This design comes from an exercise in tuning for small area and a short achievable clock period on the open sky130 flow, not from production work.
Where RTL was checked, it was by simulation tests only, not by an equivalence proof against the original.
The series may have gaps, and a smaller design here may also do less where the tests do not look.
For runs 2 to 10, only the layout was checked, not whether the RTL still works.

**design/flow/config.mk**
```make
export PLATFORM = sky130hd
export DESIGN_NAME = I_PD
export DESIGN_NICKNAME = I_PD
export VERILOG_FILES = /design/flow/design.v
export SDC_FILE = /design/flow/constraint.sdc
export NUM_CORES = 4
export LEC_CHECK = 0
export CAP_MARGIN = 20
export CORE_MARGIN = 2
export CORE_UTILIZATION = 40
export PLACE_DENSITY = 0.6
export SLEW_MARGIN = 20
```
**design/flow/constraint.sdc**
```tcl
create_clock -name core_clock -period 20.0 [get_ports {clk}]
set_input_delay 4.0000 -clock core_clock [delete_from_list [all_inputs] [get_ports {clk}]]
set_output_delay 4.0000 -clock core_clock [all_outputs]
set_load 0.01 [all_outputs]
```
**design/flow/design.v**
```verilog
`timescale 1ns / 1ps
module Multiplicador #(parameter size=22, parameter sign=1)
	(
		input wire signed [size-1:0] A, B,
		output wire signed [size-1:0] Multi 
    );
reg signed[size*2-1:0] Multg;
always @ *
begin
	Multg=A*B;
	if (A=={size{1'b0}} | B=={size{1'b0}})
		Multg={(size*2){1'b0}};
	else
	begin
		if(A[size-1]==B[size-1]) 
		begin
			if(|Multg[size*2-1:size])
				Multg[size-1:0]={1'b0,{(size-1){1'b1}}};
		end
		else 
		begin
			if(~&Multg[size*2-1:size])
				Multg[size-1:0]={1'b1,{(size-1){1'b0}}};
		end
	end
end
assign Multi=Multg[size-1:0];
endmodule
`timescale 1ns / 1ps
module Sumador #(parameter size=22, parameter sign=1)
	(
		input wire signed [size-1:0] A,B,
		output wire signed [size-1:0] D
    );
reg signed [size-1:0] R;
always @ *
begin
	R=A+B;
	if(A[size-1]==1'b0 && B[size-1]==1'b0 && R[size-1]==1'b1) begin
		R={{sign{1'b0}},{(size-1){1'b1}}}; end
	else if (A[size-1]==1'b1 && B[size-1]==1'b1 && R[size-1]==1'b0) begin
		R={{sign{1'b1}},{(size-1){1'b0}}}; end
end
assign D=R;
endmodule
`timescale 1ns / 1ps
module Reg_n# (parameter size=19)
	(
		input wire [size-1:0] In,
		input wire rst, clk, EN,
		output wire [size-1:0] Out
    );
reg [size-1:0] Reg;
always @(posedge clk , posedge rst)
begin
	if (rst) begin      
		Reg <= {size{1'b0}};
	end
	else if (EN) begin     
		Reg <= In;
	end
end
assign Out=Reg;
endmodule
`timescale 1ns / 1ps
module Derivador #(parameter size=19)
	(
		input wire clk, rst, EN,
		input wire signed [size-1:0] yk,
		output wire signed [size-1:0] dk
    );
wire signed[size-1:0] NEG_yk;
wire signed[size-1:0] yk_yk1, yk1;
assign NEG_yk=-yk;
Reg_n #(size) Registro_yk1 (
    .In(NEG_yk), 
    .rst(rst), 
    .clk(clk), 
    .EN(EN), 
    .Out(yk1)
    );
Sumador #(size,1) Suma1
	(
		.A(yk),
		.B(yk1),
		.D(yk_yk1) 
    );
Multiplicador #(size,1) Mult_150 (
    .A(-19'sd150), 
    .B(yk_yk1), 
    .Multi(dk)
    );
endmodule
`timescale 1ns / 1ps
module Integrador #(parameter size=19)
	(
		input wire clk, rst, EN,
		input wire signed [size-1:0] yk, rk,
		output signed [size-1:0] ik
    );
wire signed [size-1:0] ek, ek_7, ik1;
wire signed[size-1:0] NEG_yk;
assign NEG_yk=-yk;
Sumador #(size,1) Error (
    .A(rk), 
    .B(NEG_yk), 
    .D(ek)
    );
Multiplicador #(size,1) Mult_7 (
    .A(19'd7), 
    .B(ek), 
    .Multi(ek_7)
    );
Sumador #(size,1) Suma_ik1 (
    .A(ek_7), 
    .B(ik1), 
    .D(ik)
    );
Reg_n #(size) Registro_ik1 (
    .In(ik), 
    .rst(rst), 
    .clk(clk), 
    .EN(EN), 
    .Out(ik1)
    );
endmodule
`timescale 1ns / 1ps
module Proporcional #(parameter size=13) 
	(
		input wire signed[size-1:0] yk,
		output wire signed[size-1:0] pk
    );
Multiplicador #(size,1) Mult_18 (
    .A(-19'sd18), 
    .B(yk), 
    .Multi(pk)
    );
endmodule
`timescale 1ns / 1ps
module I_PD #(parameter size=19) 
	(
		input wire clk, rst, EN,
		input wire signed [size-1:0] yk, rk,
		output wire signed[size-1:0] pidk
    );
wire signed[size-1:0] dk, ik, pk, ik_pk,Cpidk;
Derivador #(size) Derivador_k (
    .clk(clk), 
    .rst(rst), 
    .EN(EN), 
    .yk(yk), 
    .dk(dk)
    );
Integrador #(size) Integrador_k (
    .clk(clk), 
    .rst(rst), 
    .EN(EN), 
    .yk(yk), 
    .rk(rk), 
    .ik(ik)
    );
Proporcional #(size) Proporcional_k (
    .yk(yk), 
    .pk(pk)
    );
Sumador #(size,1) Restador_ik_pk (
    .A(dk), 
    .B(pk), 
    .D(ik_pk)
    );
Sumador #(size,1) Restador_pidk (
    .A(ik_pk), 
    .B(ik), 
    .D(Cpidk)
    );
Reg_n #(size) Registro_salida (
    .In(Cpidk), 
    .rst(rst), 
    .clk(clk), 
    .EN(EN), 
    .Out(pidk)
    );
endmodule
```
**design/flow/run.sh**
```bash
#!/bin/bash
# synth_recipe.tcl (not shown) runs the flow's synth.tcl, then flattens the netlist and writes it again
# the make line also repeats each setting of config.mk as NAME=value (left out here)
make -C /OpenROAD-flow-scripts/flow DESIGN_CONFIG=/design/flow/config.mk WORK_HOME=/design/flow/orfs CLKGATE_MAP_FILE= SYNTH_SCRIPT=/design/flow/synth_recipe.tcl finish
```
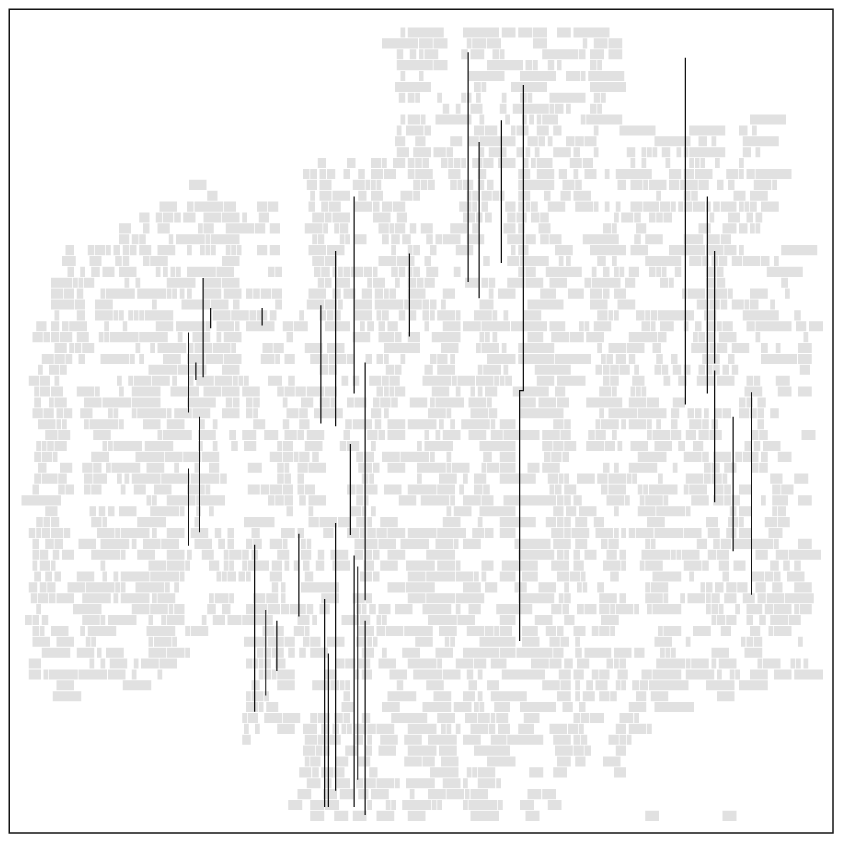
*Met4 routing, run 1*
Drawn at 4 px/µm. Cells faint in the background.
share of all routed wire: 3.1%
nets with wire on the layer: 32
main direction: vertical

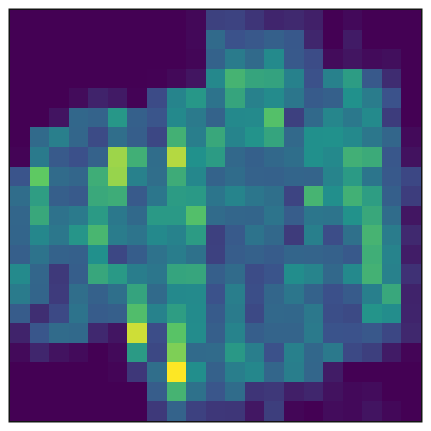
*Routed metal per tile, run 1*
Drawn at 2 px/µm. 21 x 21 tiles, from dark purple (low) to yellow (high), scaled to the fullest tile. Values are wire area over tile area, all layers added.
fullest tile: 0.55
nearly empty tiles: 20%
emptiest ninth of the die: north-west

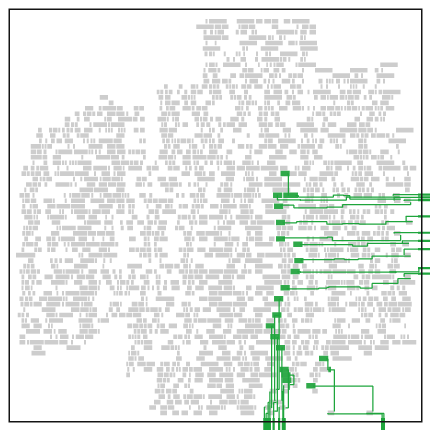
*Port wiring, run 1*
Drawn at 2 px/µm.
legend:
  green:
    port: rk
    bits: 19
    direction: input
    end_cells: 21
    buffers: 19
    wire: 1110 µm

==> results.txt, run 1 <==
- The run finished with no timing, DRC or antenna violations.
- The floorplan has 73 rows.
- The cell depth of the worst hold path is 2.
- The worst-case register-to-register setup slack is 5.91 ns.
- The share of the synthesized area in the top cell type is 0.2387.
- The quantity of gates resized following cts is 0.
- The final-stage net count is 2456.
- The arrival time at the worst endpoint is 18.68 ns.
- At the pin with the least slew margin, the transition time is 0.8557 ns.
- STA classifies the critical path endpoint as a flop.
- The first detailed-routing pass took 6 iterations.
- The number of different library cells in the post-synthesis netlist is 89.
- The final count of pins violating max slew is 0.
- After detailed routing, the wire length on met1 is 19300 µm.
- The setup path with the least slack is of type input pin to flop.
- The clock transition at the registers of the reported paths is 0.06 ns.
- At the later pin of the worst-skew pair, clock insertion delay measures 0.35 ns.
- The slowest stage of the critical path belongs to the cell a2111oi_4.
- Wires add up to 41490 µm.
- The final critical path time including I/O delays and setup is 18.48 ns.
- In the final layout, flip-flops and latches occupy approximately 1400 µm².
- The effective utilization at floorplan is 0.4071.
- The worst hold margin is 0.5205 ns.
- The die is roughly 210 µm tall.
- Counting flops and latches in the post-synthesis netlist gives 57.
- The worst clock skew is 0.01420 ns.
- In this run the critical register-to-register path is captured at Registro_salida.Reg[16].
- The number of fill cells in the layout is 3952.
- The remaining antenna violation count is 0.
- The full die area is approximately 42000 µm².
- At the end of the flow the core is filled with cells to 0.4428.
- Headroom to the max-slew limit came out at 0.4295.
- The sequential share of the synthesized area is 0.08778.
- Among all flip-flop cells after synthesis, the most frequent one is dfrtp_1.
- The routed design uses 19650 µm of met2 wire.
- The worst register-to-register path begins at Derivador_k.Registro_yk1.Reg[0].
- STA classifies the critical path startpoint as an input pin.
- The startpoint of the worst hold path is Registro_salida.Reg[1].
- The largest total area in the synthesized netlist belongs to ha_1.
- Counting every net in the synthesized netlist gives between 2000 and 2500.
- By count the netlist is led by 310 x ha_1, 274 x inv_1, 146 x a21oi_1, 120 x nand2_1, 114 x fa_1.
- The number of violations reported at the end of detailed-routing iteration 0 is 575.
- The share of async-settable or async-resettable flops after synthesis is 1.000.
- The number of synthesis warnings is 3.
- The first global-routing pass estimated between 70000 and 80000 µm of wire.
- The I/O pin count is 60.
- Setup repair after global routing left no endpoint under its margin.
- Max-cap violations in this run came to 0.
- Of the cells placed in the final design, the portion with a size suffix greater than 1 is 0.04509.
- In the final layout, the multi-input gates occupy 13570 µm².
- On the worst path, the slowest cell contributes a delay of approximately 0.6 ns.
- The TritonCTS clock tree is yes.
- The most frequent cell after synthesis is ha_1.
- The number of setup violations in the final report is 0.
- The highest routed metal layer is met5.
- The depth of the worst register-to-register path is 50.
- The number of failing hold endpoints at the final stage is 0.
- The cell that appears most often on the critical path is ha_1.
- The initial antenna violation count is 6.
- The critical path endpoint is Registro_salida.Reg[16].
- The type of the tightest min-delay check is flop to flop.
- The HPWL after detailed placement is 35750 µm.
- The number of remaining DRC errors is 0.
- The via total after detailed routing is 13743.
- In this run the tool buffered the top-level ports with 59 buffer cells.
- The average cell area after synthesis is 8.295 µm².
- The post-cts hold buffer count is 0.
- Counting every instance in the synthesized netlist gives 1959.
==> run 1: flip-flops by register name, summed over array words and instances, names as in the netlist <==
| name | flops |
|---|---|
| Derivador_k.Registro_yk1.Reg | 19 |
| Registro_salida.Reg | 19 |
| Integrador_k.Registro_ik1.Reg | 19 |
==> run 1: cell usage in the layout, fill, tap and decap left out, types with 16 or more instances in the layout <==
cell and n:
dfrtp_1 57, fa_1 114, ha_1 310, a211oi_1 35, nor2b_1 20, a21o_1 58, xor2_1 50, and3_1 16
o21ai_0 97, o21bai_1 19, nand2b_1 21, o21a_1 29, nand2_1 120, mux2_2 23, nand3_1 40, xnor2_1 83
inv_1 273, nor2_1 105, a21oi_1 146, nor3_1 59, clkdlybuf4s50_1 58, a31oi_1 25
==> run 1: per-layer routing <==
metal / up-vias / GRT usage
li1: 6925 / -
met1: 6498 / 0.2697
met2: 242 / 0.3553
met3: 72 / 0.01726
met4: 6 / 0.07143
met5: - / 0
==> run 1: cell families after synthesis <==
logic type      Yosys count  share of synthesized area
compound gates          532                     0.2198
simple gates            459                     0.1427
fa+ha+maj               424                     0.3791
buf+inv                 323                    0.07731
xor+xnor                133                    0.07169
flops                    57                    0.08778
mux                      31                    0.02164
==> run 1: critical path, delay by kind of cell <==
kind	cells	cell delay [ns]
adder cells (fa/ha/maj)	9	3.13
XOR/XNOR	2	0.46
AND/OR/NAND/NOR	15	3.16
AO/OA/AOI/OAI	25	6.00
buffers and inverters	6	1.23
multiplexers	2	0.67
==> run 1: layout make-up <==
class / instances / share of cell area
timing repair buffer: 67 / 0.03653
antenna: 3 / 0.0004247
sequential: 57 / 0.08070
tap: 525 / 0.03716
clock inverter: 6 / 0.005097
clock buffer: 10 / 0.01352
multi-input combinational: 1579 / 0.7677
inverter: 277 / 0.05882
==> run 1: stage by stage <==
step,area (µm²),setup WS (ns),instances
after global routing,17670,0.1278,2522
after global placement,17340,1.201,2505
after CTS,17660,1.188,2521
after floorplan,16250,3.554,1959
final,17680,1.516,2524
after detailed placement,17340,0.8330,2505
### The clock tree on the layout, run 1

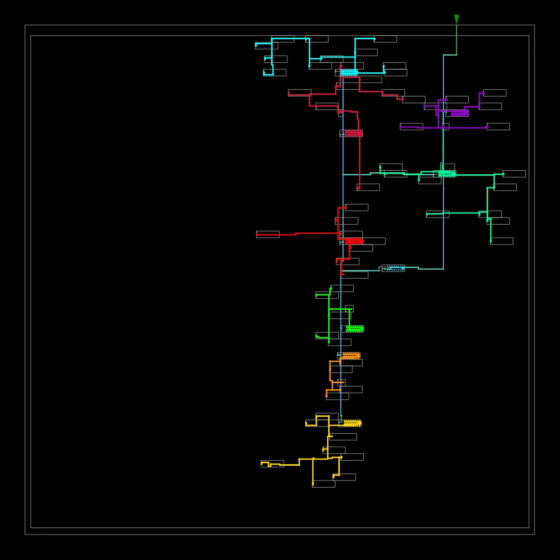

==> run 2, diff against run 1 <==
==> design/flow/design.v (replaced) <==
`timescale 1ns / 1ps
module IPD_core
	(
		input wire [18:0] yk, rk, yk1, ik1,
		output wire [18:0] n_yk1, n_ik1, n_pidk
    );
localparam [18:0] MAX = 19'h3FFFF;
localparam [18:0] MIN = 19'h40000;
function [18:0] sat_add(input [18:0] a, input [18:0] b);
	reg [19:0] s;
	begin
		s = {a[18], a} + {b[18], b};
		sat_add = (s[19] != s[18]) ? (s[19] ? MIN : MAX) : s[18:0];
	end
endfunction
wire [18:0] neg_yk = -yk;
wire signed [19:0] t = $signed({yk[18], yk}) + $signed({yk1[18], yk1});
wire [18:0] t19 = t[18:0];
wire [18:0] d_w = (t19 << 1) - (t19 << 3) - (t19 << 4) - (t19 << 7);
wire [18:0] dk = (t >= 20'sd3496) ? MIN : (t <= -20'sd3496) ? MAX : d_w;
wire signed [18:0] ys = yk;
wire [18:0] p_w = -((yk << 4) + (yk << 1));
wire [18:0] pk = (ys >= 19'sd29128) ? MIN : (ys <= -19'sd29128) ? MAX : p_w;
wire signed [19:0] e = $signed({rk[18], rk}) + $signed({neg_yk[18], neg_yk});
wire [18:0] e19 = e[18:0];
wire [18:0] m_w = (e19 << 3) - e19;
wire [18:0] m7 = (e >= 20'sd74899) ? MAX : (e <= -20'sd74899) ? MIN : m_w;
wire [18:0] ik = sat_add(m7, ik1);
assign n_yk1 = neg_yk;
assign n_ik1 = ik;
assign n_pidk = sat_add(sat_add(dk, pk), ik);
endmodule
module I_PD #(parameter size=19)
	(
		input wire clk, rst, EN,
		input wire signed [size-1:0] yk, rk,
		output reg signed [size-1:0] pidk
    );
reg [18:0] yk1, ik1;
wire [18:0] n_yk1, n_ik1, n_pidk;
IPD_core core (.yk(yk), .rk(rk), .yk1(yk1), .ik1(ik1),
	.n_yk1(n_yk1), .n_ik1(n_ik1), .n_pidk(n_pidk));
always @(posedge clk or posedge rst)
begin
	if (rst) begin
		yk1 <= 19'd0;
		ik1 <= 19'd0;
		pidk <= 19'd0;
	end
	else if (EN) begin
		yk1 <= n_yk1;
		ik1 <= n_ik1;
		pidk <= n_pidk;
	end
end
endmodule
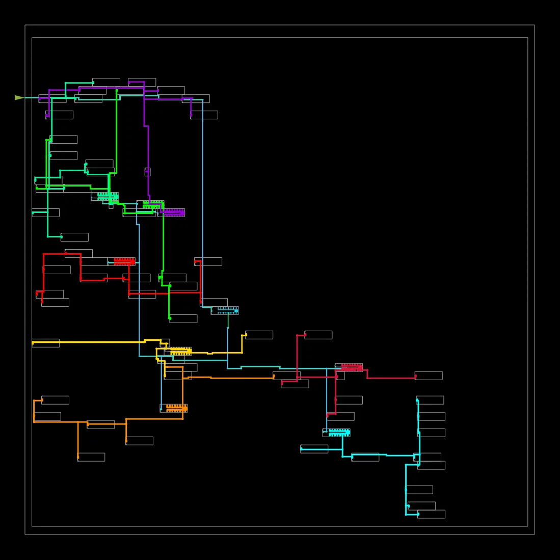
*The clock tree on the layout, run 2*
clock tree root driver cell: clkbuf_16
count of flip-flops and latches: 57

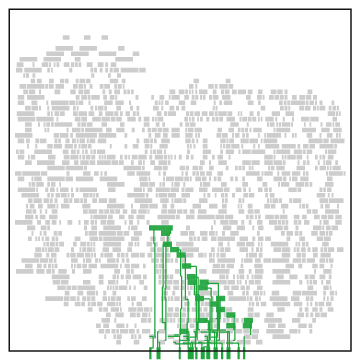
*Port wiring, run 2*
Drawn at 2 px/µm.
legend:
  green:
    port: rk
    bits: 19
    direction: input
    end_cells: 21
    buffers: 19
    wire: 742 µm

==> run 2 against run 1 <==
  * Still clean
  * Fmax increased by 18%
  * Worst setup slack improved by 2.9 ns
  * Register-to-register slack improved by 3.7 ns
  * Critical path depth decreased by 17
  * Wire length decreased by 26%
  * Die area decreased by 31%
  * Synthesized cell count decreased by 30%
  * Highest routed layer is now met4
==> results.txt, run 2 <==
- The run finished with no timing, DRC or antenna violations.
- The via count of the first global-routing pass is around 10000.
- During placement, the flow inserted port buffers numbering 59.
- For this block, the initial DRC count from the detailed router was 599.
- In the finished design, the share of the clock period the worst path needs comes to 0.7802.
- 0 antenna diodes ended up in the layout.
- The actual transition at the worst max-transition pin is ~0.87 ns.
- After clock tree synthesis, the clock-pin slew on the worst setup and hold paths is ~0.06 ns.
- The number of hold buffers added after CTS was 0.
- The startpoint identified for the worst register-to-register timing path is yk1[0].
- The core area is 27030 µm².
- Counting instances in the post-synthesis netlist gives the leading cell types as 189 x ha_1, 139 x inv_1, 137 x a21oi_1, 102 x xnor2_1, 81 x o21ai_0.
- Summing every instance area after synthesis gives 11040 µm².
- CTS built an H-tree with a depth of 3.
- The setup path with the least slack is of type input pin to flop.
- The sequential share of the synthesized area is 0.1292.
- Data on the critical path arrives at its endpoint at 15.80 ns.
- The share of async-settable or async-resettable flops after synthesis is 1.000.
- The worst register-to-register path has a setup slack of 9.57 ns.
- After detailed routing, the average wire length per cell comes to 17.27 µm.
- The final-layout setup total negative slack is 0 ns.
- The tool flagged a number of max-cap violations equal to 0.
- The effective utilization at floorplan is 0.4085.
- Across all hold checks on the routed design, the worst slack comes to 0.4916 ns.
- At the worst endpoint, the required time is slightly above 20 ns.
- On the critical path, the stage with the largest delay is an instance of nand3_1.
- The number of different library cells in the post-synthesis netlist is 76.
- Setup violations remaining at the end of the flow were counted as 0.
- The startpoint identified for the worst hold timing path is pidk[1].
- The type of destination of the critical path is a flop.
- The quantity of gates resized following cts is 0.
- At the end of routability-driven placement, the weighted congestion stood at 0.9099.
- The routed wire length is 30600 µm.
- ha_1 is the most common cell in the netlist.
- The HPWL after detailed placement is roughly 25000 µm.
- In this run the worst hold path is classified as flop to flop.
- CTS saw 57 sinks.
- TritonCTS built the clock tree.
- In the final layout, the share of cells above drive strength 1 is 0.05381.
- Entering global routing, the biggest net connects 71 pins.
- The initial antenna violation count is 0.
- The final count of pins violating max slew was 0.
- The post-CTS setup-driven buffer insertion count is 0.
- The number of synthesis warnings is 2.
- The die is 170.1 µm wide.
- In the final routing, the length of wire on met1 measures 14870 µm.
- The depth of the worst register-to-register path is 39.
- The die covers about 29000 µm².
- The biggest cell delay along the critical path is approximately 0.6 ns.
- The detail-routed via count per cell is 5.698.
- Of all nets on the critical path, the largest fanout is 20.
- The maximum operating frequency is 64.09 MHz.
- In this run, synthesis inferred 0 flip-flops with an integrated enable.
- The share of the synthesized area in the top cell type is 0.2142.
- The relative slew slack is 0.4206.
- The floorplan row count is 60.
- The number of failing hold endpoints at the final stage is 0.
- The largest area contributor in the netlist is ha_1.
- The kind of launch point of the worst setup path is an input pin.
- Among all flip-flop cells after synthesis, the most frequent one is dfrtp_1.
- After global routing the overflow that remains totals 0.
- The first global-routing pass estimated 50490 µm of wire.
- The number of remaining DRC errors is 0.
- The highest routed metal layer is met4.
- The count of state elements after synthesis is 57.
- The I/O pin count is 60.
- The aggregate global-route resource usage is 0.2159.
- The capture endpoint of the worst hold path is pidk[1].
- TritonCTS created 9 clock buffers.
- The number of buffers between clock root and the deepest sink is 2.
- The cell depth of the worst hold path is 1.
- The commonest non-fill, non-tap cell in the layout is ha_1.
- The via total after detailed routing is 10096.
- Between clock sinks in the finished design, the worst skew comes to 0.008554 ns.
- In the layout the commonest cells are 189 x ha_1, 138 x inv_1, 137 x a21oi_1.
- The share of the core filled with cells in the final layout is 0.4548.
- In the final layout, the registers with the most flip-flops are ik1 x19, pidk x19, yk1 x19.
- The endpoint identified for the worst register-to-register timing path is pidk[17].
- The die extent in y is 170.1 µm.
- The number of fill cells in the layout is around 2700.
- At the later pin of the worst-skew pair, clock insertion delay measures about 0.35 ns.
- The average cell area after synthesis is roughly 8.0 µm².
- The total nets after synthesis is 1628.
- The count of nets left with antenna violations once routing finished came out at 0.
- The layout overhead on the synthesized area is 11.33%.
- The routed length on met2 is 14200 µm.
- The cell count after synthesis is ~1400.
- The clock period could shrink to ~16 ns.
- The final-stage net count is around 1700.
- The detailed-routed wire length on met3 is 1072 µm.
- Yosys attributes the largest share of cell area to ha_1 21%, dfrtp_1 13%, xnor2_1 8.1%.
- The pre-antenna-repair detailed-routing pass consisted of 5 iterations.
- Setup repair after global routing left no endpoint under its margin.
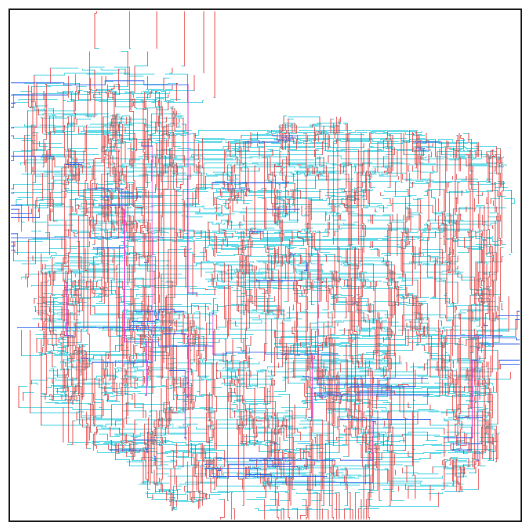
*Routed metal, one color a layer, run 2*
Drawn at 3 px/µm.
legend:
  magenta:
    layer: met4
    wire_length: 457 µm
  cyan:
    layer: met1
    wire_length: 14900 µm
  red:
    layer: met2
    wire_length: 14200 µm
  blue:
    layer: met3
    wire_length: 1070 µm

## run 2: cell count changes after synthesis, moves of 23 or more
cell,delta
nor2_1,-31
ha_1,-121
inv_1,-135
nand2_1,-54
fa_1,-94
nor3_1,-25
a211oi_1,-23
## run 2: metal layers
metal / vias to the layer above / global-route usage
met5: - / 0
met4: 0 / 0.04905
met3: 31 / 0.02884
met2: 180 / 0.3646
met1: 4769 / 0.2925
li1: 5116 / -
## run 2: worst max-delay path, delay by kind of cell
kind / cells / cell delay (ns)
AO/OA/AOI/OAI: 24 / 6.33
XOR/XNOR: 2 / 0.37
adder cells (fa/ha/maj): 6 / 1.98
buffers and inverters: 3 / 0.86
AND/OR/NAND/NOR: 7 / 2.26
## run 2: area by class of cell
type | instances | area (µm²) | area share
Clock buffer | 10 | 229.0 | 0.01863
Multi-Input combinational cell | 1150 | 8950 | 0.7281
Clock inverter | 5 | 81.33 | 0.006616
Timing Repair Buffer | 67 | 645.6 | 0.05252
Inverter | 142 | 533.0 | 0.04336
Sequential cell | 57 | 1426 | 0.1160
Tap cell | 341 | 426.7 | 0.03471
## run 2: per-stage QoR
stage               worst slack (ns)  instances  area (µm²)
floorplan                      6.786       1378       11040
global placement               4.477       1757       11980
detailed placement             4.176       1757       11980
CTS                            4.411       1772       12290
global route                   3.316       1772       12290
finish                         4.396       1772       12290
## run 2: cell families (layout without fill, tap and decap cells)
group / Yosys count / count (layout) / synth area share
xor+xnor: 141 / 141 / 0.1119
flops: 57 / 57 / 0.1292
compound gates: 476 / 476 / 0.2842
mux: 35 / 35 / 0.03547
buf+inv: 171 / 224 / 0.06063
simple gates: 287 / 287 / 0.1264
fa+ha+maj: 211 / 211 / 0.2523
## run 2: worst max-delay path by stage
stage                     startpoint        to  slack, ns  cells past startpoint
final                          yk[1]  pidk[17]       4.40                     42
after global routing           yk[1]  pidk[12]       3.32                     42
after CTS                      yk[1]  pidk[14]       4.41                     41
after detailed placement       yk[1]   pidk[5]       4.18                     41
after global placement         yk[1]  pidk[13]       4.48                     41
after floorplan                yk[1]  pidk[10]       6.79                     46
==> run 3, diff against run 2 <==
--- a/design/flow/config.mk
+++ b/design/flow/config.mk
@@ -5,6 +5,7 @@
 export SDC_FILE = /design/flow/constraint.sdc
 export NUM_CORES = 4
 export LEC_CHECK = 0
+export ABC_CLOCK_PERIOD_IN_PS = 2000
 export CAP_MARGIN = 20
 export CORE_MARGIN = 2
 export CORE_UTILIZATION = 40
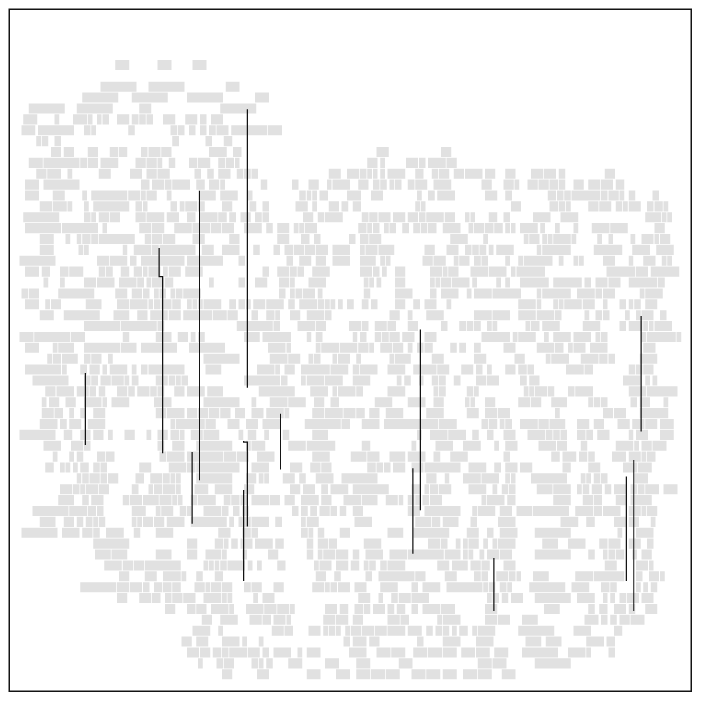
*Met4 routing, run 3*
Drawn at 4 px/µm. Cells faint in the background.
main direction: vertical
wire length on this layer: 457 µm

==> run 3 against run 2 <==
  * Count of clock-buffer cells in the layout unchanged
  * Sequential share of layout area unchanged
  * Fmax did not move
  * Sequential cell count unchanged
  * Wire length is the same
  * Area after synthesis did not move
==> results.txt, run 3 <==
- The run finished with no timing, DRC or antenna violations.
- The final critical path time including I/O delays and setup is 15.60 ns.
- The post-synth design cell area is 11040 µm².
- The maximum operating frequency is 64.09 MHz.
- The worst setup path is captured at a flop.
- Compared with the post-synthesis result, the final layout area differs by 11.33%.
- Clock skew on the completed layout was measured at 0.008554 ns.
- The clock sink count is 57.
- The highest net fanout along the worst path is 20.
- The commonest cells after synthesis are 189 x ha_1, 139 x inv_1, 137 x a21oi_1, 102 x xnor2_1, 81 x o21ai_0.
- The biggest cell delay along the critical path is approximately 0.61 ns.
- The via count of the first global-routing pass came to ~10000.
- The filler cells instantiated in the layout total 2747.
- For this block, the initial DRC count from the detailed router was 599.
- The HPWL after detailed placement is 24980 µm.
- The number of instances in the placed design is 1757.
- STA classifies the critical path startpoint as an input pin.
- The first global-routing pass estimated 50490 µm of wire.
- Of the total synthesized cell area, the portion taken by XOR and XNOR cells is 0.1119.
- The maximum number of pins on one net before global-route repair is just over 70.
- The number of synthesis warnings is 2.
- The deepest level of the CTS H-tree is 3.
- For this run, the detailed router's first-pass iteration total came to 5.
- The I/O pin count is 60.
- The total nets after synthesis is approximately 1600.
- The final-layout setup total negative slack is 0 ns.
- After global routing the overflow that remains totals 0.
- The number of failing hold endpoints at the final stage came to 0.
- The register area is 1426 µm².
- Clock-pin slew was measured on the worst setup and hold paths at 0.06 ns.
- Gates resized during post-CTS repair numbered 0.
- The largest registers in the layout are ik1 x19, pidk x19, yk1 x19.
- ha_1 is the most common cell in the netlist.
- The routed layout has 10096 vias.
- The count of input and output buffers is 59.
- In the final layout, the multi-input gates occupy 8950 µm².
- The largest individual stage delay along the critical path comes from the cell nand3_1.
- The count of state elements after synthesis is 57.
- The share of async-settable or async-resettable flops after synthesis is 1.000.
- In this run the deepest clock path goes through 2 buffers.
- By area the synthesized netlist is led by ha_1 21%, dfrtp_1 13%, xnor2_1 8.1%.
- TritonCTS built the clock tree.
- The library cell used most frequently in the layout, excluding fill and tap cells, is ha_1.
- The finished layout holds 1772 standard cells, fillers aside.
- The critical path required time is just over 20 ns.
- The number of clock buffers inserted by TritonCTS is 9.
- The clock tree root buffer cell is clkbuf_16.
- Counting flops with a built-in enable in the synthesized netlist gives 0.
- The width of the die is between 150 and 200 µm.
- Summed over all instances, the cell type with the most area after synthesis is ha_1.
- The share of the synthesized area in compound gates (AO/OA/AOI/OAI) is 0.2842.
- The arrival time at the worst endpoint is between 15 and 20 ns.
- After the last flow step, the layout net total stands at ~1700.
- The relative slew slack is 0.4206.
- 0 antenna diodes ended up in the layout.
- In the global route stage, overall resource usage came out at 0.2159.
- The cell count after synthesis is 1378.
- The most used flip-flop cell after synthesis is dfrtp_1.
- For this design, the CTS-stage hold fixing added 0 buffers.
- The area share of fa/ha/maj cells after synthesis is 0.2523.
- The main combinational cell family by area after synthesis is compound AO/OA/AOI/OAI gates.
- The portion of the clock cycle consumed by the worst path in the final layout is 0.7802.
- The sequential share of the synthesized area is 0.1292.
- The share of the synthesized area in the top cell type is 0.2142.
- Of the cells placed in the final design, the portion with a size suffix greater than 1 is 0.05381.
- For this block, the routed nets add up to between 30000 and 40000 µm of wire.
- The final count of pins violating max slew is 0.
- The actual transition at the worst max-transition pin is 0.8691 ns.
- The worst hold path belongs to the class flop to flop.
- Setup repair after global routing left no endpoint under its margin.
- The average cell area after synthesis is 8.012 µm².
- The initial antenna violation count is 0.
- The number of setup buffers added after CTS is 0.
- The die extent in y is 170.1 µm.
- Dividing the detail-routed via count by the number of cells gives 5.698.
- The full die area is 28950 µm².
- The synthesized netlist contains 76 unique library cells.
- The reported max-cap violation count is 0.
- The number of remaining DRC errors is 0.
- The effective utilization at floorplan is 0.4085.
- The later pin in the worst-skew pair is clocked with a latency of 0.35 ns.
- Leaving out fill and tap cells, the most frequent cells in the layout are 189 x ha_1, 138 x inv_1, 137 x a21oi_1.
- The number of setup violations in the final report is 0.
- The core area is 27030 µm².
- The floorplan row count is 60.
- By startpoint and endpoint, the worst setup path is classified as input pin to flop.
- The average wire per standard cell is 17.27 µm.
- The multiplexer share of the synthesized area is 0.03547.
- The remaining antenna violation count is 0.
- The simple logic cell fraction of the synthesized area is 0.1264.
- Routability-driven placement finished with a final weighted congestion of between 0.9 and 1.
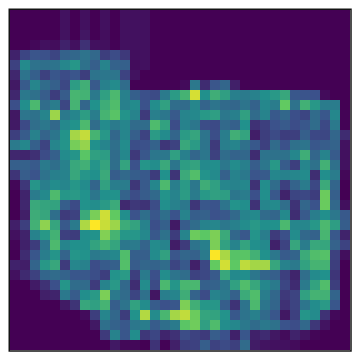
*Routed metal per tile, run 3*
Drawn at 2 px/µm. 34 x 34 tiles, from dark purple (low) to yellow (high), scaled to the fullest tile. Values are wire area over tile area, all layers added.
densest ninth of the die: west
tiles over half the peak: 19%
emptiest ninth of the die: north-east

## run 3: cell counts after synthesis
No cell type changed its count.
## run 3: worst paths after layout
| kind | slack [ns] | depth (start not counted) | to | from |
|---|---|---|---|---|
| worst max-delay path | 4.40 | 42 | pidk[17] | yk[1] |
| worst min-delay path | 0.49 | 1 | pidk[1] | pidk[1] |
| worst max register to register | 9.57 | 39 | pidk[17] | yk1[0] |
| worst min register to register | 0.49 | 1 | pidk[1] | pidk[1] |
| max in group asynchronous | 15.29 | 3 | yk1[6] | rst |
| min in group asynchronous | 4.20 | 3 | ik1[10] | rst |
## run 3: layer usage
metal / track usage / wire, µm / vias to the layer above / part of all wire
li1: - / - / 5116 / -
met1: 0.2925 / 14870 / 4769 / 0.49
met2: 0.3646 / 14200 / 180 / 0.46
met3: 0.02884 / 1072 / 31 / 0.035
met4: 0.04905 / 457 / 0 / 0.015
met5: 0 / 0 / - / 0
## run 3: layout make-up
cell class,count,share of cell area
sequential,57,0.1160
timing repair buffer,67,0.05252
inverter,142,0.04336
clock inverter,5,0.006616
multi-input combinational,1150,0.7281
tap,341,0.03471
clock buffer,10,0.01863
## run 3: logic make-up after synthesis
group / count (synthesis)
AOI/OAI and AO/OA: 476
xor gates and xnor gates: 141
adders and majority gates: 211
buffers and inverters: 171
DFF: 57
muxes: 35
and+or+nand+nor: 287
## run 3: worst max-delay path, delay by kind of cell
kind | cells | cell delay (ns)
adders and majority gates | 6 | 1.98
buffers and inverters | 3 | 0.86
AOI/OAI and AO/OA | 24 | 6.33
and+or+nand+nor | 7 | 2.26
xor gates and xnor gates | 2 | 0.37
## run 3: metrics by stage
stage | area [µm²] | hold slack (ns) | utilization | setup slack (ns)
finish | 12290 | 0.4916 | 0.4548 | 4.396
global route | 12290 | 0.5122 | 0.4548 | 3.316
detailed placement | 11980 | 0.4754 | 0.4431 | 4.176
global placement | 11980 | 0.4717 | 0.4431 | 4.477
CTS | 12290 | 0.4926 | 0.4546 | 4.411
floorplan | 11040 | 0.4849 | - | 6.786
==> run 4, diff against run 3 <==
--- a/design/flow/config.mk
+++ b/design/flow/config.mk
@@ -5,7 +5,7 @@
 export SDC_FILE = /design/flow/constraint.sdc
 export NUM_CORES = 4
 export LEC_CHECK = 0
-export ABC_CLOCK_PERIOD_IN_PS = 2000
+export ABC_CLOCK_PERIOD_IN_PS = 5000
 export CAP_MARGIN = 20
 export CORE_MARGIN = 2
 export CORE_UTILIZATION = 40
==> run 4 against run 3 <==
  * Area after synthesis is the same
  * Die area stayed put
  * Clock skew unchanged
  * Highest routed layer unchanged
  * Critical path type unchanged
  * Fmax unchanged
  * Wire length unchanged
  * Core utilization unchanged
  * Hold slack is the same
==> results.txt, run 4 <==
- In the final layout, the registers with the most flip-flops are ik1 x19, pidk x19, yk1 x19.
- The H-tree was split into 3 levels.
- The maximum operating frequency is around 64 MHz.
- The finished cells cover about 12000 µm².
- The clock net in this run drives a total of 57 sinks.
- The I/O pin count is 60.
- TritonCTS created 9 clock buffers.
- The clock transition at the registers of the reported paths is 0.06 ns.
- The clock tree root buffer cell is clkbuf_16.
- The first routing iteration left roughly 600 violations.
- The cell family contributing the most delay on the critical path is compound AO/OA/AOI/OAI gates.
- The critical path is of the input pin to flop type.
- Fill cells in the final layout number 2747.
- STA classifies the critical path endpoint as a flop.
- The global-route wire length before repair is 50490 µm.
- The commonest non-fill, non-tap cell in the layout is ha_1.
- The initial antenna violation count came to 0.
- The via total after detailed routing is between 10000 and 15000.
- The HPWL after detailed placement is 24980 µm.
- Counting both buffers and inverters, the worst setup path holds a total of 3.
- The count of input and output buffers is a little under 60.
- The post-synth design cell area is 11040 µm².
- The average cell area after synthesis is 8.012 µm².
- The repair_antennas step left the layout with diodes totalling 0.
- In this run, synthesis inferred 0 flip-flops with an integrated enable.
- Among all cell types in the netlist, the one instantiated most often is ha_1.
- The total nets after synthesis is around 1600.
- The layout overhead on the synthesized area is 11.33%.
- Of the post-synthesis cell area, the dominant cell type holds 0.2142.
- Dividing the final minimum period by the clock period gives 0.7802.
- The TritonCTS clock tree is yes.
- The register area is 1426 µm².
- The relative slew slack is 0.4206.
- The fraction of final layout cells with drive strength greater than 1 is 0.05381.
- The critical path required time is between 20 and 25 ns.
- The core area is 27030 µm².
- In this run the remaining antenna-violating nets after routing total 0.
- Counting distinct cell types in the post-synthesis netlist gives 76.
- In the post-synthesis netlist, the biggest area contributors are ha_1 21%, dfrtp_1 13%, xnor2_1 8.1%.
- The quantity of gates resized following cts is 0.
- The commonest cells after synthesis are 189 x ha_1, 139 x inv_1, 137 x a21oi_1, 102 x xnor2_1, 81 x o21ai_0.
- The sequential share of the synthesized area is 0.1292.
- The insertion delay of the later-clocked pin in the worst-skew pair is 0.35 ns.
- The largest individual stage delay along the critical path comes from the cell nand3_1.
- Wires add up to approximately 31000 µm.
- STA classifies the critical path startpoint as an input pin.
- The synthesized design contains 57 register bits.
- The total cell area at the placement stage is 11980 µm².
- The actual transition at the worst max-transition pin is between 0.8 and 0.9 ns.
- After clock tree synthesis, the flow added hold-fix buffers numbering 0.
- Along the worst path, the maximum fanout reaches 20.
- The Yosys step of the flow raised 2 warnings.
- The number of setup violations in the final report is 0.
- In the final layout, the multi-input gates occupy around 8900 µm².
- The average wire per standard cell is 17.27 µm.
- In this run the core area contains 60 standard-cell rows.
- STA puts the critical path data arrival time at 15.80 ns.
- The non-filler instance count after layout is approximately 1800.
- Setup total negative slack on the finished layout was measured at 0 ns.
- The tool flagged a number of max-cap violations equal to 0.
- The flip-flop cell with the highest count after synthesis is dfrtp_1.
- The biggest cell delay along the critical path is 0.61 ns.
- The final count of pins violating max slew is 0.
- The cell count after synthesis is approximately 1400.
- Setup repair after global routing left no endpoint under its margin.
- The maximum number of pins on one net before global-route repair is between 70 and 80.
- The effective utilization at floorplan is 0.4085.
- The number of instances in the placed design is 1757.
- The largest area contributor in the netlist is ha_1.
- The floorplan step set the die height to 170.1 µm.
- Across all setup checks in the final design, the least slack found is 4.396 ns.
- In the layout the commonest cells are 189 x ha_1, 138 x inv_1, 137 x a21oi_1.
- After detailed routing, the number of remaining DRC violations is 0.
- The total grt overflow is 0.
- The final critical path time including I/O delays and setup is 15.60 ns.
- At the end of routability-driven placement, the weighted congestion stood at 0.9099.
- Using the TritonRoute via totals, the vias-per-cell ratio works out to approximately 5.7.
- The via count of the first global-routing pass came to between 9000 and 10000.
- The post-CTS setup-driven buffer insertion count is 0.
- The type of the tightest min-delay check is flop to flop.
- The floorplan step defined a die boundary enclosing 28950 µm².
- The share of async-settable or async-resettable flops after synthesis is 1.000.
- The final-stage net count is 1677.
- In the global route stage, overall resource usage came out at 0.2159.
- The first detailed-routing pass took 5 iterations.
- The worst-case setup slack after placement is 4.176 ns.
- Across the routed clock network, the largest skew measured is ~0.0086 ns.
- From left edge to right edge, the die measures 170.1 µm.
- The longest clock path from root to sink contains 2 buffers.
- The number of failing hold endpoints at the final stage came to 0.
- The flow ran to the end and the layout has no timing, DRC or antenna violations.
## run 4: cell counts in the layout (fill, tap and decap cells not counted)
Identical to the previous run, type by type.
## run 4: stage by stage
stage                     utilization  hold slack, ns
after floorplan                     -          0.4849
after global placement         0.4431          0.4717
after detailed placement       0.4431          0.4754
after CTS                      0.4546          0.4926
after global routing           0.4548          0.5122
final                          0.4548          0.4916
## run 4: path summary, 6_finish.rpt
check                      startpoint        to  slack, ns  cells after the start
max reg2reg                    yk1[0]  pidk[17]       9.57                     39
min                           pidk[1]   pidk[1]       0.49                      1
max                             yk[1]  pidk[17]       4.40                     42
min in group asynchronous         rst   ik1[10]       4.20                      3
min reg2reg                   pidk[1]   pidk[1]       0.49                      1
max in group asynchronous         rst    yk1[6]      15.29                      3
## run 4: layout make-up
type | count | area share
multi-input combinational | 1150 | 0.7281
clock buffer | 10 | 0.01863
clock inverter | 5 | 0.006616
tap | 341 | 0.03471
inverter | 142 | 0.04336
timing repair buffer | 67 | 0.05252
sequential | 57 | 0.1160
## run 4: cell families (layout without fill, tap and decap cells)
| group | after synthesis | after routing | share of synthesized area |
|---|---|---|---|
| compound gates | 476 | 476 | 0.2842 |
| simple gates | 287 | 287 | 0.1264 |
| fa+ha+maj | 211 | 211 | 0.2523 |
| buf+inv | 171 | 224 | 0.06063 |
| xor+xnor | 141 | 141 | 0.1119 |
| flops | 57 | 57 | 0.1292 |
| mux | 35 | 35 | 0.03547 |
## run 4: layer usage
metal  global-route usage  share of wire
met4              0.04905          0.015
met1               0.2925           0.49
met3              0.02884          0.035
met2               0.3646           0.46
met5                    0              0
==> run 5, diff against run 4 <==
--- a/design/flow/config.mk
+++ b/design/flow/config.mk
@@ -5,7 +5,7 @@
 export SDC_FILE = /design/flow/constraint.sdc
 export NUM_CORES = 4
 export LEC_CHECK = 0
-export ABC_CLOCK_PERIOD_IN_PS = 5000
+export ABC_AREA = 1
 export CAP_MARGIN = 20
 export CORE_MARGIN = 2
 export CORE_UTILIZATION = 40
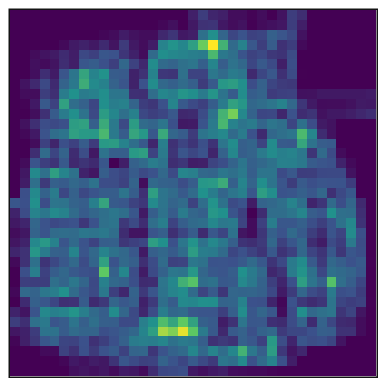
*Routed metal per tile, run 5*
Drawn at 2 px/µm. 37 x 37 tiles, from dark purple (low) to yellow (high), scaled to the fullest tile. Values are wire area over tile area, all layers added.
fullest tile: 0.76
tiles over half the peak: 5.3%
emptiest ninth of the die: north-east

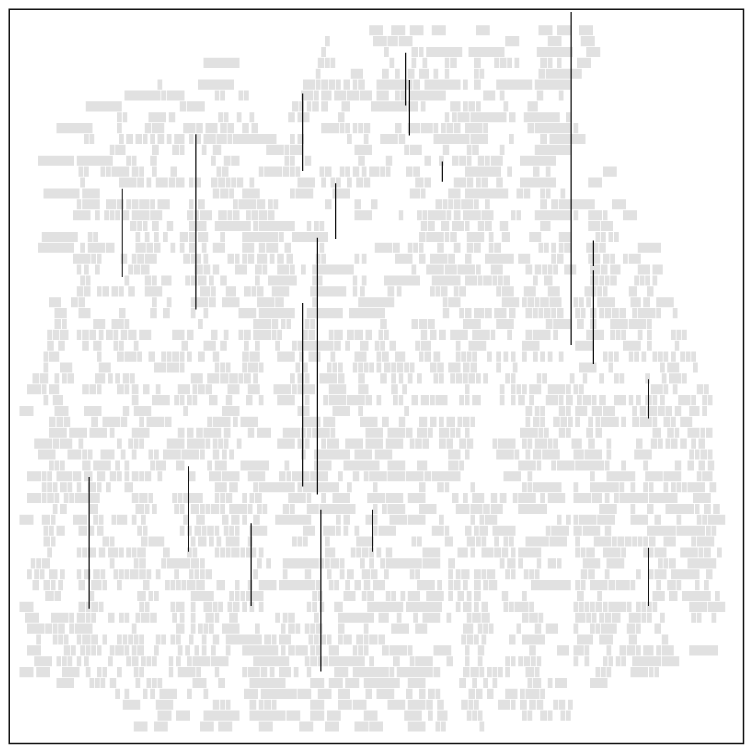
*Met4 routing, run 5*
Drawn at 4 px/µm. Cells faint in the background.
nets with wire on the layer: 16
wire length on this layer: 499 µm
share of all routed wire: 1.3%

==> run 5 against run 4 <==
  * Clock skew increased by 0.0026 ns
  * Register-to-register slack improved by 1.0 ns
  * Wire length is 26% higher
  * Via count up 31%
  * Still clean on timing, DRC and antenna
  * First-iteration DRC count is 47% higher
  * Critical path type unchanged
  * Area after synthesis increased by 16%
  * Non-clock buffer count down 4
==> results.txt, run 5 <==
- The cell depth of the worst hold path is 2.
- The final count of pins violating max slew was 0.
- The first detailed-routing pass ran for 6 iterations.
- After floorplanning, the core was sized to cover 31560 µm².
- The final-layout setup total negative slack is 0 ns.
- The kind of launch point of the worst setup path is an input pin.
- The number of violations reported at the end of detailed-routing iteration 0 is 881.
- The critical path required time is 20.24 ns.
- The biggest cell delay along the critical path is 0.60 ns.
- Setup repair after global routing left no endpoint under its margin.
- The global-route wire length before repair is around 64000 µm.
- After synthesis the cells add up to approximately 13000 µm².
- The TritonCTS clock tree is yes.
- The die extent in y is 183.2 µm.
- Of all the cell area in the finished design, the clock network holds 0.02316.
- The aggregate global-route resource usage is 0.2341.
- The H-tree generated during clock tree synthesis spans 3 levels.
- The setup path with the least slack is of type input pin to flop.
- In this run the tightest slew margin relative to its limit is 0.3741.
- The count of input and output buffers is between 50 and 60.
- In the final layout, flip-flops and latches occupy 1426 µm².
- The portion of the clock cycle consumed by the worst path in the final layout is 0.6963.
- In this run the core area contains 65 standard-cell rows.
- The insertion delay of the later-clocked pin in the worst-skew pair is 0.35 ns.
- After layout, the inverter instance count without clock inverters stands at between 300 and 400.
- Clock skew on the completed layout was measured at 0.01116 ns.
- The largest total area in the synthesized netlist belongs to ha_1.
- The maximum operating frequency is 71.81 MHz.
- The sequential fraction of total cell area is 0.1008.
- The via total after detailed routing is 13245.
- The number of setup violations in the final report is 0.
- The commonest cells after synthesis are 558 x nand2_1, 317 x inv_1, 189 x ha_1, 178 x a21oi_1, 141 x nor2_1.
- The count of antenna diodes in the layout is 1.
- Of the post-synthesis cell area, the dominant cell type holds 0.1841.
- The via count of the first global-routing pass came to 12697.
- The depth of the worst register-to-register path is 48.
- The final critical path time including I/O delays and setup is ~14 ns.
- At the worst endpoint, the arrival time is 14.17 ns.
- The end of the worst register-to-register path is pidk[12].
- The average cell area after synthesis is 6.234 µm².
- In the layout the commonest cells are 558 x nand2_1, 316 x inv_1, 189 x ha_1.
- The clock transition at the registers of the reported paths is 0.06 ns.
- The fraction of final layout cells with drive strength greater than 1 is 0.04917.
- The largest individual stage delay along the critical path comes from the cell a21oi_2.
- The largest registers in the layout are ik1 x19, pidk x19, yk1 x19.
- The number of different library cells in the post-synthesis netlist is 58.
- After clock tree synthesis, the flow added hold-fix buffers numbering 0.
- In the synthesized netlist the async set-or-reset flop fraction comes to 1.000.
- During synthesis, Yosys emitted a total of 2 warnings.
- The flip-flop cell with the highest count after synthesis is dfrtp_1.
- The non-clock buffer total of the final layout is 63.
- CTS saw 57 sinks.
- The non-filler instance count after layout is 2518.
- The most frequent cell after synthesis is nand2_1.
- The highest net fanout along the worst path is 17.
- The total grt overflow is 0.
- The number of sequential cells is 57.
- In the final design, more cell area goes to multi-input combinational cells than to any other class.
- The commonest non-fill, non-tap cell in the layout is nand2_1.
- The clock buffer count is 9.
- The final-stage net count is 2360.
- The fraction of final cell area spent on non-clock buffers in this run is 0.04384.
- The remaining antenna violation count is 0.
- The inserted tap cell count is about 400.
- The post-CTS setup-driven buffer insertion count is 0.
- The initial utilization of the core area, before any placement, comes to 0.4071.
- The average wire per standard cell is 15.37 µm.
- The total nets after synthesis is 2311.
- The number of clock buffers inserted by TritonCTS is 9.
- The layout contains a multi-input combinational cell count of roughly 1700.
- The capture endpoint of the worst hold path is yk1[2].
- The run finished with no timing, DRC or antenna violations.
- The number of enable-type register cells in the synthesized netlist is 0.
- The origin of the critical flop-to-flop path is yk1[0].
- Counting every instance in the synthesized netlist gives 2061.
- The worst-case register-to-register setup slack is 10.60 ns.
- The type of destination of the critical path is a flop.
- The die covers approximately 34000 µm².
- The multi-input gate share of the layout cell area is 0.7103.
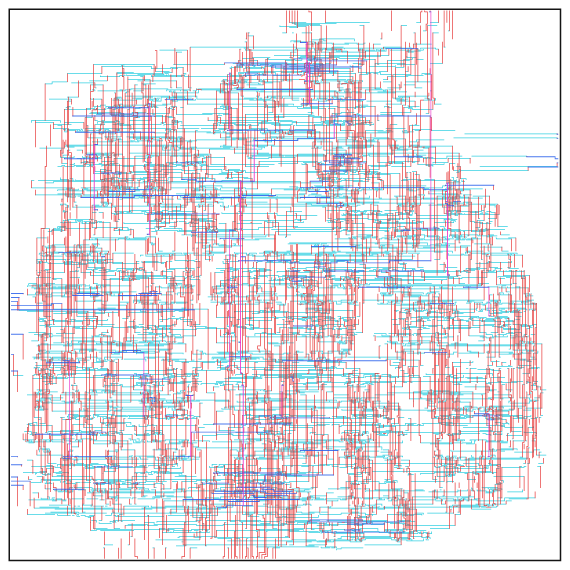
*Routed metal, one color a layer, run 5*
Drawn at 3 px/µm.
legend:
  magenta:
    layer: met4
    wire_length: 499 µm
  blue:
    layer: met3
    wire_length: 1740 µm
  cyan:
    layer: met1
    wire_length: 19200 µm
  red:
    layer: met2
    wire_length: 17300 µm

-- run 5: changes by cell type in the layout (fill, tap and decap cells not counted), moves of 34 or more --
| cell | previous run | this run |
|---|---|---|
| nand2_1 | 66 | 558 |
| inv_1 | 138 | 316 |
| nand3_1 | 26 | 116 |
| nor2_1 | 74 | 141 |
| xnor2_1 | 102 | 37 |
| a21o_1 | 57 | 6 |
| a21oi_1 | 137 | 177 |
| o21a_1 | 39 | 4 |
| xor2_1 | 39 | 73 |
-- run 5: cells by family (layout without fill, tap and decap cells) --
family	count (synthesis)	in the layout	synth area share
buf+inv	350	404	0.1066
fa+ha+maj	209	209	0.2152
compound gates	372	372	0.1613
simple gates	957	957	0.3224
flops	57	57	0.1110
xor+xnor	116	116	0.08346
other cells	0	1	0
-- run 5: how the worst max path moves through the flow --
stage | to | slack, ns | start
floorplan | pidk[12] | 8.44 | yk[1]
global placement | pidk[1] | 5.55 | yk[0]
detailed placement | pidk[1] | 5.86 | yk[0]
CTS | pidk[1] | 6.16 | yk[0]
global route | pidk[1] | 5.01 | yk[1]
finish | pidk[1] | 6.07 | yk[0]
-- run 5: through the flow --
stage	instance area (µm²)	setup WS [ns]	util	hold WS, ns
3_3_place_gp	13820	5.548	0.4380	0.4610
3_5_place_dp	13820	5.864	0.4381	0.4645
4_1_cts	14150	6.162	0.4485	0.4783
6_report	14150	6.075	0.4486	0.4742
2_1_floorplan	12850	8.436	-	0.4459
5_1_grt	14150	5.015	0.4485	0.5084
-- run 5: worst max-delay path, delay by kind of cell --
family	cells	cell delay [ns]
simple gates	23	3.54
xor+xnor	4	0.91
buf+inv	9	1.40
fa+ha+maj	6	2.29
compound gates	9	2.01
-- run 5: routing by layer --
metal / global-route usage / vias up / share of wire
met3: 0.02204 / 41 / 0.045
met4: 0.04672 / 0 / 0.013
met2: 0.3859 / 296 / 0.45
met5: 0 / - / 0
li1: - / 6835 / -
met1: 0.3331 / 6073 / 0.50
### Port wiring, run 5

Drawn at 2 px/µm.
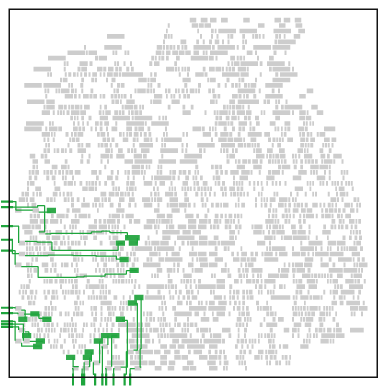

==> run 6, diff against run 5 <==
==> design/flow/design.v (replaced) <==
`timescale 1ns / 1ps
module IPD_core
	(
		input wire [18:0] yk, rk,
		input wire [18:0] yp,       
		input wire [18:0] ik1,
		output wire [18:0] n_ik1, n_pidk
    );
localparam [18:0] MAX = 19'h3FFFF;
localparam [18:0] MIN = 19'h40000;
function [18:0] clamp20(input [19:0] s);
	clamp20 = (s[19] != s[18]) ? (s[19] ? MIN : MAX) : s[18:0];
endfunction
function [39:0] csa(input [19:0] a, input [19:0] b, input [19:0] c);
	csa = {((a & b) | (a & c) | (b & c)) << 1, a ^ b ^ c};
endfunction
wire ypmin = (yp == MIN);
wire ymin = (yk == MIN);
wire [19:0] t0 = {yk[18], yk} - {yp[18], yp};
wire [19:0] t = {t0[19] ^ ypmin, t0[18:0]};
wire signed [19:0] ts = t;
wire d_min = ts >= 20'sd3496;       
wire d_max = ts <= -20'sd3496;      
wire dsat = d_min | d_max;
wire d_wrap = (ts >= 20'sd1748) | (ts <= -20'sd1748);
wire [39:0] l1 = csa(~(t << 7), ~(t << 4), ~(t << 3));
wire [39:0] l2 = csa(l1[19:0], l1[39:20], t << 1);
wire [19:0] ds = dsat ? 20'd0 : l2[19:0];
wire [19:0] dc = dsat ? 20'd0 : l2[39:20];
wire signed [18:0] ys = yk;
wire p_min = ys >= 19'sd29128;      
wire p_max = ys <= -19'sd29128;     
wire psat = p_min | p_max;
wire p_wrap = (ys >= 19'sd14564) | (ys <= -19'sd14564);
wire [19:0] yc = psat ? 20'h20000 : {yk[18], yk};
wire [19:0] kd = d_min ? 20'hC0000 : d_max ? 20'h3FFFF : 20'd3;
wire [19:0] pr = kd - (yc << 4) - (yc << 1) - {19'd0, p_max};
wire [39:0] l3 = csa(ds, dc, pr);
wire [19:0] v = l3[19:0] + l3[39:20];
wire par_a = (dsat ? 1'b0 : d_wrap) ^ (psat ? p_max : p_wrap);
wire [18:0] a = clamp20({v[19] ^ par_a, v[18:0]});
wire [19:0] e0 = {rk[18], rk} - {yk[18], yk};
wire [19:0] e = {e0[19] ^ ymin, e0[18:0]};
wire signed [19:0] es = e;
wire m_max = es >= 20'sd74899;
wire m_min = es <= -20'sd74899;
wire msat = m_max | m_min;
wire m_wrap = (es >= 20'sd37450) | (es <= -20'sd37450);
wire [19:0] ec = msat ? 20'h40000 : e;
wire [19:0] q = (ec << 3) - ec + {ik1[18], ik1} - {19'd0, m_max};
wire par_q = msat ? m_max : m_wrap;
wire [18:0] ik = clamp20({q[19] ^ par_q, q[18:0]});
assign n_ik1 = ik;
assign n_pidk = clamp20({a[18], a} + {ik[18], ik});
endmodule
module I_PD #(parameter size=19)
	(
		input wire clk, rst, EN,
		input wire signed [size-1:0] yk, rk,
		output reg signed [size-1:0] pidk
    );
reg [18:0] yp, ik1;
wire [18:0] n_ik1, n_pidk;
IPD_core core (.yk(yk), .rk(rk), .yp(yp), .ik1(ik1),
	.n_ik1(n_ik1), .n_pidk(n_pidk));
always @(posedge clk or posedge rst)
begin
	if (rst) begin
		yp <= 19'd0;
		ik1 <= 19'd0;
		pidk <= 19'd0;
	end
	else if (EN) begin
		yp <= yk;
		ik1 <= n_ik1;
		pidk <= n_pidk;
	end
end
endmodule
--- a/design/flow/config.mk
+++ b/design/flow/config.mk
@@ -5,7 +5,6 @@
 export SDC_FILE = /design/flow/constraint.sdc
 export NUM_CORES = 4
 export LEC_CHECK = 0
-export ABC_AREA = 1
 export CAP_MARGIN = 20
 export CORE_MARGIN = 2
 export CORE_UTILIZATION = 40
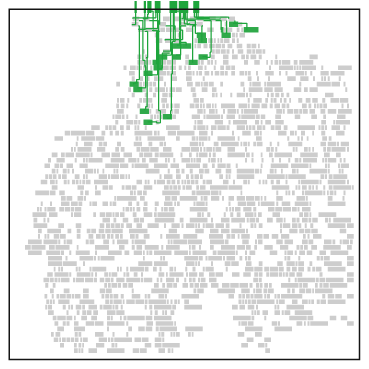
*Port wiring, run 6*
Drawn at 2 px/µm.
legend:
  green:
    port: rk
    bits: 19
    direction: input
    end_cells: 20
    buffers: 19
    wire: 682 µm

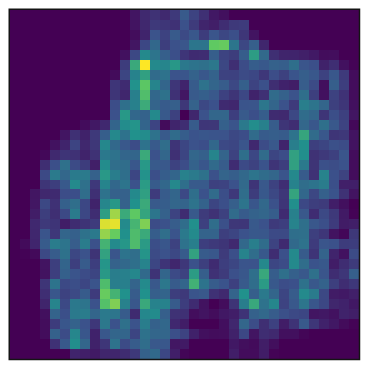
*Routed metal per tile, run 6*
Drawn at 2 px/µm. 35 x 35 tiles, from dark purple (low) to yellow (high), scaled to the fullest tile. Values are wire area over tile area, all layers added.
emptiest ninth of the die: north-west
fullest tile: 0.78
mean over tiles: 0.16

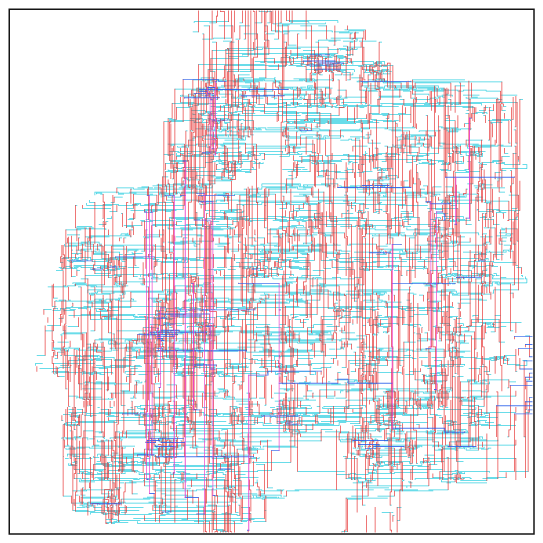
*Routed metal, one color a layer, run 6*
Drawn at 3 px/µm.
legend:
  magenta:
    layer: met4
    wire_length: 1190 µm
  blue:
    layer: met3
    wire_length: 811 µm
  cyan:
    layer: met1
    wire_length: 14600 µm
  red:
    layer: met2
    wire_length: 14600 µm

==> run 6 against run 5 <==
  * Non-clock buffer count up 3
  * Final area down 9.0%
  * Still clean on timing, DRC and antenna
  * Cell count down 25%
  * Largest cell class unchanged
==> results.txt, run 6 <==
- The via count of the first global-routing pass is 9679.
- In this run the remaining antenna-violating nets after routing total 0.
- Of the available clock period, the critical path in the final layout requires 0.8848.
- The buffering stage count on the worst path with inverters included is 6.
- The library cells used most frequently in the layout, excluding fill and tap cells, are 224 x inv_1, 157 x ha_1, 113 x nand2_1.
- The main combinational cell family by area after synthesis is adder cells.
- The final critical path time including I/O delays and setup is 17.70 ns.
- The quantity of gates resized following cts is 0.
- In this run the number of H-tree levels came out at 3.
- The post-synth design cell area is 11620 µm².
- Based on the critical path, the design can be clocked at up to about 57 MHz.
- Measured against its own limit, the worst slew margin works out to 0.3181.
- The type of destination of the critical path is a flop.
- The multiplexer share of the synthesized area is 0.004631.
- For the final routed database, the setup TNS stands at 0 ns.
- The largest single stage delay on the critical path is between 0.8 and 0.9 ns.
- The detail-routed via count per cell is 5.349.
- For this design the top-level I/O count stands at 60.
- Routability-driven placement finished with a final weighted congestion of a little over 0.9.
- The width of the die is 174.4 µm.
- The final non-filler cell area is 12880 µm².
- The first global-routing pass estimated about 51000 µm of wire.
- The floorplan step defined a die boundary enclosing 30420 µm².
- The average cell area after synthesis is between 8 and 9 µm².
- The number of different library cells in the post-synthesis netlist is 81.
- The share of the synthesized area in compound gates (AO/OA/AOI/OAI) is 0.2103.
- The tool flagged a number of max-cap violations equal to 0.
- The run finished with no timing, DRC or antenna violations.
- The number of violations reported at the end of detailed-routing iteration 0 is about 620.
- The fraction of final layout cells with drive strength greater than 1 is 0.04870.
- The clock sink count is 57.
- The share of the core filled with cells in the final layout is 0.4500.
- In the synthesized netlist, the number of instances is between 1000 and 1500.
- The Yosys step of the flow raised 2 warnings.
- The post-CTS setup-driven buffer insertion count is 0.
- The largest total area in the synthesized netlist belongs to ha_1.
- After synthesis, the share of flip-flops with an asynchronous set or reset is 1.000.
- On the final layout, the worst clock skew is roughly 0.0077 ns.
- The initialized floorplan defines 62 standard-cell rows.
- The number of buffers between clock root and the deepest sink is 2.
- The total nets after synthesis is 1728.
- The post-cts hold buffer count is 0.
- The slowest stage of the critical path is the or2_1 cell.
- The effective utilization at floorplan is 0.4058.
- The initial antenna violation count is 0.
- The average wire per standard cell is 16.55 µm.
- The cell family with the largest share of critical-path delay is compound AO/OA/AOI/OAI gates.
- The worst hold margin is 0.4892 ns.
- Setup repair after global routing left no endpoint under its margin.
- Before antenna repair, the detailed router went through 5 iterations.
- The HPWL after detailed placement is between 20000 and 30000 µm.
- By count the netlist is led by 225 x inv_1, 157 x ha_1, 113 x nand2_1, 100 x nor2_1.
- The routed length on met2 is 14560 µm.
- Of the total synthesized cell area, the portion taken by XOR and XNOR cells is 0.08411.
- In the routed design, unresolved DRC markers number 0.
- Synthesis inferred 57 register bits.
- The final count of pins violating max slew is 0.
- The simple logic cell fraction of the synthesized area is 0.1670.
- In the post-synthesis netlist, the biggest area contributors are ha_1 17%, fa_1 14%, dfrtp_1 12%.
- Across every metal layer, demand over resource in global routing totals 0.2068.
- The arrival time at the worst endpoint is approximately 18 ns.
- Among all flip-flop cells after synthesis, the most frequent one is dfrtp_1.
- The type of the tightest min-delay check is flop to flop.
- The TritonCTS clock tree is yes.
- The clock tree root buffer cell is clkbuf_16.
- The sequential share of the synthesized area is 0.1228.
- In this run, synthesis inferred 0 flip-flops with an integrated enable.
- The placed instances occupy a cell area of 12590 µm².
- For this block, the via count after detailed routing is ~10000.
- The worst setup margin is around 2.3 ns.
- The count of antenna diodes in the layout is 0.
- After clock tree synthesis, the clock-pin slew on the worst setup and hold paths is 0.05 ns.
- The final-stage net count is 1771.
- Setup violations remaining at the end of the flow were counted as 0.
- Global routing finished with a remaining overflow of 0.
- The insertion delay of the later-clocked pin in the worst-skew pair is between 0.3 and 0.4 ns.
- After detailed routing, no signal wire sits above met4.
- The actual transition at the worst max-transition pin is 1.019 ns.
- For the worst setup path, the data required time is slightly above 20 ns.
- Entering global routing, the biggest net connects 81 pins.
- Relative to the synthesized area, the layout overhead comes to 10.89%.
- The largest registers in the layout are ik1 x19, pidk x19, yp x19.
- The most frequent cell after synthesis is inv_1.
- The detailed-routed wire length on met3 is 811 µm.
- Counting the buffers created by CTS gives 9.
- Of all nets on the critical path, the largest fanout is 34.
- The critical path class is input pin to flop.
- The area share of fa/ha/maj cells after synthesis is 0.3245.
- Port buffering added 59 buffers.
- From bottom edge to top edge, the die measures 174.4 µm.
- The core region is 28630 µm².
- The routed design has 31160 µm of wire.
- The length of routed wiring on met1 is between 10000 and 15000 µm.
- Leaving out fill and tap cells, the most frequent cell in the layout is inv_1.
- The share of the synthesized area in the top cell type is 0.1691.
- STA classifies the critical path startpoint as an input pin.
- The worst-case setup slack after placement is 1.901 ns.
- The number of failing hold endpoints at the final stage was 0.
[run 6: cell type report]
class	count	area, µm²
fillers	2859	15740
multi-input cells	1132	9185
flip-flops and latches	57	1426
inverters	228	857.1
repair buffers	66	638.1
well taps	384	480.5
clock buffers	9	225.2
clock inverters	7	70.07
[run 6: worst paths after layout]
kind	start	end	slack (ns)	cells past startpoint
worst max register to register	yp[0]	pidk[15]	6.64	50
worst min-delay path	pidk[3]	pidk[3]	0.49	1
min in group asynchronous	rst	pidk[12]	4.20	3
worst min register to register	pidk[3]	pidk[3]	0.49	1
max in group asynchronous	rst	yp[1]	15.29	3
worst max-delay path	yk[4]	pidk[15]	2.30	54
[run 6: kinds of logic (layout without fill, tap and decap cells)]
group,after synthesis,after routing
AND/OR/NAND/NOR,402,402
AO/OA/AOI/OAI,362,362
buffers and inverters,262,310
adder cells (fa/ha/maj),257,257
XOR/XNOR,106,106
flip-flops,57,57
multiplexers,5,5
[run 6: routing by layer]
layer / track usage / up-vias
li1: - / 5074
met1: 0.2839 / 4748
met2: 0.3395 / 201
met3: 0.01575 / 49
met4: 0.07913 / 0
met5: 0 / -
[run 6: through the flow]
step	cells
3_3_place_gp	1867
6_report	1883
2_1_floorplan	1451
4_1_cts	1883
3_5_place_dp	1867
5_1_grt	1883
### Met4 routing, run 6

Drawn at 4 px/µm. Cells faint in the background.
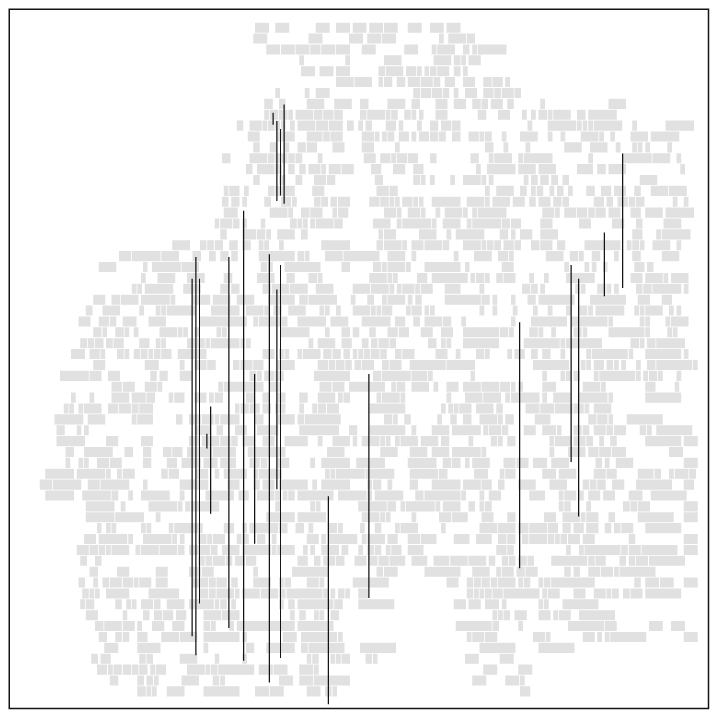

==> run 7, diff against run 6 <==
==> design/flow/config.mk (replaced) <==
export PLATFORM = sky130hd
export DESIGN_NAME = I_PD
export DESIGN_NICKNAME = I_PD
export VERILOG_FILES = /design/flow/design.v
export SDC_FILE = /design/flow/constraint.sdc
export NUM_CORES = 4
export LEC_CHECK = 0
export CAP_MARGIN = 80
export CORE_MARGIN = 2
export CORE_UTILIZATION = 40
export PLACE_DENSITY = 0.6
export SLEW_MARGIN = 80
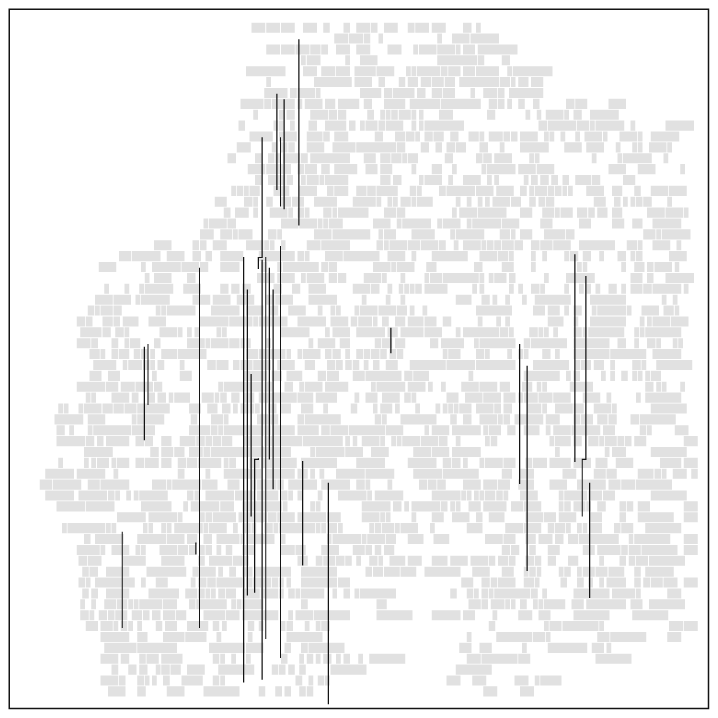
*Met4 routing, run 7*
Drawn at 4 px/µm. Cells faint in the background.
nets with wire on the layer: 22
share of all routed wire: 3.9%

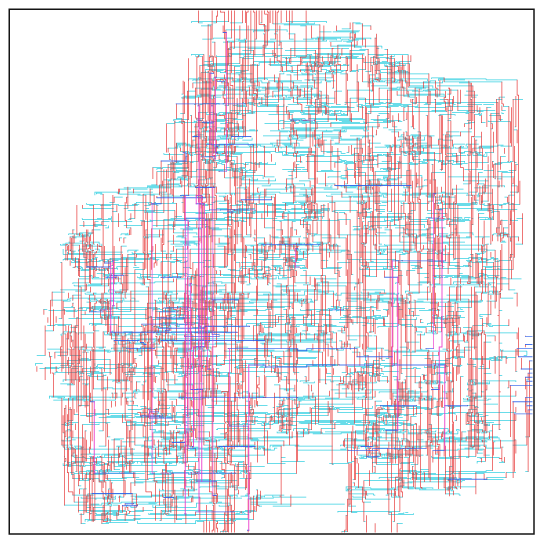
*Routed metal, one color a layer, run 7*
Drawn at 3 px/µm.
legend:
  blue:
    layer: met3
    wire_length: 884 µm
  magenta:
    layer: met4
    wire_length: 1270 µm
  cyan:
    layer: met1
    wire_length: 14900 µm
  red:
    layer: met2
    wire_length: 15600 µm

==> run 7 against run 6 <==
  * Via count is 2.8% higher
  * Area after synthesis unchanged
  * Synthesized cell count is the same
  * Sequential share of layout area shrank 1.2 points
  * Critical endpoint is now pidk[6]
==> results.txt, run 7 <==
- The initial antenna violation count is 0.
- The type of destination of the critical path is a flop.
- In this run the standard cell core region covers about 29000 µm².
- The die extent in y is around 170 µm.
- The largest area contributor in the netlist is ha_1.
- The worst hold path belongs to the class flop to flop.
- The fraction of final layout cells with drive strength greater than 1 is 0.1799.
- Hold repair after CTS inserted 0 buffers.
- A synthesized cell averages 8.006 µm².
- The number of different library cells in the post-synthesis netlist is 81.
- In this run, synthesis inferred 0 flip-flops with an integrated enable.
- In this run the count of I/O pins placed on the die edge is 60.
- The clock tree synthesis step divided the H-tree into 3 levels.
- Across the routed clock network, the largest skew measured is ~0.0064 ns.
- Data arrives at the worst endpoint at 18.07 ns.
- The most frequent cell on the critical path is buf_2.
- For this run, the slowest stage of the critical path takes 0.59 ns.
- The number of synthesis warnings is 2.
- The remaining antenna violation count is 0.
- The worst-case setup slack after placement is 1.855 ns.
- The TritonCTS clock tree is yes.
- Relative to the synthesized area, the layout overhead comes to 24.78%.
- Clock tree synthesis found a total of 57 sinks.
- The number of failing hold endpoints at the final stage is 0.
- The worst setup path is launched from an input pin.
- The critical path contains buffers and inverters numbering 17 combined.
- The final count of pins violating max slew is 0.
- The routed design uses ~16000 µm of met2 wire.
- For the worst setup path, the data required time is 20.23 ns.
- The global-route wire length before repair is 52220 µm.
- By count the netlist is led by 225 x inv_1, 157 x ha_1, 113 x nand2_1, 100 x nor2_1.
- Setup violations remaining at the end of the flow were counted as 0.
- Max-cap violations in this run came to 0.
- The final critical path time including I/O delays and setup is 17.84 ns.
- The count of state elements after synthesis is 57.
- During placement, the flow inserted port buffers numbering 59.
- Once detailed placement completed, the half-perimeter wirelength came to 27660 µm.
- In this run the clock root is driven by a clkbuf_16.
- In the final layout, the registers with the most flip-flops are ik1 x19, pidk x19, yp x19.
- Summing over every cut layer, the via total after detailed routing is 10350.
- Of the synthesized area, sequential elements account for 0.1228.
- The number of clock buffers inserted by TritonCTS is 9.
- The clock transition at the registers of the reported paths is 0.06 ns.
- The post-synth design cell area is 11620 µm².
- Summed over all failing endpoints, the final setup total negative slack is 0 ns.
- The total grt overflow is 0.
- The final-stage net count is 1828.
- The length of routed wiring on met1 is 14880 µm.
- On the critical path the largest part of the delay comes from compound AO/OA/AOI/OAI gates.
- The maximum operating frequency is roughly 56 MHz.
- The worst setup margin is 2.157 ns.
- In this run, post-CTS repair resized a total of 0 instances.
- Before antenna repair, the detailed router went through 5 iterations.
- Detailed routing placed a total of 883 µm of wire on met3.
- The via count of the first global-routing pass is 10158.
- For this run, the total global-route usage over all layers was measured as 0.2134.
- Among all stages on the critical path, the largest delay is contributed by clkdlybuf4s50_1.
- The detailed router used layers up to and including met4.
- Setup repair after global routing left no endpoint under its margin.
- The share of async-settable or async-resettable flops after synthesis is 1.000.
- The die covers 30420 µm².
- Among all cell types in the netlist, the one instantiated most often is inv_1.
- The flow ran to the end and the layout has no timing, DRC or antenna violations.
- The share of the synthesized area in the top cell type is 0.1691.
- In this run, the number of DRC markers left after iteration 0 of detailed routing was 620.
- In the routed design, unresolved DRC markers number 0.
- The repair_antennas step left the layout with diodes totalling 0.
- In this run the post-CTS setup repair buffer count came out at 0.
- Dividing the detail-routed wire length by the instance count gives around 17 µm.
- The routed wire length is between 30000 and 40000 µm.
- Entering global routing, the biggest net connects 36 pins.
- The library cell used most frequently in the layout, excluding fill and tap cells, is inv_1.
- The effective utilization at floorplan is 0.4058.
- The critical path in this run is classified as input pin to flop.
- Ranked by total cell area, the synthesized netlist is headed by ha_1 17%, fa_1 14%, dfrtp_1 12%.
- At the end of routability-driven placement, the weighted congestion stood at 0.9359.
- Dividing the detail-routed via count by the number of cells gives 5.335.
- The flip-flop cell with the highest count after synthesis is dfrtp_1.
- When the netlist entered floorplanning its net count stood at around 1700.
- The floorplan step set the die width to 174.4 µm.
- In this run the tightest slew margin relative to its limit is 0.7955.
- In the layout the commonest cells are 217 x inv_1, 141 x ha_1, 113 x nand2_1.
- Of the available clock period, the critical path in the final layout requires 0.8922.
- The later pin in the worst-skew pair is clocked with a latency of 0.34 ns.
- The floorplan row count is 62.
- At the pin with the least slew margin, the transition time is 0.3067 ns.
- The highest net fanout along the worst path is 9.
- The number of buffers between clock root and the deepest sink is 2.
- The cell count after synthesis is ~1500.
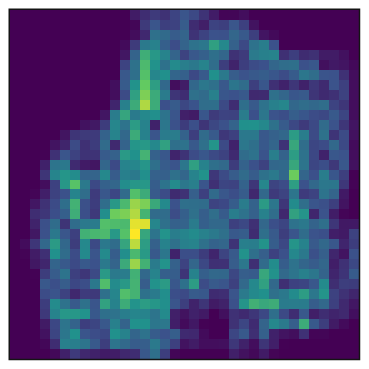
*Routed metal per tile, run 7*
Drawn at 2 px/µm. 35 x 35 tiles, from dark purple (low) to yellow (high), scaled to the fullest tile. Values are wire area over tile area, all layers added.
mean over tiles: 0.17
emptiest ninth of the die: north-west
fullest tile: 0.71
densest ninth of the die: center
tiles over half the peak: 9.1%
nearly empty tiles: 22%

-- run 7: cell counts after synthesis --
Identical to the previous run, type by type.
-- run 7: per-stage QoR --
stage	instances	util	hold WS, ns	area, µm²
floorplan	1451	-	0.4807	11620
global placement	1867	0.4397	0.4707	12590
detailed placement	1916	0.4798	0.4730	13730
CTS	1932	0.4896	0.4874	14010
global route	1940	0.5064	0.5063	14500
finish	1940	0.5064	0.4816	14500
-- run 7: cell families (layout without fill, tap and decap cells) --
kind of cell | Yosys count | in the layout | synth area share
flops | 57 | 57 | 0.1228
buf+inv | 262 | 367 | 0.08659
xor+xnor | 106 | 106 | 0.08411
mux | 5 | 5 | 0.004631
compound gates | 362 | 362 | 0.2103
fa+ha+maj | 257 | 257 | 0.3245
simple gates | 402 | 402 | 0.1670
-- run 7: layout make-up --
cell class	count	area, µm²
Inverter	228	859.6
Multi-Input combinational cell	1132	10450
Sequential cell	57	1426
Clock buffer	10	239.0
Timing Repair Buffer	123	996.0
Fill cell	2680	14130
Clock inverter	6	42.54
Tap cell	384	480.5
-- run 7: final timing paths --
kind                         start  endpoint  slack (ns)  depth (start not counted)
max                          yk[0]   pidk[6]        2.16                         64
min                        pidk[4]   pidk[4]        0.48                          2
max reg2reg                  yp[0]   pidk[6]        5.63                         62
min reg2reg                pidk[4]   pidk[4]        0.48                          2
max in group asynchronous      rst   ik1[17]       15.69                          4
min in group asynchronous      rst  pidk[13]        3.95                          3
-- run 7: metal layers --
layer / vias up / global-route usage
met2: 189 / 0.3575
li1: 5172 / -
met5: - / 0
met3: 58 / 0.01750
met1: 4931 / 0.2843
met4: 0 / 0.08754
-- run 7: worst reg2reg max path, delay by kind of cell (launching register included) --
family | cells | cell delay (ns)
compound gates | 27 | 4.90
xor+xnor | 4 | 0.82
fa+ha+maj | 8 | 2.56
buf+inv | 15 | 4.28
flops | 1 | 0.39
mux | 1 | 0.26
simple gates | 7 | 1.04
### Port wiring, run 7

Drawn at 2 px/µm.
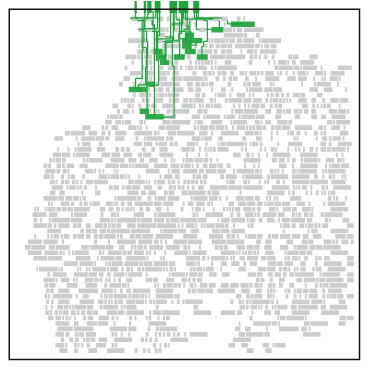

==> run 8, diff against run 7 <==
--- a/design/flow/config.mk
+++ b/design/flow/config.mk
@@ -9,4 +9,5 @@
 export CORE_MARGIN = 2
 export CORE_UTILIZATION = 40
 export PLACE_DENSITY = 0.6
+export SETUP_SLACK_MARGIN = 5
 export SLEW_MARGIN = 80
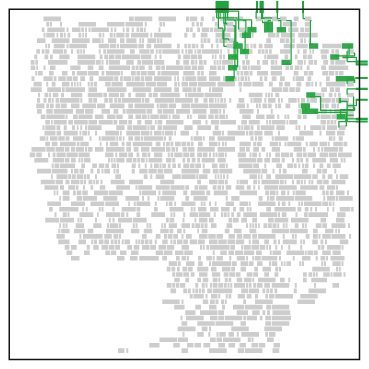
*Port wiring, run 8*
Drawn at 2 px/µm.
legend:
  green:
    port: rk
    bits: 19
    direction: input
    end_cells: 20
    buffers: 19
    wire: 456 µm

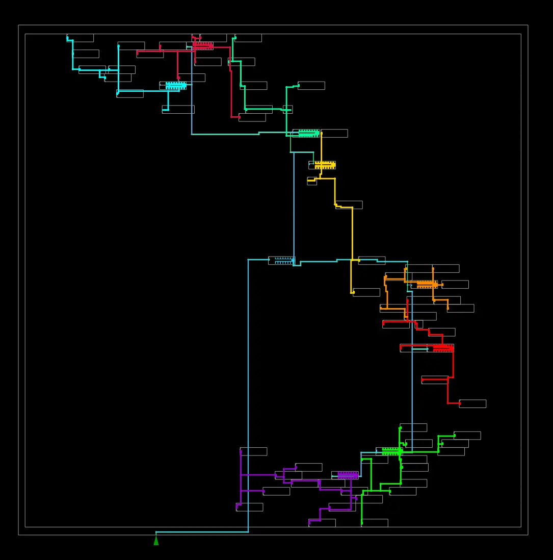
*The clock tree on the layout, run 8*
total number of clock tree sinks: 57
H-tree lvl count: 3
number of CTS-inserted buffers: 9

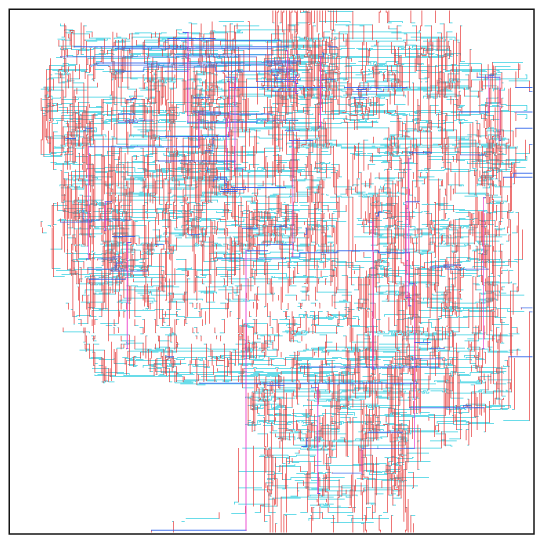
*Routed metal, one color a layer, run 8*
Drawn at 3 px/µm.
legend:
  cyan:
    layer: met1
    wire_length: 14400 µm
  red:
    layer: met2
    wire_length: 16500 µm
  blue:
    layer: met3
    wire_length: 1450 µm
  magenta:
    layer: met4
    wire_length: 675 µm

==> run 8 against run 7 <==
  * Die area did not move
  * Clock skew barely moved
  * Global-route usage is 0.33 points lower
  * Worst setup slack improved by 3.2 ns
==> results.txt, run 8 <==
- The count of antenna diodes in the layout is 0.
- The launching instance or port of the critical path is yk[0].
- In the final layout, the share of cells above drive strength 1 is 0.2532.
- Yosys attributes the largest share of cell area to ha_1 17%, fa_1 14%, dfrtp_1 12%.
- Counting I/O delays and the setup requirement, the final critical path takes 14.66 ns.
- Row generation in the floorplan step produced 62 rows.
- The type of destination of the critical path is a flop.
- The worst setup path is of the input pin to flop kind.
- The number of synthesis warnings is 2.
- The routed wire length is 33110 µm.
- The busiest layer in global routing is met2.
- In this design, the critical path's most frequently occurring cell is xnor2_2.
- The full die area is 30420 µm².
- The final route contains 10922 vias.
- The number of failing hold endpoints at the final stage was 0.
- 60 I/O pins were placed.
- The post-synth design cell area is 11620 µm².
- The remaining antenna violation count is 0.
- The type of the tightest min-delay check is flop to flop.
- The die extent in y is 174.4 µm.
- The first routing iteration left 750 violations.
- For the final database, setup skew stands at 0.006387 ns.
- Counting instances, the worst hold path has a depth of 1.
- In this run, post-CTS hold repair placed 0 buffers.
- On the worst path, the slowest cell contributes a delay of 0.52 ns.
- The count of input and output buffers is 59.
- The most frequent cell after synthesis is inv_1.
- The average cell area after synthesis is 8.006 µm².
- The maximum number of pins on one net before global-route repair is 40.
- The first global-routing pass estimated around 52000 µm of wire.
- In this run the tightest slew margin relative to its limit is 0.7860.
- The reported max-cap violation count is 0.
- Along the worst path, the maximum fanout reaches 7.
- STA classifies the critical path startpoint as an input pin.
- The via count of the first global-routing pass was around 11000.
- The width of the die is 174.4 µm.
- For the pin with the worst max-slew slack, the measured transition is 0.3189 ns.
- Clock-pin slew was measured on the worst setup and hold paths at around 0.06 ns.
- The portion of the clock cycle consumed by the worst path in the final layout is 0.7328.
- For this run, global-route usage on met1 was measured as 0.2721.
- No sink is reached through more buffers than the 2 on the longest clock path.
- The largest registers in the layout are ik1 x19, pidk x19, yp x19.
- The layout overhead on the synthesized area is 33.19%.
- The share of the synthesized area in the top cell type is 0.1691.
- The capture endpoint of the worst hold path is pidk[13].
- In the final timing run, aggregate negative setup slack is 0 ns.
- TritonCTS built the clock tree.
- The effective utilization at floorplan is 0.4058.
- The aggregate global-route resource usage is 0.2101.
- The average wire per standard cell is 16.50 µm.
- The endpoint identified for the worst register-to-register timing path is pidk[6].
- The count of state elements after synthesis is 57.
- Setup violations remaining at the end of the flow were counted as 0.
- The startpoint of the worst hold path is pidk[13].
- The routability congestion estimate from global placement is 0.8979.
- The number of different library cells used by synthesis comes to ~80.
- The detail-routed via count per cell is 5.442.
- For this run the aggregate overflow at the end of global routing stands at 0.
- For the worst setup path, the data required time is 20.24 ns.
- The most used flip-flop cell after synthesis is dfrtp_1.
- The share of the Yosys chip area taken by registers is 0.1228.
- On the critical path, the stage with the largest delay is an instance of fa_1.
- The commonest cells after synthesis are 225 x inv_1, 157 x ha_1, 113 x nand2_1, 100 x nor2_1.
- For this run, the post-layout net count is 1896.
- The synthesized design contains 0 enable-type register cells.
- Synthesis produced a netlist with a net count of 1728.
- STA puts the critical path data arrival time at 14.89 ns.
- The initial antenna violation count is 0.
- The commonest non-fill, non-tap cell in the layout is inv_1.
- In this run the register-to-register setup slack is between 8 and 9 ns.
- The number of remaining DRC errors is 0.
- The share of async-settable or async-resettable flops after synthesis is 1.000.
- The HPWL after detailed placement is 25900 µm.
- Leaving out fill and tap cells, the most frequent cells in the layout are 211 x inv_1, 130 x ha_1, 111 x nand2_1.
- The largest area contributor in the netlist is ha_1.
- For this run, the share of the core covered by cells in the final layout is 0.5406.
- The met3 track utilization from global routing is 0.03718.
- The origin of the critical flop-to-flop path is yp[3].
- The run finished with no timing, DRC or antenna violations.
- The number of cells on the worst reg-to-reg path is 60.
- The global routing usage on met2 is 0.3573.
- The maximum operating frequency is 68.23 MHz.
- The cell sitting at the root of the clock tree is a clkbuf_16.
- Setup repair after global routing could not meet its margin everywhere.
- The final count of pins violating max slew was 0.
- The number of iterations in the first detailed-routing pass is 5.
- In the synthesized netlist, the number of instances is around 1500.
- The floorplan step defined a core boundary enclosing 28630 µm².
- At the later pin of the worst-skew pair, clock insertion delay measures 0.35 ns.
## run 8: cell counts after synthesis
Identical to the previous run, type by type.
## run 8: what timing repair did
action | 4_1_cts | 5_1_grt
hold endpoints to repair | 0 | 0
cloned | 0 | 1
resized for setup | 59 | 129
setup buffers | 27 | 42
pin swaps | 25 | 74
setup endpoints to repair | 19 | 19
## run 8: final cells by class
cell class                 count  area, µm²
clock inverter                 6      92.59
clock buffer                   9      225.2
sequential                    57       1426
multi-input combinational   1132      10770
tap                          384      480.5
timing repair buffer         191       1598
fill                        2552      13150
inverter                     228      883.3
## run 8: worst max-delay path: cells and delay by family
kind | cells | cell delay (ns)
AO/OA/AOI/OAI | 25 | 4.53
XOR/XNOR | 8 | 1.35
adder cells (fa/ha/maj) | 9 | 2.70
buffers and inverters | 12 | 1.27
multiplexers | 1 | 0.26
AND/OR/NAND/NOR | 6 | 0.77
## run 8: logic make-up after synthesis
| family | after synthesis | synth area share |
|---|---|---|
| compound gates | 362 | 0.2103 |
| fa+ha+maj | 257 | 0.3245 |
| flops | 57 | 0.1228 |
| xor+xnor | 106 | 0.08411 |
| mux | 5 | 0.004631 |
| simple gates | 402 | 0.1670 |
| buf+inv | 262 | 0.08659 |
## run 8: worst max path at each step
stage | to | slack, ns | depth (start not counted)
after global routing | pidk[6] | 4.85 | 61
after CTS | pidk[6] | 5.00 | 62
final | pidk[6] | 5.34 | 61
after global placement | pidk[6] | 2.72 | 56
after floorplan | pidk[10] | 5.05 | 55
after detailed placement | pidk[15] | 2.77 | 63
## run 8: layer usage
metal  vias to the layer above  part of all wire  wire length [µm]
li1                       5307                 -                 -
met1                      5348              0.44             14450
met2                       219              0.50             16540
met3                        48             0.044              1447
met4                         0             0.020               674
met5                         -                 0                 0
## run 8: stage by stage
stage	cells	hold slack [ns]	cell area, µm²	setup slack [ns]
after global placement	1866	0.4758	12600	2.715
after global routing	2007	0.5064	15470	4.852
final	2007	0.4855	15470	5.344
after floorplan	1451	0.4807	11630	5.054
after CTS	1958	0.4910	14390	5.002
after detailed placement	1916	0.4769	13690	2.773
### Routed metal per tile, run 8

Drawn at 2 px/µm. 35 x 35 tiles, from dark purple (low) to yellow (high), scaled to the fullest tile. Values are wire area over tile area, all layers added.
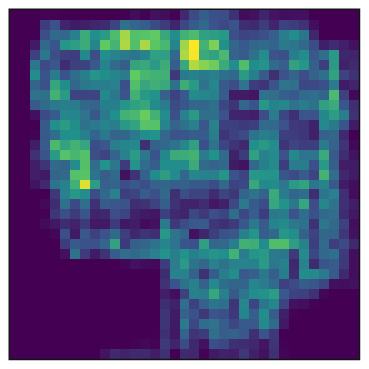

==> run 9, diff against run 8 <==
--- a/design/flow/design.v
+++ b/design/flow/design.v
@@ -4,7 +4,7 @@
 		input wire [18:0] yk, rk,
 		input wire [18:0] yp,       
 		input wire [18:0] ik1,
-		output wire [18:0] n_ik1, n_pidk
+		output wire [18:0] n_ik1, n_a
     );
 localparam [18:0] MAX = 19'h3FFFF;
 localparam [18:0] MIN = 19'h40000;
@@ -51,29 +51,31 @@
 wire par_q = msat ? m_max : m_wrap;
 wire [18:0] ik = clamp20({q[19] ^ par_q, q[18:0]});
 assign n_ik1 = ik;
-assign n_pidk = clamp20({a[18], a} + {ik[18], ik});
+assign n_a = a;
 endmodule
 module I_PD #(parameter size=19)
 	(
 		input wire clk, rst, EN,
 		input wire signed [size-1:0] yk, rk,
-		output reg signed [size-1:0] pidk
+		output wire signed [size-1:0] pidk
     );
-reg [18:0] yp, ik1;
-wire [18:0] n_ik1, n_pidk;
+reg [18:0] yp, ik1, a1;
+wire [18:0] n_ik1, n_a;
+wire [19:0] sum = {a1[18], a1} + {ik1[18], ik1};
 IPD_core core (.yk(yk), .rk(rk), .yp(yp), .ik1(ik1),
-	.n_ik1(n_ik1), .n_pidk(n_pidk));
+	.n_ik1(n_ik1), .n_a(n_a));
+assign pidk = (sum[19] != sum[18]) ? {sum[19], {18{~sum[19]}}} : sum[18:0];
 always @(posedge clk or posedge rst)
 begin
 	if (rst) begin
 		yp <= 19'd0;
 		ik1 <= 19'd0;
-		pidk <= 19'd0;
+		a1 <= 19'd0;
 	end
 	else if (EN) begin
 		yp <= yk;
 		ik1 <= n_ik1;
-		pidk <= n_pidk;
+		a1 <= n_a;
 	end
 end
 endmodule
==> design/flow/config.mk (replaced) <==
export PLATFORM = sky130hd
export DESIGN_NAME = I_PD
export DESIGN_NICKNAME = I_PD
export VERILOG_FILES = /design/flow/design.v
export SDC_FILE = /design/flow/constraint.sdc
export NUM_CORES = 4
export LEC_CHECK = 0
export CAP_MARGIN = 20
export CORE_MARGIN = 2
export CORE_UTILIZATION = 40
export PLACE_DENSITY = 0.6
export SLEW_MARGIN = 20
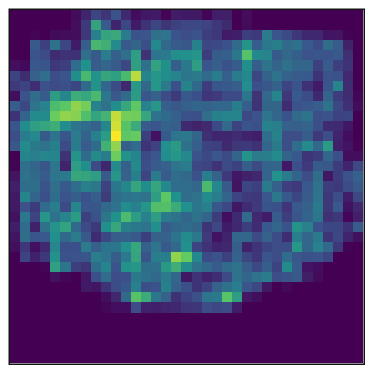
*Routed metal per tile, run 9*
Drawn at 2 px/µm. 35 x 35 tiles, from dark purple (low) to yellow (high), scaled to the fullest tile. Values are wire area over tile area, all layers added.
tiles over half the peak: 8.5%
nearly empty tiles: 26%
fullest tile: 0.70
mean over tiles: 0.16

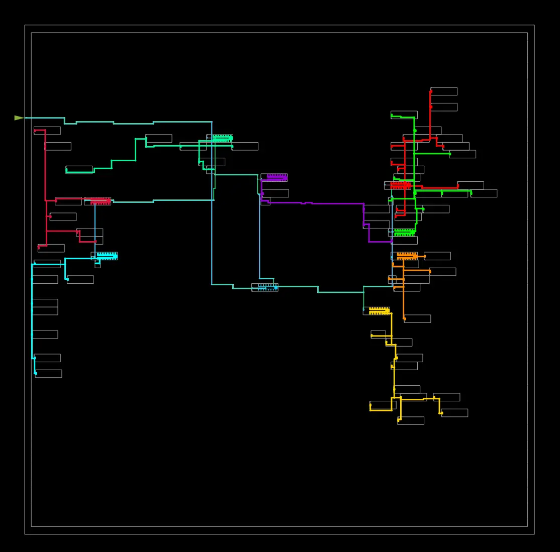
*The clock tree on the layout, run 9*

==> run 9 against run 8 <==
  * Critical endpoint is now a1[16]
  * Sequential share of layout area grew 1.6 points
  * Worst setup slack gained 1.0 ns
  * Highest routed layer unchanged
  * Fmax grew 7.7%
  * Critical path type unchanged
  * Global-route usage shrank 0.22 points
  * Hold slack gained 0.049 ns
  * Final area shrank 15%
  * Register-to-register slack gained 1.6 ns
==> results.txt, run 9 <==
- The run finished with no timing, DRC or antenna violations.
- In this run, post-CTS hold repair placed 0 buffers.
- The number of antenna diodes in the final layout is 0.
- Counting along the longest clock path gives a buffer depth of 2.
- Wires add up to 32120 µm.
- The count of state elements after synthesis is 57.
- Max-cap violations in this run came to 0.
- Measured against its own limit, the worst slew margin works out to 0.3588.
- The mapped netlist covers 11930 µm².
- The share of async-settable or async-resettable flops after synthesis is 1.000.
- Buffers added to address setup during post-CTS repair amount to 0.
- Setup violations remaining at the end of the flow were counted as 0.
- The deepest level of the CTS H-tree is 3.
- Yosys mapped the design onto between 80 and 90 distinct sky130hd cell types.
- Compared with the post-synthesis result, the final layout area differs by 10.37%.
- The aggregate global-route resource usage is 0.2079.
- The total grt overflow is 0.
- The sequential share of the synthesized area is 0.1195.
- The biggest cell delay along the critical path is 0.54 ns.
- At the end of the flow the core is filled with cells to 0.4467.
- TritonCTS created 9 clock buffers.
- The worst clock skew is roughly 0.009 ns.
- The final-stage net count is 1800.
- Setup slack on the worst reg-to-reg path comes out at 10.30 ns.
- Routability-driven placement finished with a final weighted congestion of between 0.9 and 1.
- The commonest cells after synthesis are 243 x inv_1, 155 x ha_1, 96 x a21oi_1, 83 x o21ai_0, 81 x nand2_1.
- The critical path required time is 20.18 ns.
- By instance count, the cell type seen most on the critical path is inv_1.
- The via count of the first global-routing pass is 10158.
- Once the clock tree was built, the resizer swapped 0 gates to a different size.
- The number of enable-type register cells in the synthesized netlist is 0.
- The first global-routing pass estimated 52080 µm of wire.
- Synthesis produced a netlist whose cell count is 1485.
- Input and output buffers added on the ports amount to 59.
- The largest registers in the layout are a1 x19, ik1 x19, yp x19.
- The number of failing hold endpoints at the final stage is 0.
- The initial utilization of the core area, before any placement, comes to 0.4048.
- The core area is around 29000 µm².
- Data arrives at the worst endpoint at approximately 14 ns.
- The largest area contributor in the netlist is ha_1.
- The clock tree root buffer cell is clkbuf_16.
- The critical path in this run is classified as input pin to flop.
- The total cell area at the placement stage is 12890 µm².
- The number of fill cells in the layout is 3045.
- Yosys instantiated no cell more often than inv_1.
- The I/O pin count is 60.
- The final count of pins violating max slew came to 0.
- In the final timing run, aggregate negative setup slack is 0 ns.
- The die is 176.7 µm tall.
- Clock-pin slew was measured on the worst setup and hold paths at 0.06 ns.
- Counting every net in the synthesized netlist gives 1760.
- At the pin with the least slew margin, the transition time is roughly 0.96 ns.
- The floorplan has 63 rows.
- Along the worst path, the maximum fanout reaches 28.
- In the synthesized netlist the dominant register cell turns out to be dfrtp_1.
- Hold timing on the final database bottoms out at a slack of 0.5344 ns.
- The via total after detailed routing is approximately 11000.
- The number of violations reported at the end of detailed-routing iteration 0 is 705.
- TritonCTS built the clock tree.
- Of the available clock period, the critical path in the final layout requires 0.6805.
- The maximum number of pins on one net before global-route repair is 90.
- The first detailed-routing pass took 5 iterations.
- Summing all multi-input logic gate instances after layout gives 9428 µm².
- The average cell area after synthesis is 8.035 µm².
- Dividing the detail-routed via count by the number of cells gives 5.509.
- In the routed design, unresolved DRC markers number 0.
- The HPWL after detailed placement is approximately 27000 µm.
- The type of the tightest min-delay check is flop to flop.
- The width of the die is 176.7 µm.
- The kind of launch point of the worst setup path is an input pin.
- In the final layout, the share of cells above drive strength 1 is 0.04706.
- Registers take 1426 µm².
- The worst setup path is captured at a flop.
- The slowest stage of the critical path is the clkdlybuf4s50_1 cell.
- The insertion delay of the later-clocked pin in the worst-skew pair is 0.34 ns.
- Setup repair after global routing left no endpoint under its margin.
- Timing would allow up to 73.48 MHz.
- The commonest non-fill, non-tap cell in the layout is inv_1.
- The initial antenna violation count came to 0.
- In the layout the commonest cells are 242 x inv_1, 155 x ha_1, 96 x a21oi_1.
- Counting I/O delays and the setup requirement, the final critical path takes 13.61 ns.
- The clock sink count is 57.
- The die covers 31230 µm².
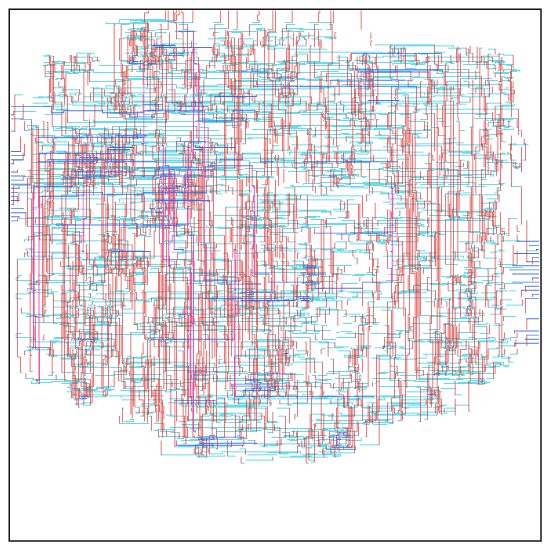
*Routed metal, one color a layer, run 9*
Drawn at 3 px/µm.
legend:
  magenta:
    layer: met4
    wire_length: 626 µm
  red:
    layer: met2
    wire_length: 14800 µm
  cyan:
    layer: met1
    wire_length: 15100 µm
  blue:
    layer: met3
    wire_length: 1550 µm

==> run 9: cell count changes after synthesis, sizes merged, moves of 18 or more <==
cell   previous run  this run
a31oi            33         5
nor3             30        53
nand2           113        81
o22ai             3        21
nor2            102        72
mux2i             2        21
==> run 9: worst paths after layout <==
check,startpoint,end,cells past startpoint
max in group asynchronous,rst,yp[9],3
hold reg to reg,a1[18],a1[18],2
setup reg to reg,yp[0],a1[16],42
hold / removal,a1[18],a1[18],2
setup / recovery,yk[0],a1[16],44
min in group asynchronous,rst,ik1[9],3
==> run 9: cell families (layout without fill, tap and decap cells) <==
family                     after synthesis  count (layout)  synth area share
AOI/OAI and AO/OA                      397             397            0.2221
xor gates and xnor gates                97              97           0.07245
adders and majority gates              253             253            0.3110
buffers and inverters                  280             325           0.09038
DFF                                     57              57            0.1195
muxes                                   23              23           0.02055
and+or+nand+nor                        378             378            0.1640
==> run 9: critical path, delay by kind of cell <==
family	cells	cell delay, ns
XOR/XNOR	4	1.06
adder cells (fa/ha/maj)	6	1.98
AO/OA/AOI/OAI	22	4.66
buffers and inverters	7	1.32
AND/OR/NAND/NOR	5	0.77
==> run 9: cell type report <==
type / count / area share
well taps: 390 / 0.03705
flip-flops and latches: 57 / 0.1083
clock buffers: 10 / 0.01815
repair buffers: 65 / 0.04788
clock inverters: 6 / 0.003230
multi-input cells: 1148 / 0.7158
inverters: 244 / 0.06954
==> run 9: per-layer routing <==
layer  global-route usage  share of wire  vias to the layer above  routed length (µm)
met3              0.02298          0.048                       34                1549
li1                     -              -                     5258                   -
met4              0.05131          0.019                        0                 625
met1               0.2902           0.47                     5003               15140
met5                    0              0                        -                   0
met2               0.3431           0.46                      283               14800
==> run 9: metrics by stage <==
step	setup slack, ns	cells
2_1_floorplan	7.515	1485
3_3_place_gp	6.359	1904
3_5_place_dp	6.121	1904
4_1_cts	6.437	1920
5_1_grt	5.604	1920
6_report	6.391	1920
### Port wiring, run 9

Drawn at 2 px/µm.
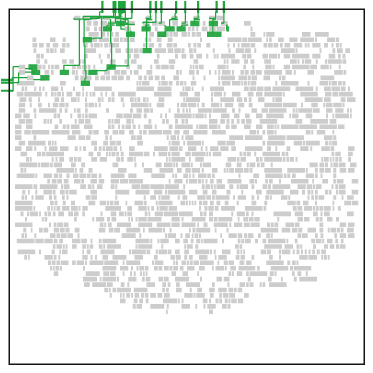

==> run 10, diff against run 9 <==
--- a/design/flow/design.v
+++ b/design/flow/design.v
@@ -24,19 +24,18 @@
 wire dsat = d_min | d_max;
 wire d_wrap = (ts >= 20'sd1748) | (ts <= -20'sd1748);
 wire [39:0] l1 = csa(~(t << 7), ~(t << 4), ~(t << 3));
-wire [39:0] l2 = csa(l1[19:0], l1[39:20], t << 1);
-wire [19:0] ds = dsat ? 20'd0 : l2[19:0];
-wire [19:0] dc = dsat ? 20'd0 : l2[39:20];
+wire [39:0] l2 = csa(l1[19:0], {l1[39:21], 1'b1}, {t[18:0], 1'b1});
+wire [19:0] ds = d_min ? 20'hC0000 : d_max ? 20'h3FFFF : l2[19:0];
+wire [19:0] dc = dsat ? 20'd0 : {l2[39:21], 1'b1};
 wire signed [18:0] ys = yk;
 wire p_min = ys >= 19'sd29128;      
 wire p_max = ys <= -19'sd29128;     
 wire psat = p_min | p_max;
 wire p_wrap = (ys >= 19'sd14564) | (ys <= -19'sd14564);
 wire [19:0] yc = psat ? 20'h20000 : {yk[18], yk};
-wire [19:0] kd = d_min ? 20'hC0000 : d_max ? 20'h3FFFF : 20'd3;
-wire [19:0] pr = kd - (yc << 4) - (yc << 1) - {19'd0, p_max};
-wire [39:0] l3 = csa(ds, dc, pr);
-wire [19:0] v = l3[19:0] + l3[39:20];
+wire [19:0] m18 = (yc << 4) + (yc << 1);
+wire [39:0] l3 = csa(ds, dc, ~m18);
+wire [19:0] v = l3[19:0] + {l3[39:21], ~p_max};
 wire par_a = (dsat ? 1'b0 : d_wrap) ^ (psat ? p_max : p_wrap);
 wire [18:0] a = clamp20({v[19] ^ par_a, v[18:0]});
 wire [19:0] e0 = {rk[18], rk} - {yk[18], yk};
@@ -47,11 +46,20 @@
 wire msat = m_max | m_min;
 wire m_wrap = (es >= 20'sd37450) | (es <= -20'sd37450);
 wire [19:0] ec = msat ? 20'h40000 : e;
-wire [19:0] q = (ec << 3) - ec + {ik1[18], ik1} - {19'd0, m_max};
+wire [39:0] lq = csa(ec << 3, ~ec, {ik1[18], ik1});
+wire [19:0] q = lq[19:0] + {lq[39:21], ~m_max};
 wire par_q = msat ? m_max : m_wrap;
 wire [18:0] ik = clamp20({q[19] ^ par_q, q[18:0]});
 assign n_ik1 = ik;
 assign n_a = a;
+endmodule
+module IPD_out
+	(
+		input wire [18:0] a1, ik1,
+		output wire [18:0] pidk
+    );
+wire [19:0] sum = {a1[18], a1} + {ik1[18], ik1};
+assign pidk = (sum[19] != sum[18]) ? {sum[19], {18{~sum[19]}}} : sum[18:0];
 endmodule
 module I_PD #(parameter size=19)
 	(
@@ -61,10 +69,9 @@
     );
 reg [18:0] yp, ik1, a1;
 wire [18:0] n_ik1, n_a;
-wire [19:0] sum = {a1[18], a1} + {ik1[18], ik1};
 IPD_core core (.yk(yk), .rk(rk), .yp(yp), .ik1(ik1),
 	.n_ik1(n_ik1), .n_a(n_a));
-assign pidk = (sum[19] != sum[18]) ? {sum[19], {18{~sum[19]}}} : sum[18:0];
+IPD_out out (.a1(a1), .ik1(ik1), .pidk(pidk));
 always @(posedge clk or posedge rst)
 begin
 	if (rst) begin
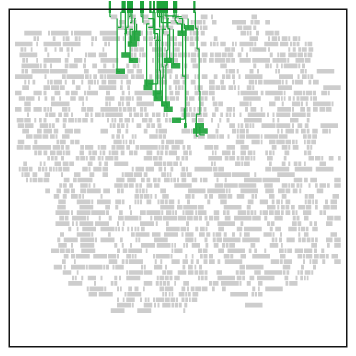
*Port wiring, run 10*
Drawn at 2 px/µm.
legend:
  green:
    port: rk
    bits: 19
    direction: input
    end_cells: 20
    buffers: 19
    wire: 693 µm

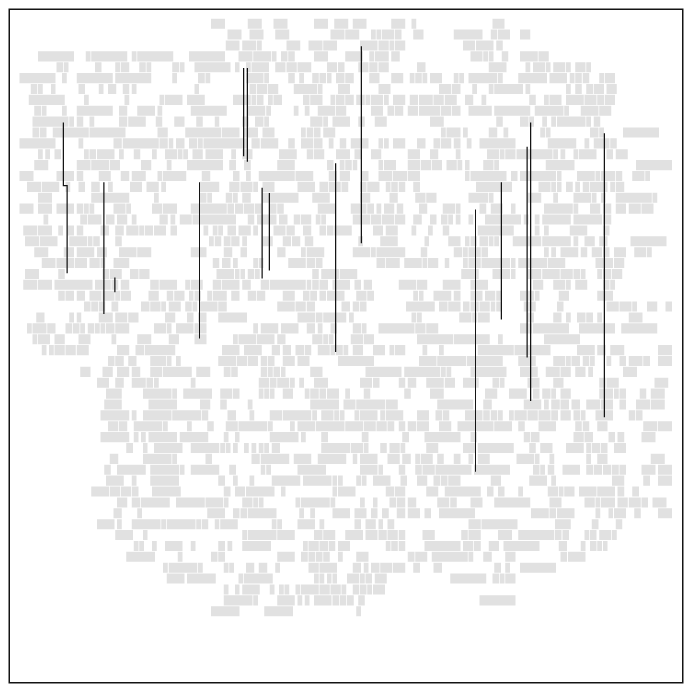
*Met4 routing, run 10*
Drawn at 4 px/µm. Cells faint in the background.
longest straight run: 70.7 µm
nets with wire on the layer: 14

==> run 10 against run 9 <==
  * Still clean on timing, DRC and antenna
  * Via count decreased by 6.1%
  * Register-to-register slack improved by 1.3 ns
  * Die area decreased by 9.6%
  * Wire length decreased by 3.6%
  * Critical path type unchanged
  * Largest cell class unchanged
  * Highest routed layer unchanged
==> results.txt, run 10 <==
- The cell family with the largest share of critical-path delay is compound AO/OA/AOI/OAI gates.
- The kind of launch point of the worst setup path is an input pin.
- The Yosys step of the flow raised 2 warnings.
- The largest area contributor in the netlist is ha_1.
- The clock sink count is 57.
- The effective utilization at floorplan is 0.4036.
- The worst pin sits at a relative slew slack of 0.3579.
- The flow ran to the end and the layout has no timing, DRC or antenna violations.
- The maximum number of pins on one net before global-route repair is slightly above 70.
- TritonCTS built the clock tree.
- The HPWL after detailed placement is 25450 µm.
- The share of async-settable or async-resettable flops after synthesis is 1.000.
- The number of setup violations in the final report is 0.
- The library cells used most frequently in the layout, excluding fill and tap cells, are 194 x inv_1, 121 x ha_1, 112 x a21oi_1.
- The register area is roughly 1400 µm².
- The actual transition at the worst max-transition pin is 0.9600 ns.
- The total nets after synthesis is 1595.
- In this design, the stage delay of the slowest critical-path cell is 0.80 ns.
- The most frequent cell on the critical path is o21ai_0.
- The fraction of final layout cells with drive strength greater than 1 is 0.04231.
- Of the synthesized area, sequential elements account for 0.1326.
- After detailed placement, the design holds a cell count of roughly 1700.
- In this run the mean area of a mapped cell was 7.863 µm².
- The post-CTS setup-driven buffer insertion count is 0.
- The detail route stage leaves a number of antenna-violating nets equal to 0.
- Fill cells in the final layout number between 2000 and 3000.
- In the routed layout, each cell is associated on average with a via count of 5.641.
- Clock-pin slew was measured on the worst setup and hold paths at 0.06 ns.
- The synthesized design contains 0 enable-type register cells.
- The number of buffers between clock root and the deepest sink is 2.
- The most frequent cell after synthesis is inv_1.
- Ranked by total cell area, the synthesized netlist is headed by ha_1 14%, dfrtp_1 13%, fa_1 12%.
- The initial antenna violation count is 1.
- The commonest cells after synthesis are 195 x inv_1, 121 x ha_1, 112 x a21oi_1, 96 x nand2_1, 82 x nor2_1.
- Port buffering added 59 buffers.
- The worst setup path is of the input pin to flop kind.
- The deepest level of the CTS H-tree is 3.
- The routed wire length is 30960 µm.
- For the final routed database, the setup TNS stands at 0 ns.
- The type of destination of the critical path is a flop.
- Of the available clock period, the critical path in the final layout requires 0.6259.
- The buffering stage count on the worst path with inverters included is 4.
- The number of remaining DRC errors is 0.
- For this design, the slowest cell found on the critical path is a211oi_4.
- From synthesis to final layout, the design area changed by 11.47%.
- The number of violations reported at the end of detailed-routing iteration 0 is 755.
- The via count of the first global-routing pass was around 9700.
- In this run the core area contains 60 standard-cell rows.
- Along the worst path, the maximum fanout reaches 24.
- The post-cts hold buffer count is 0.
- After detailed routing, the average wire length per cell comes to about 18 µm.
- The total grt overflow is 0.
- In this run the clock root is driven by a clkbuf_16.
- The via total after detailed routing is ~10000.
- The worst path needs 12.52 ns of the cycle, external delays included.
- For the final database, setup skew stands at 0.01116 ns.
- In this run, distinct cell masters in the synthesized netlist total 90.
- The final count of pins violating max slew is 0.
- The largest registers in the layout are a1 x19, ik1 x19, yp x19.
- The region available for standard cell placement spans 26650 µm².
- The multi-input gate area in the final layout is around 8500 µm².
- The routability congestion estimate from global placement is ~0.93.
- The type of the tightest min-delay check is flop to flop.
- The share of the synthesized area in the top cell type is 0.1407.
- The tool flagged a number of max-cap violations equal to 0.
- Leaving out fill and tap cells, the most frequent cell in the layout is inv_1.
- The die is 168.0 µm tall.
- For the worst-skew pair, the clock arrives at the later sink with an insertion delay of 0.35 ns.
- The die covers 28220 µm².
- Counting every instance in the synthesized netlist gives 1368.
- The aggregate global-route resource usage is 0.2237.
- The I/O pin count is 60.
- In the synthesized netlist the dominant register cell turns out to be dfrtp_1.
- Setup repair after global routing left no endpoint under its margin.
- The cell area that synthesis handed to floorplanning was 10760 µm².
- The finished layout holds 1760 standard cells, fillers aside.
- In this run, post-CTS repair resized a total of 0 instances.
- The width of the die is 168.0 µm.
- The maximum operating frequency is 79.89 MHz.
- The number of iterations in the first detailed-routing pass is 5.
- The count of state elements after synthesis is 57.
- The number of failing hold endpoints at the final stage was 0.
- At the worst endpoint, the arrival time is 12.78 ns.
- Counting the buffers created by CTS gives 9.
- The global-route wire length before repair is 51070 µm.
- The net count of the finished layout is about 1600.
- Data on the critical path is required at its endpoint by 20.26 ns.
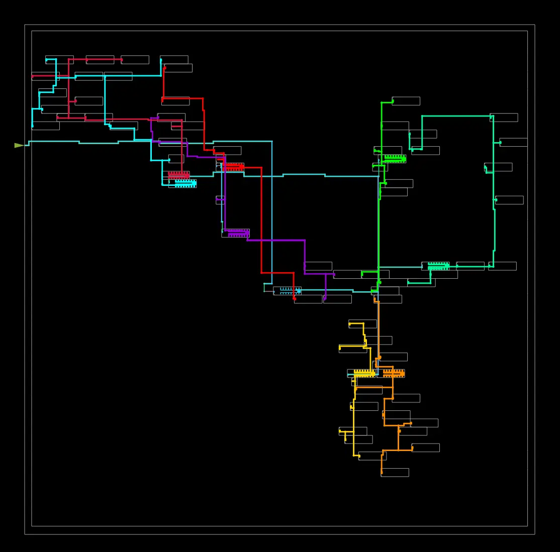
*The clock tree on the layout, run 10*

run 10: metrics by stage:
step                      hold WS (ns)  area (µm²)    util  worst slack (ns)
final                           0.5057       11990  0.4499             7.482
after global routing            0.5334       11990  0.4498             6.689
after CTS                       0.5109       11990  0.4498             7.465
after detailed placement        0.4937       11680  0.4383             7.143
after global placement          0.4932       11670  0.4380             7.169
after floorplan                 0.4612       10760       -             9.357
run 10: cell families after synthesis:
family	after synthesis	share of synthesized area
XOR/XNOR	85	0.07061
AND/OR/NAND/NOR	375	0.1758
flip-flops	57	0.1326
AO/OA/AOI/OAI	430	0.2703
multiplexers	6	0.005932
buffers and inverters	228	0.08212
adder cells (fa/ha/maj)	187	0.2626
run 10: layout make-up:
| cell class | instances | share of cell area |
|---|---|---|
| Multi-Input combinational cell | 1083 | 0.7050 |
| Sequential cell | 57 | 0.1190 |
| Inverter | 196 | 0.06136 |
| Timing Repair Buffer | 66 | 0.05322 |
| Tap cell | 341 | 0.03558 |
| Clock buffer | 12 | 0.02139 |
| Clock inverter | 4 | 0.004278 |
| Antenna cell | 1 | 0.0002087 |
run 10: path summary, 6_finish.rpt:
| check | slack [ns] | start | to | cells after the start |
|---|---|---|---|---|
| worst max-delay path | 7.48 | yk[1] | a1[16] | 37 |
| worst min-delay path | 0.51 | a1[14] | a1[14] | 1 |
| worst max register to register | 11.55 | yp[1] | a1[16] | 32 |
| worst min register to register | 0.51 | a1[14] | a1[14] | 1 |
| max in group asynchronous | 15.27 | rst | a1[2] | 3 |
| min in group asynchronous | 4.21 | rst | yp[16] | 3 |
run 10: metal layers:
metal	global-route usage	vias to the layer above	part of all wire
li1	-	4948	-
met1	0.3029	4725	0.47
met2	0.3794	222	0.47
met3	0.02844	34	0.039
met4	0.05482	0	0.019
met5	0	-	0

==> notes/layouts.md <==
Pictures saved along the way, in no particular order.

The clock tree on the layout.
(a)
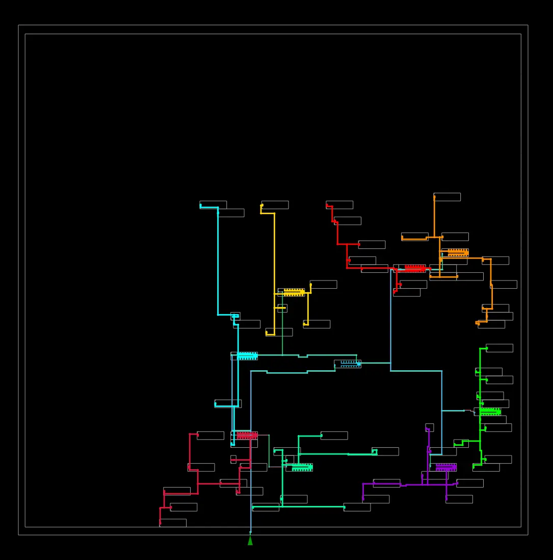
(b)
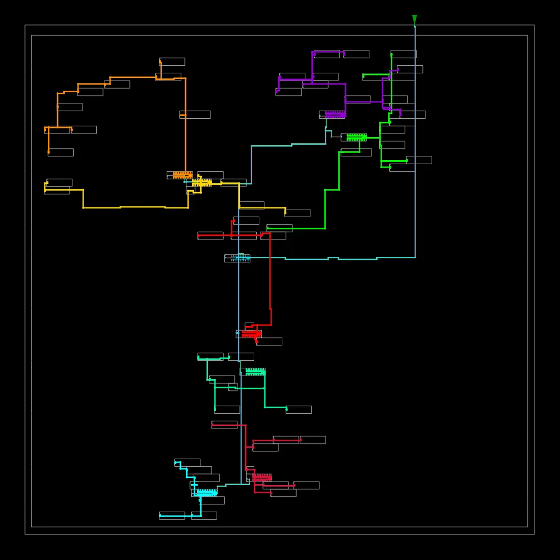
- (b) = run 5
- (a) = run 7

==> separate check: timing with driven ports <==
No port has a modelled driver above. Below, the same layouts with a new extraction and two added sets of constraints. Step 1 sets driving cells, clkbuf_16 on the clock port and buf_2 on the other inputs (assumed; they add their load-dependent delay and slew). Step 2 adds t to the input delays and takes it off the output delays; t is the mean of the earliest and latest rising clock arrival at the registers after step 1. Input paths then give back, and output paths get back, about the clock's delay inside the block. Slacks: ideal / step 1 / step 2; pairs: ideal / step 1.
| run | shift t [ns] | setup slack, ns | worst setup path after step 2 | clock arrival spread, ns |
|---|---|---|---|---|
| run 1 | 0.382 | 1.516 / 1.496 / 1.114 | input to register | 0.014 / 0.014 |
| run 2 | 0.388 | 4.396 / 4.419 / 4.031 | input to register | 0.008 / 0.009 |
| run 3 | 0.388 | 4.396 / 4.419 / 4.031 | input to register | 0.008 / 0.009 |
| run 4 | 0.388 | 4.396 / 4.419 / 4.031 | input to register | 0.008 / 0.009 |
| run 5 | 0.392 | 6.075 / 6.104 / 5.713 | input to register | 0.011 / 0.011 |
| run 6 | 0.373 | 2.304 / 2.313 / 1.940 | input to register | 0.008 / 0.008 |
| run 7 | 0.379 | 2.157 / 2.175 / 1.796 | input to register | 0.008 / 0.007 |
| run 8 | 0.391 | 5.344 / 5.339 / 4.948 | input to register | 0.007 / 0.007 |
| run 9 | 0.387 | 6.391 / 6.418 / 6.032 | input to register | 0.009 / 0.009 |
| run 10 | 0.389 | 7.482 / 7.457 / 7.068 | input to register | 0.011 / 0.011 |
After both steps setup and hold are still met in every run listed. For run 10, which loses most, drivers alone change the setup slack by -0.025 ns; drivers and shift together by -0.414 ns.
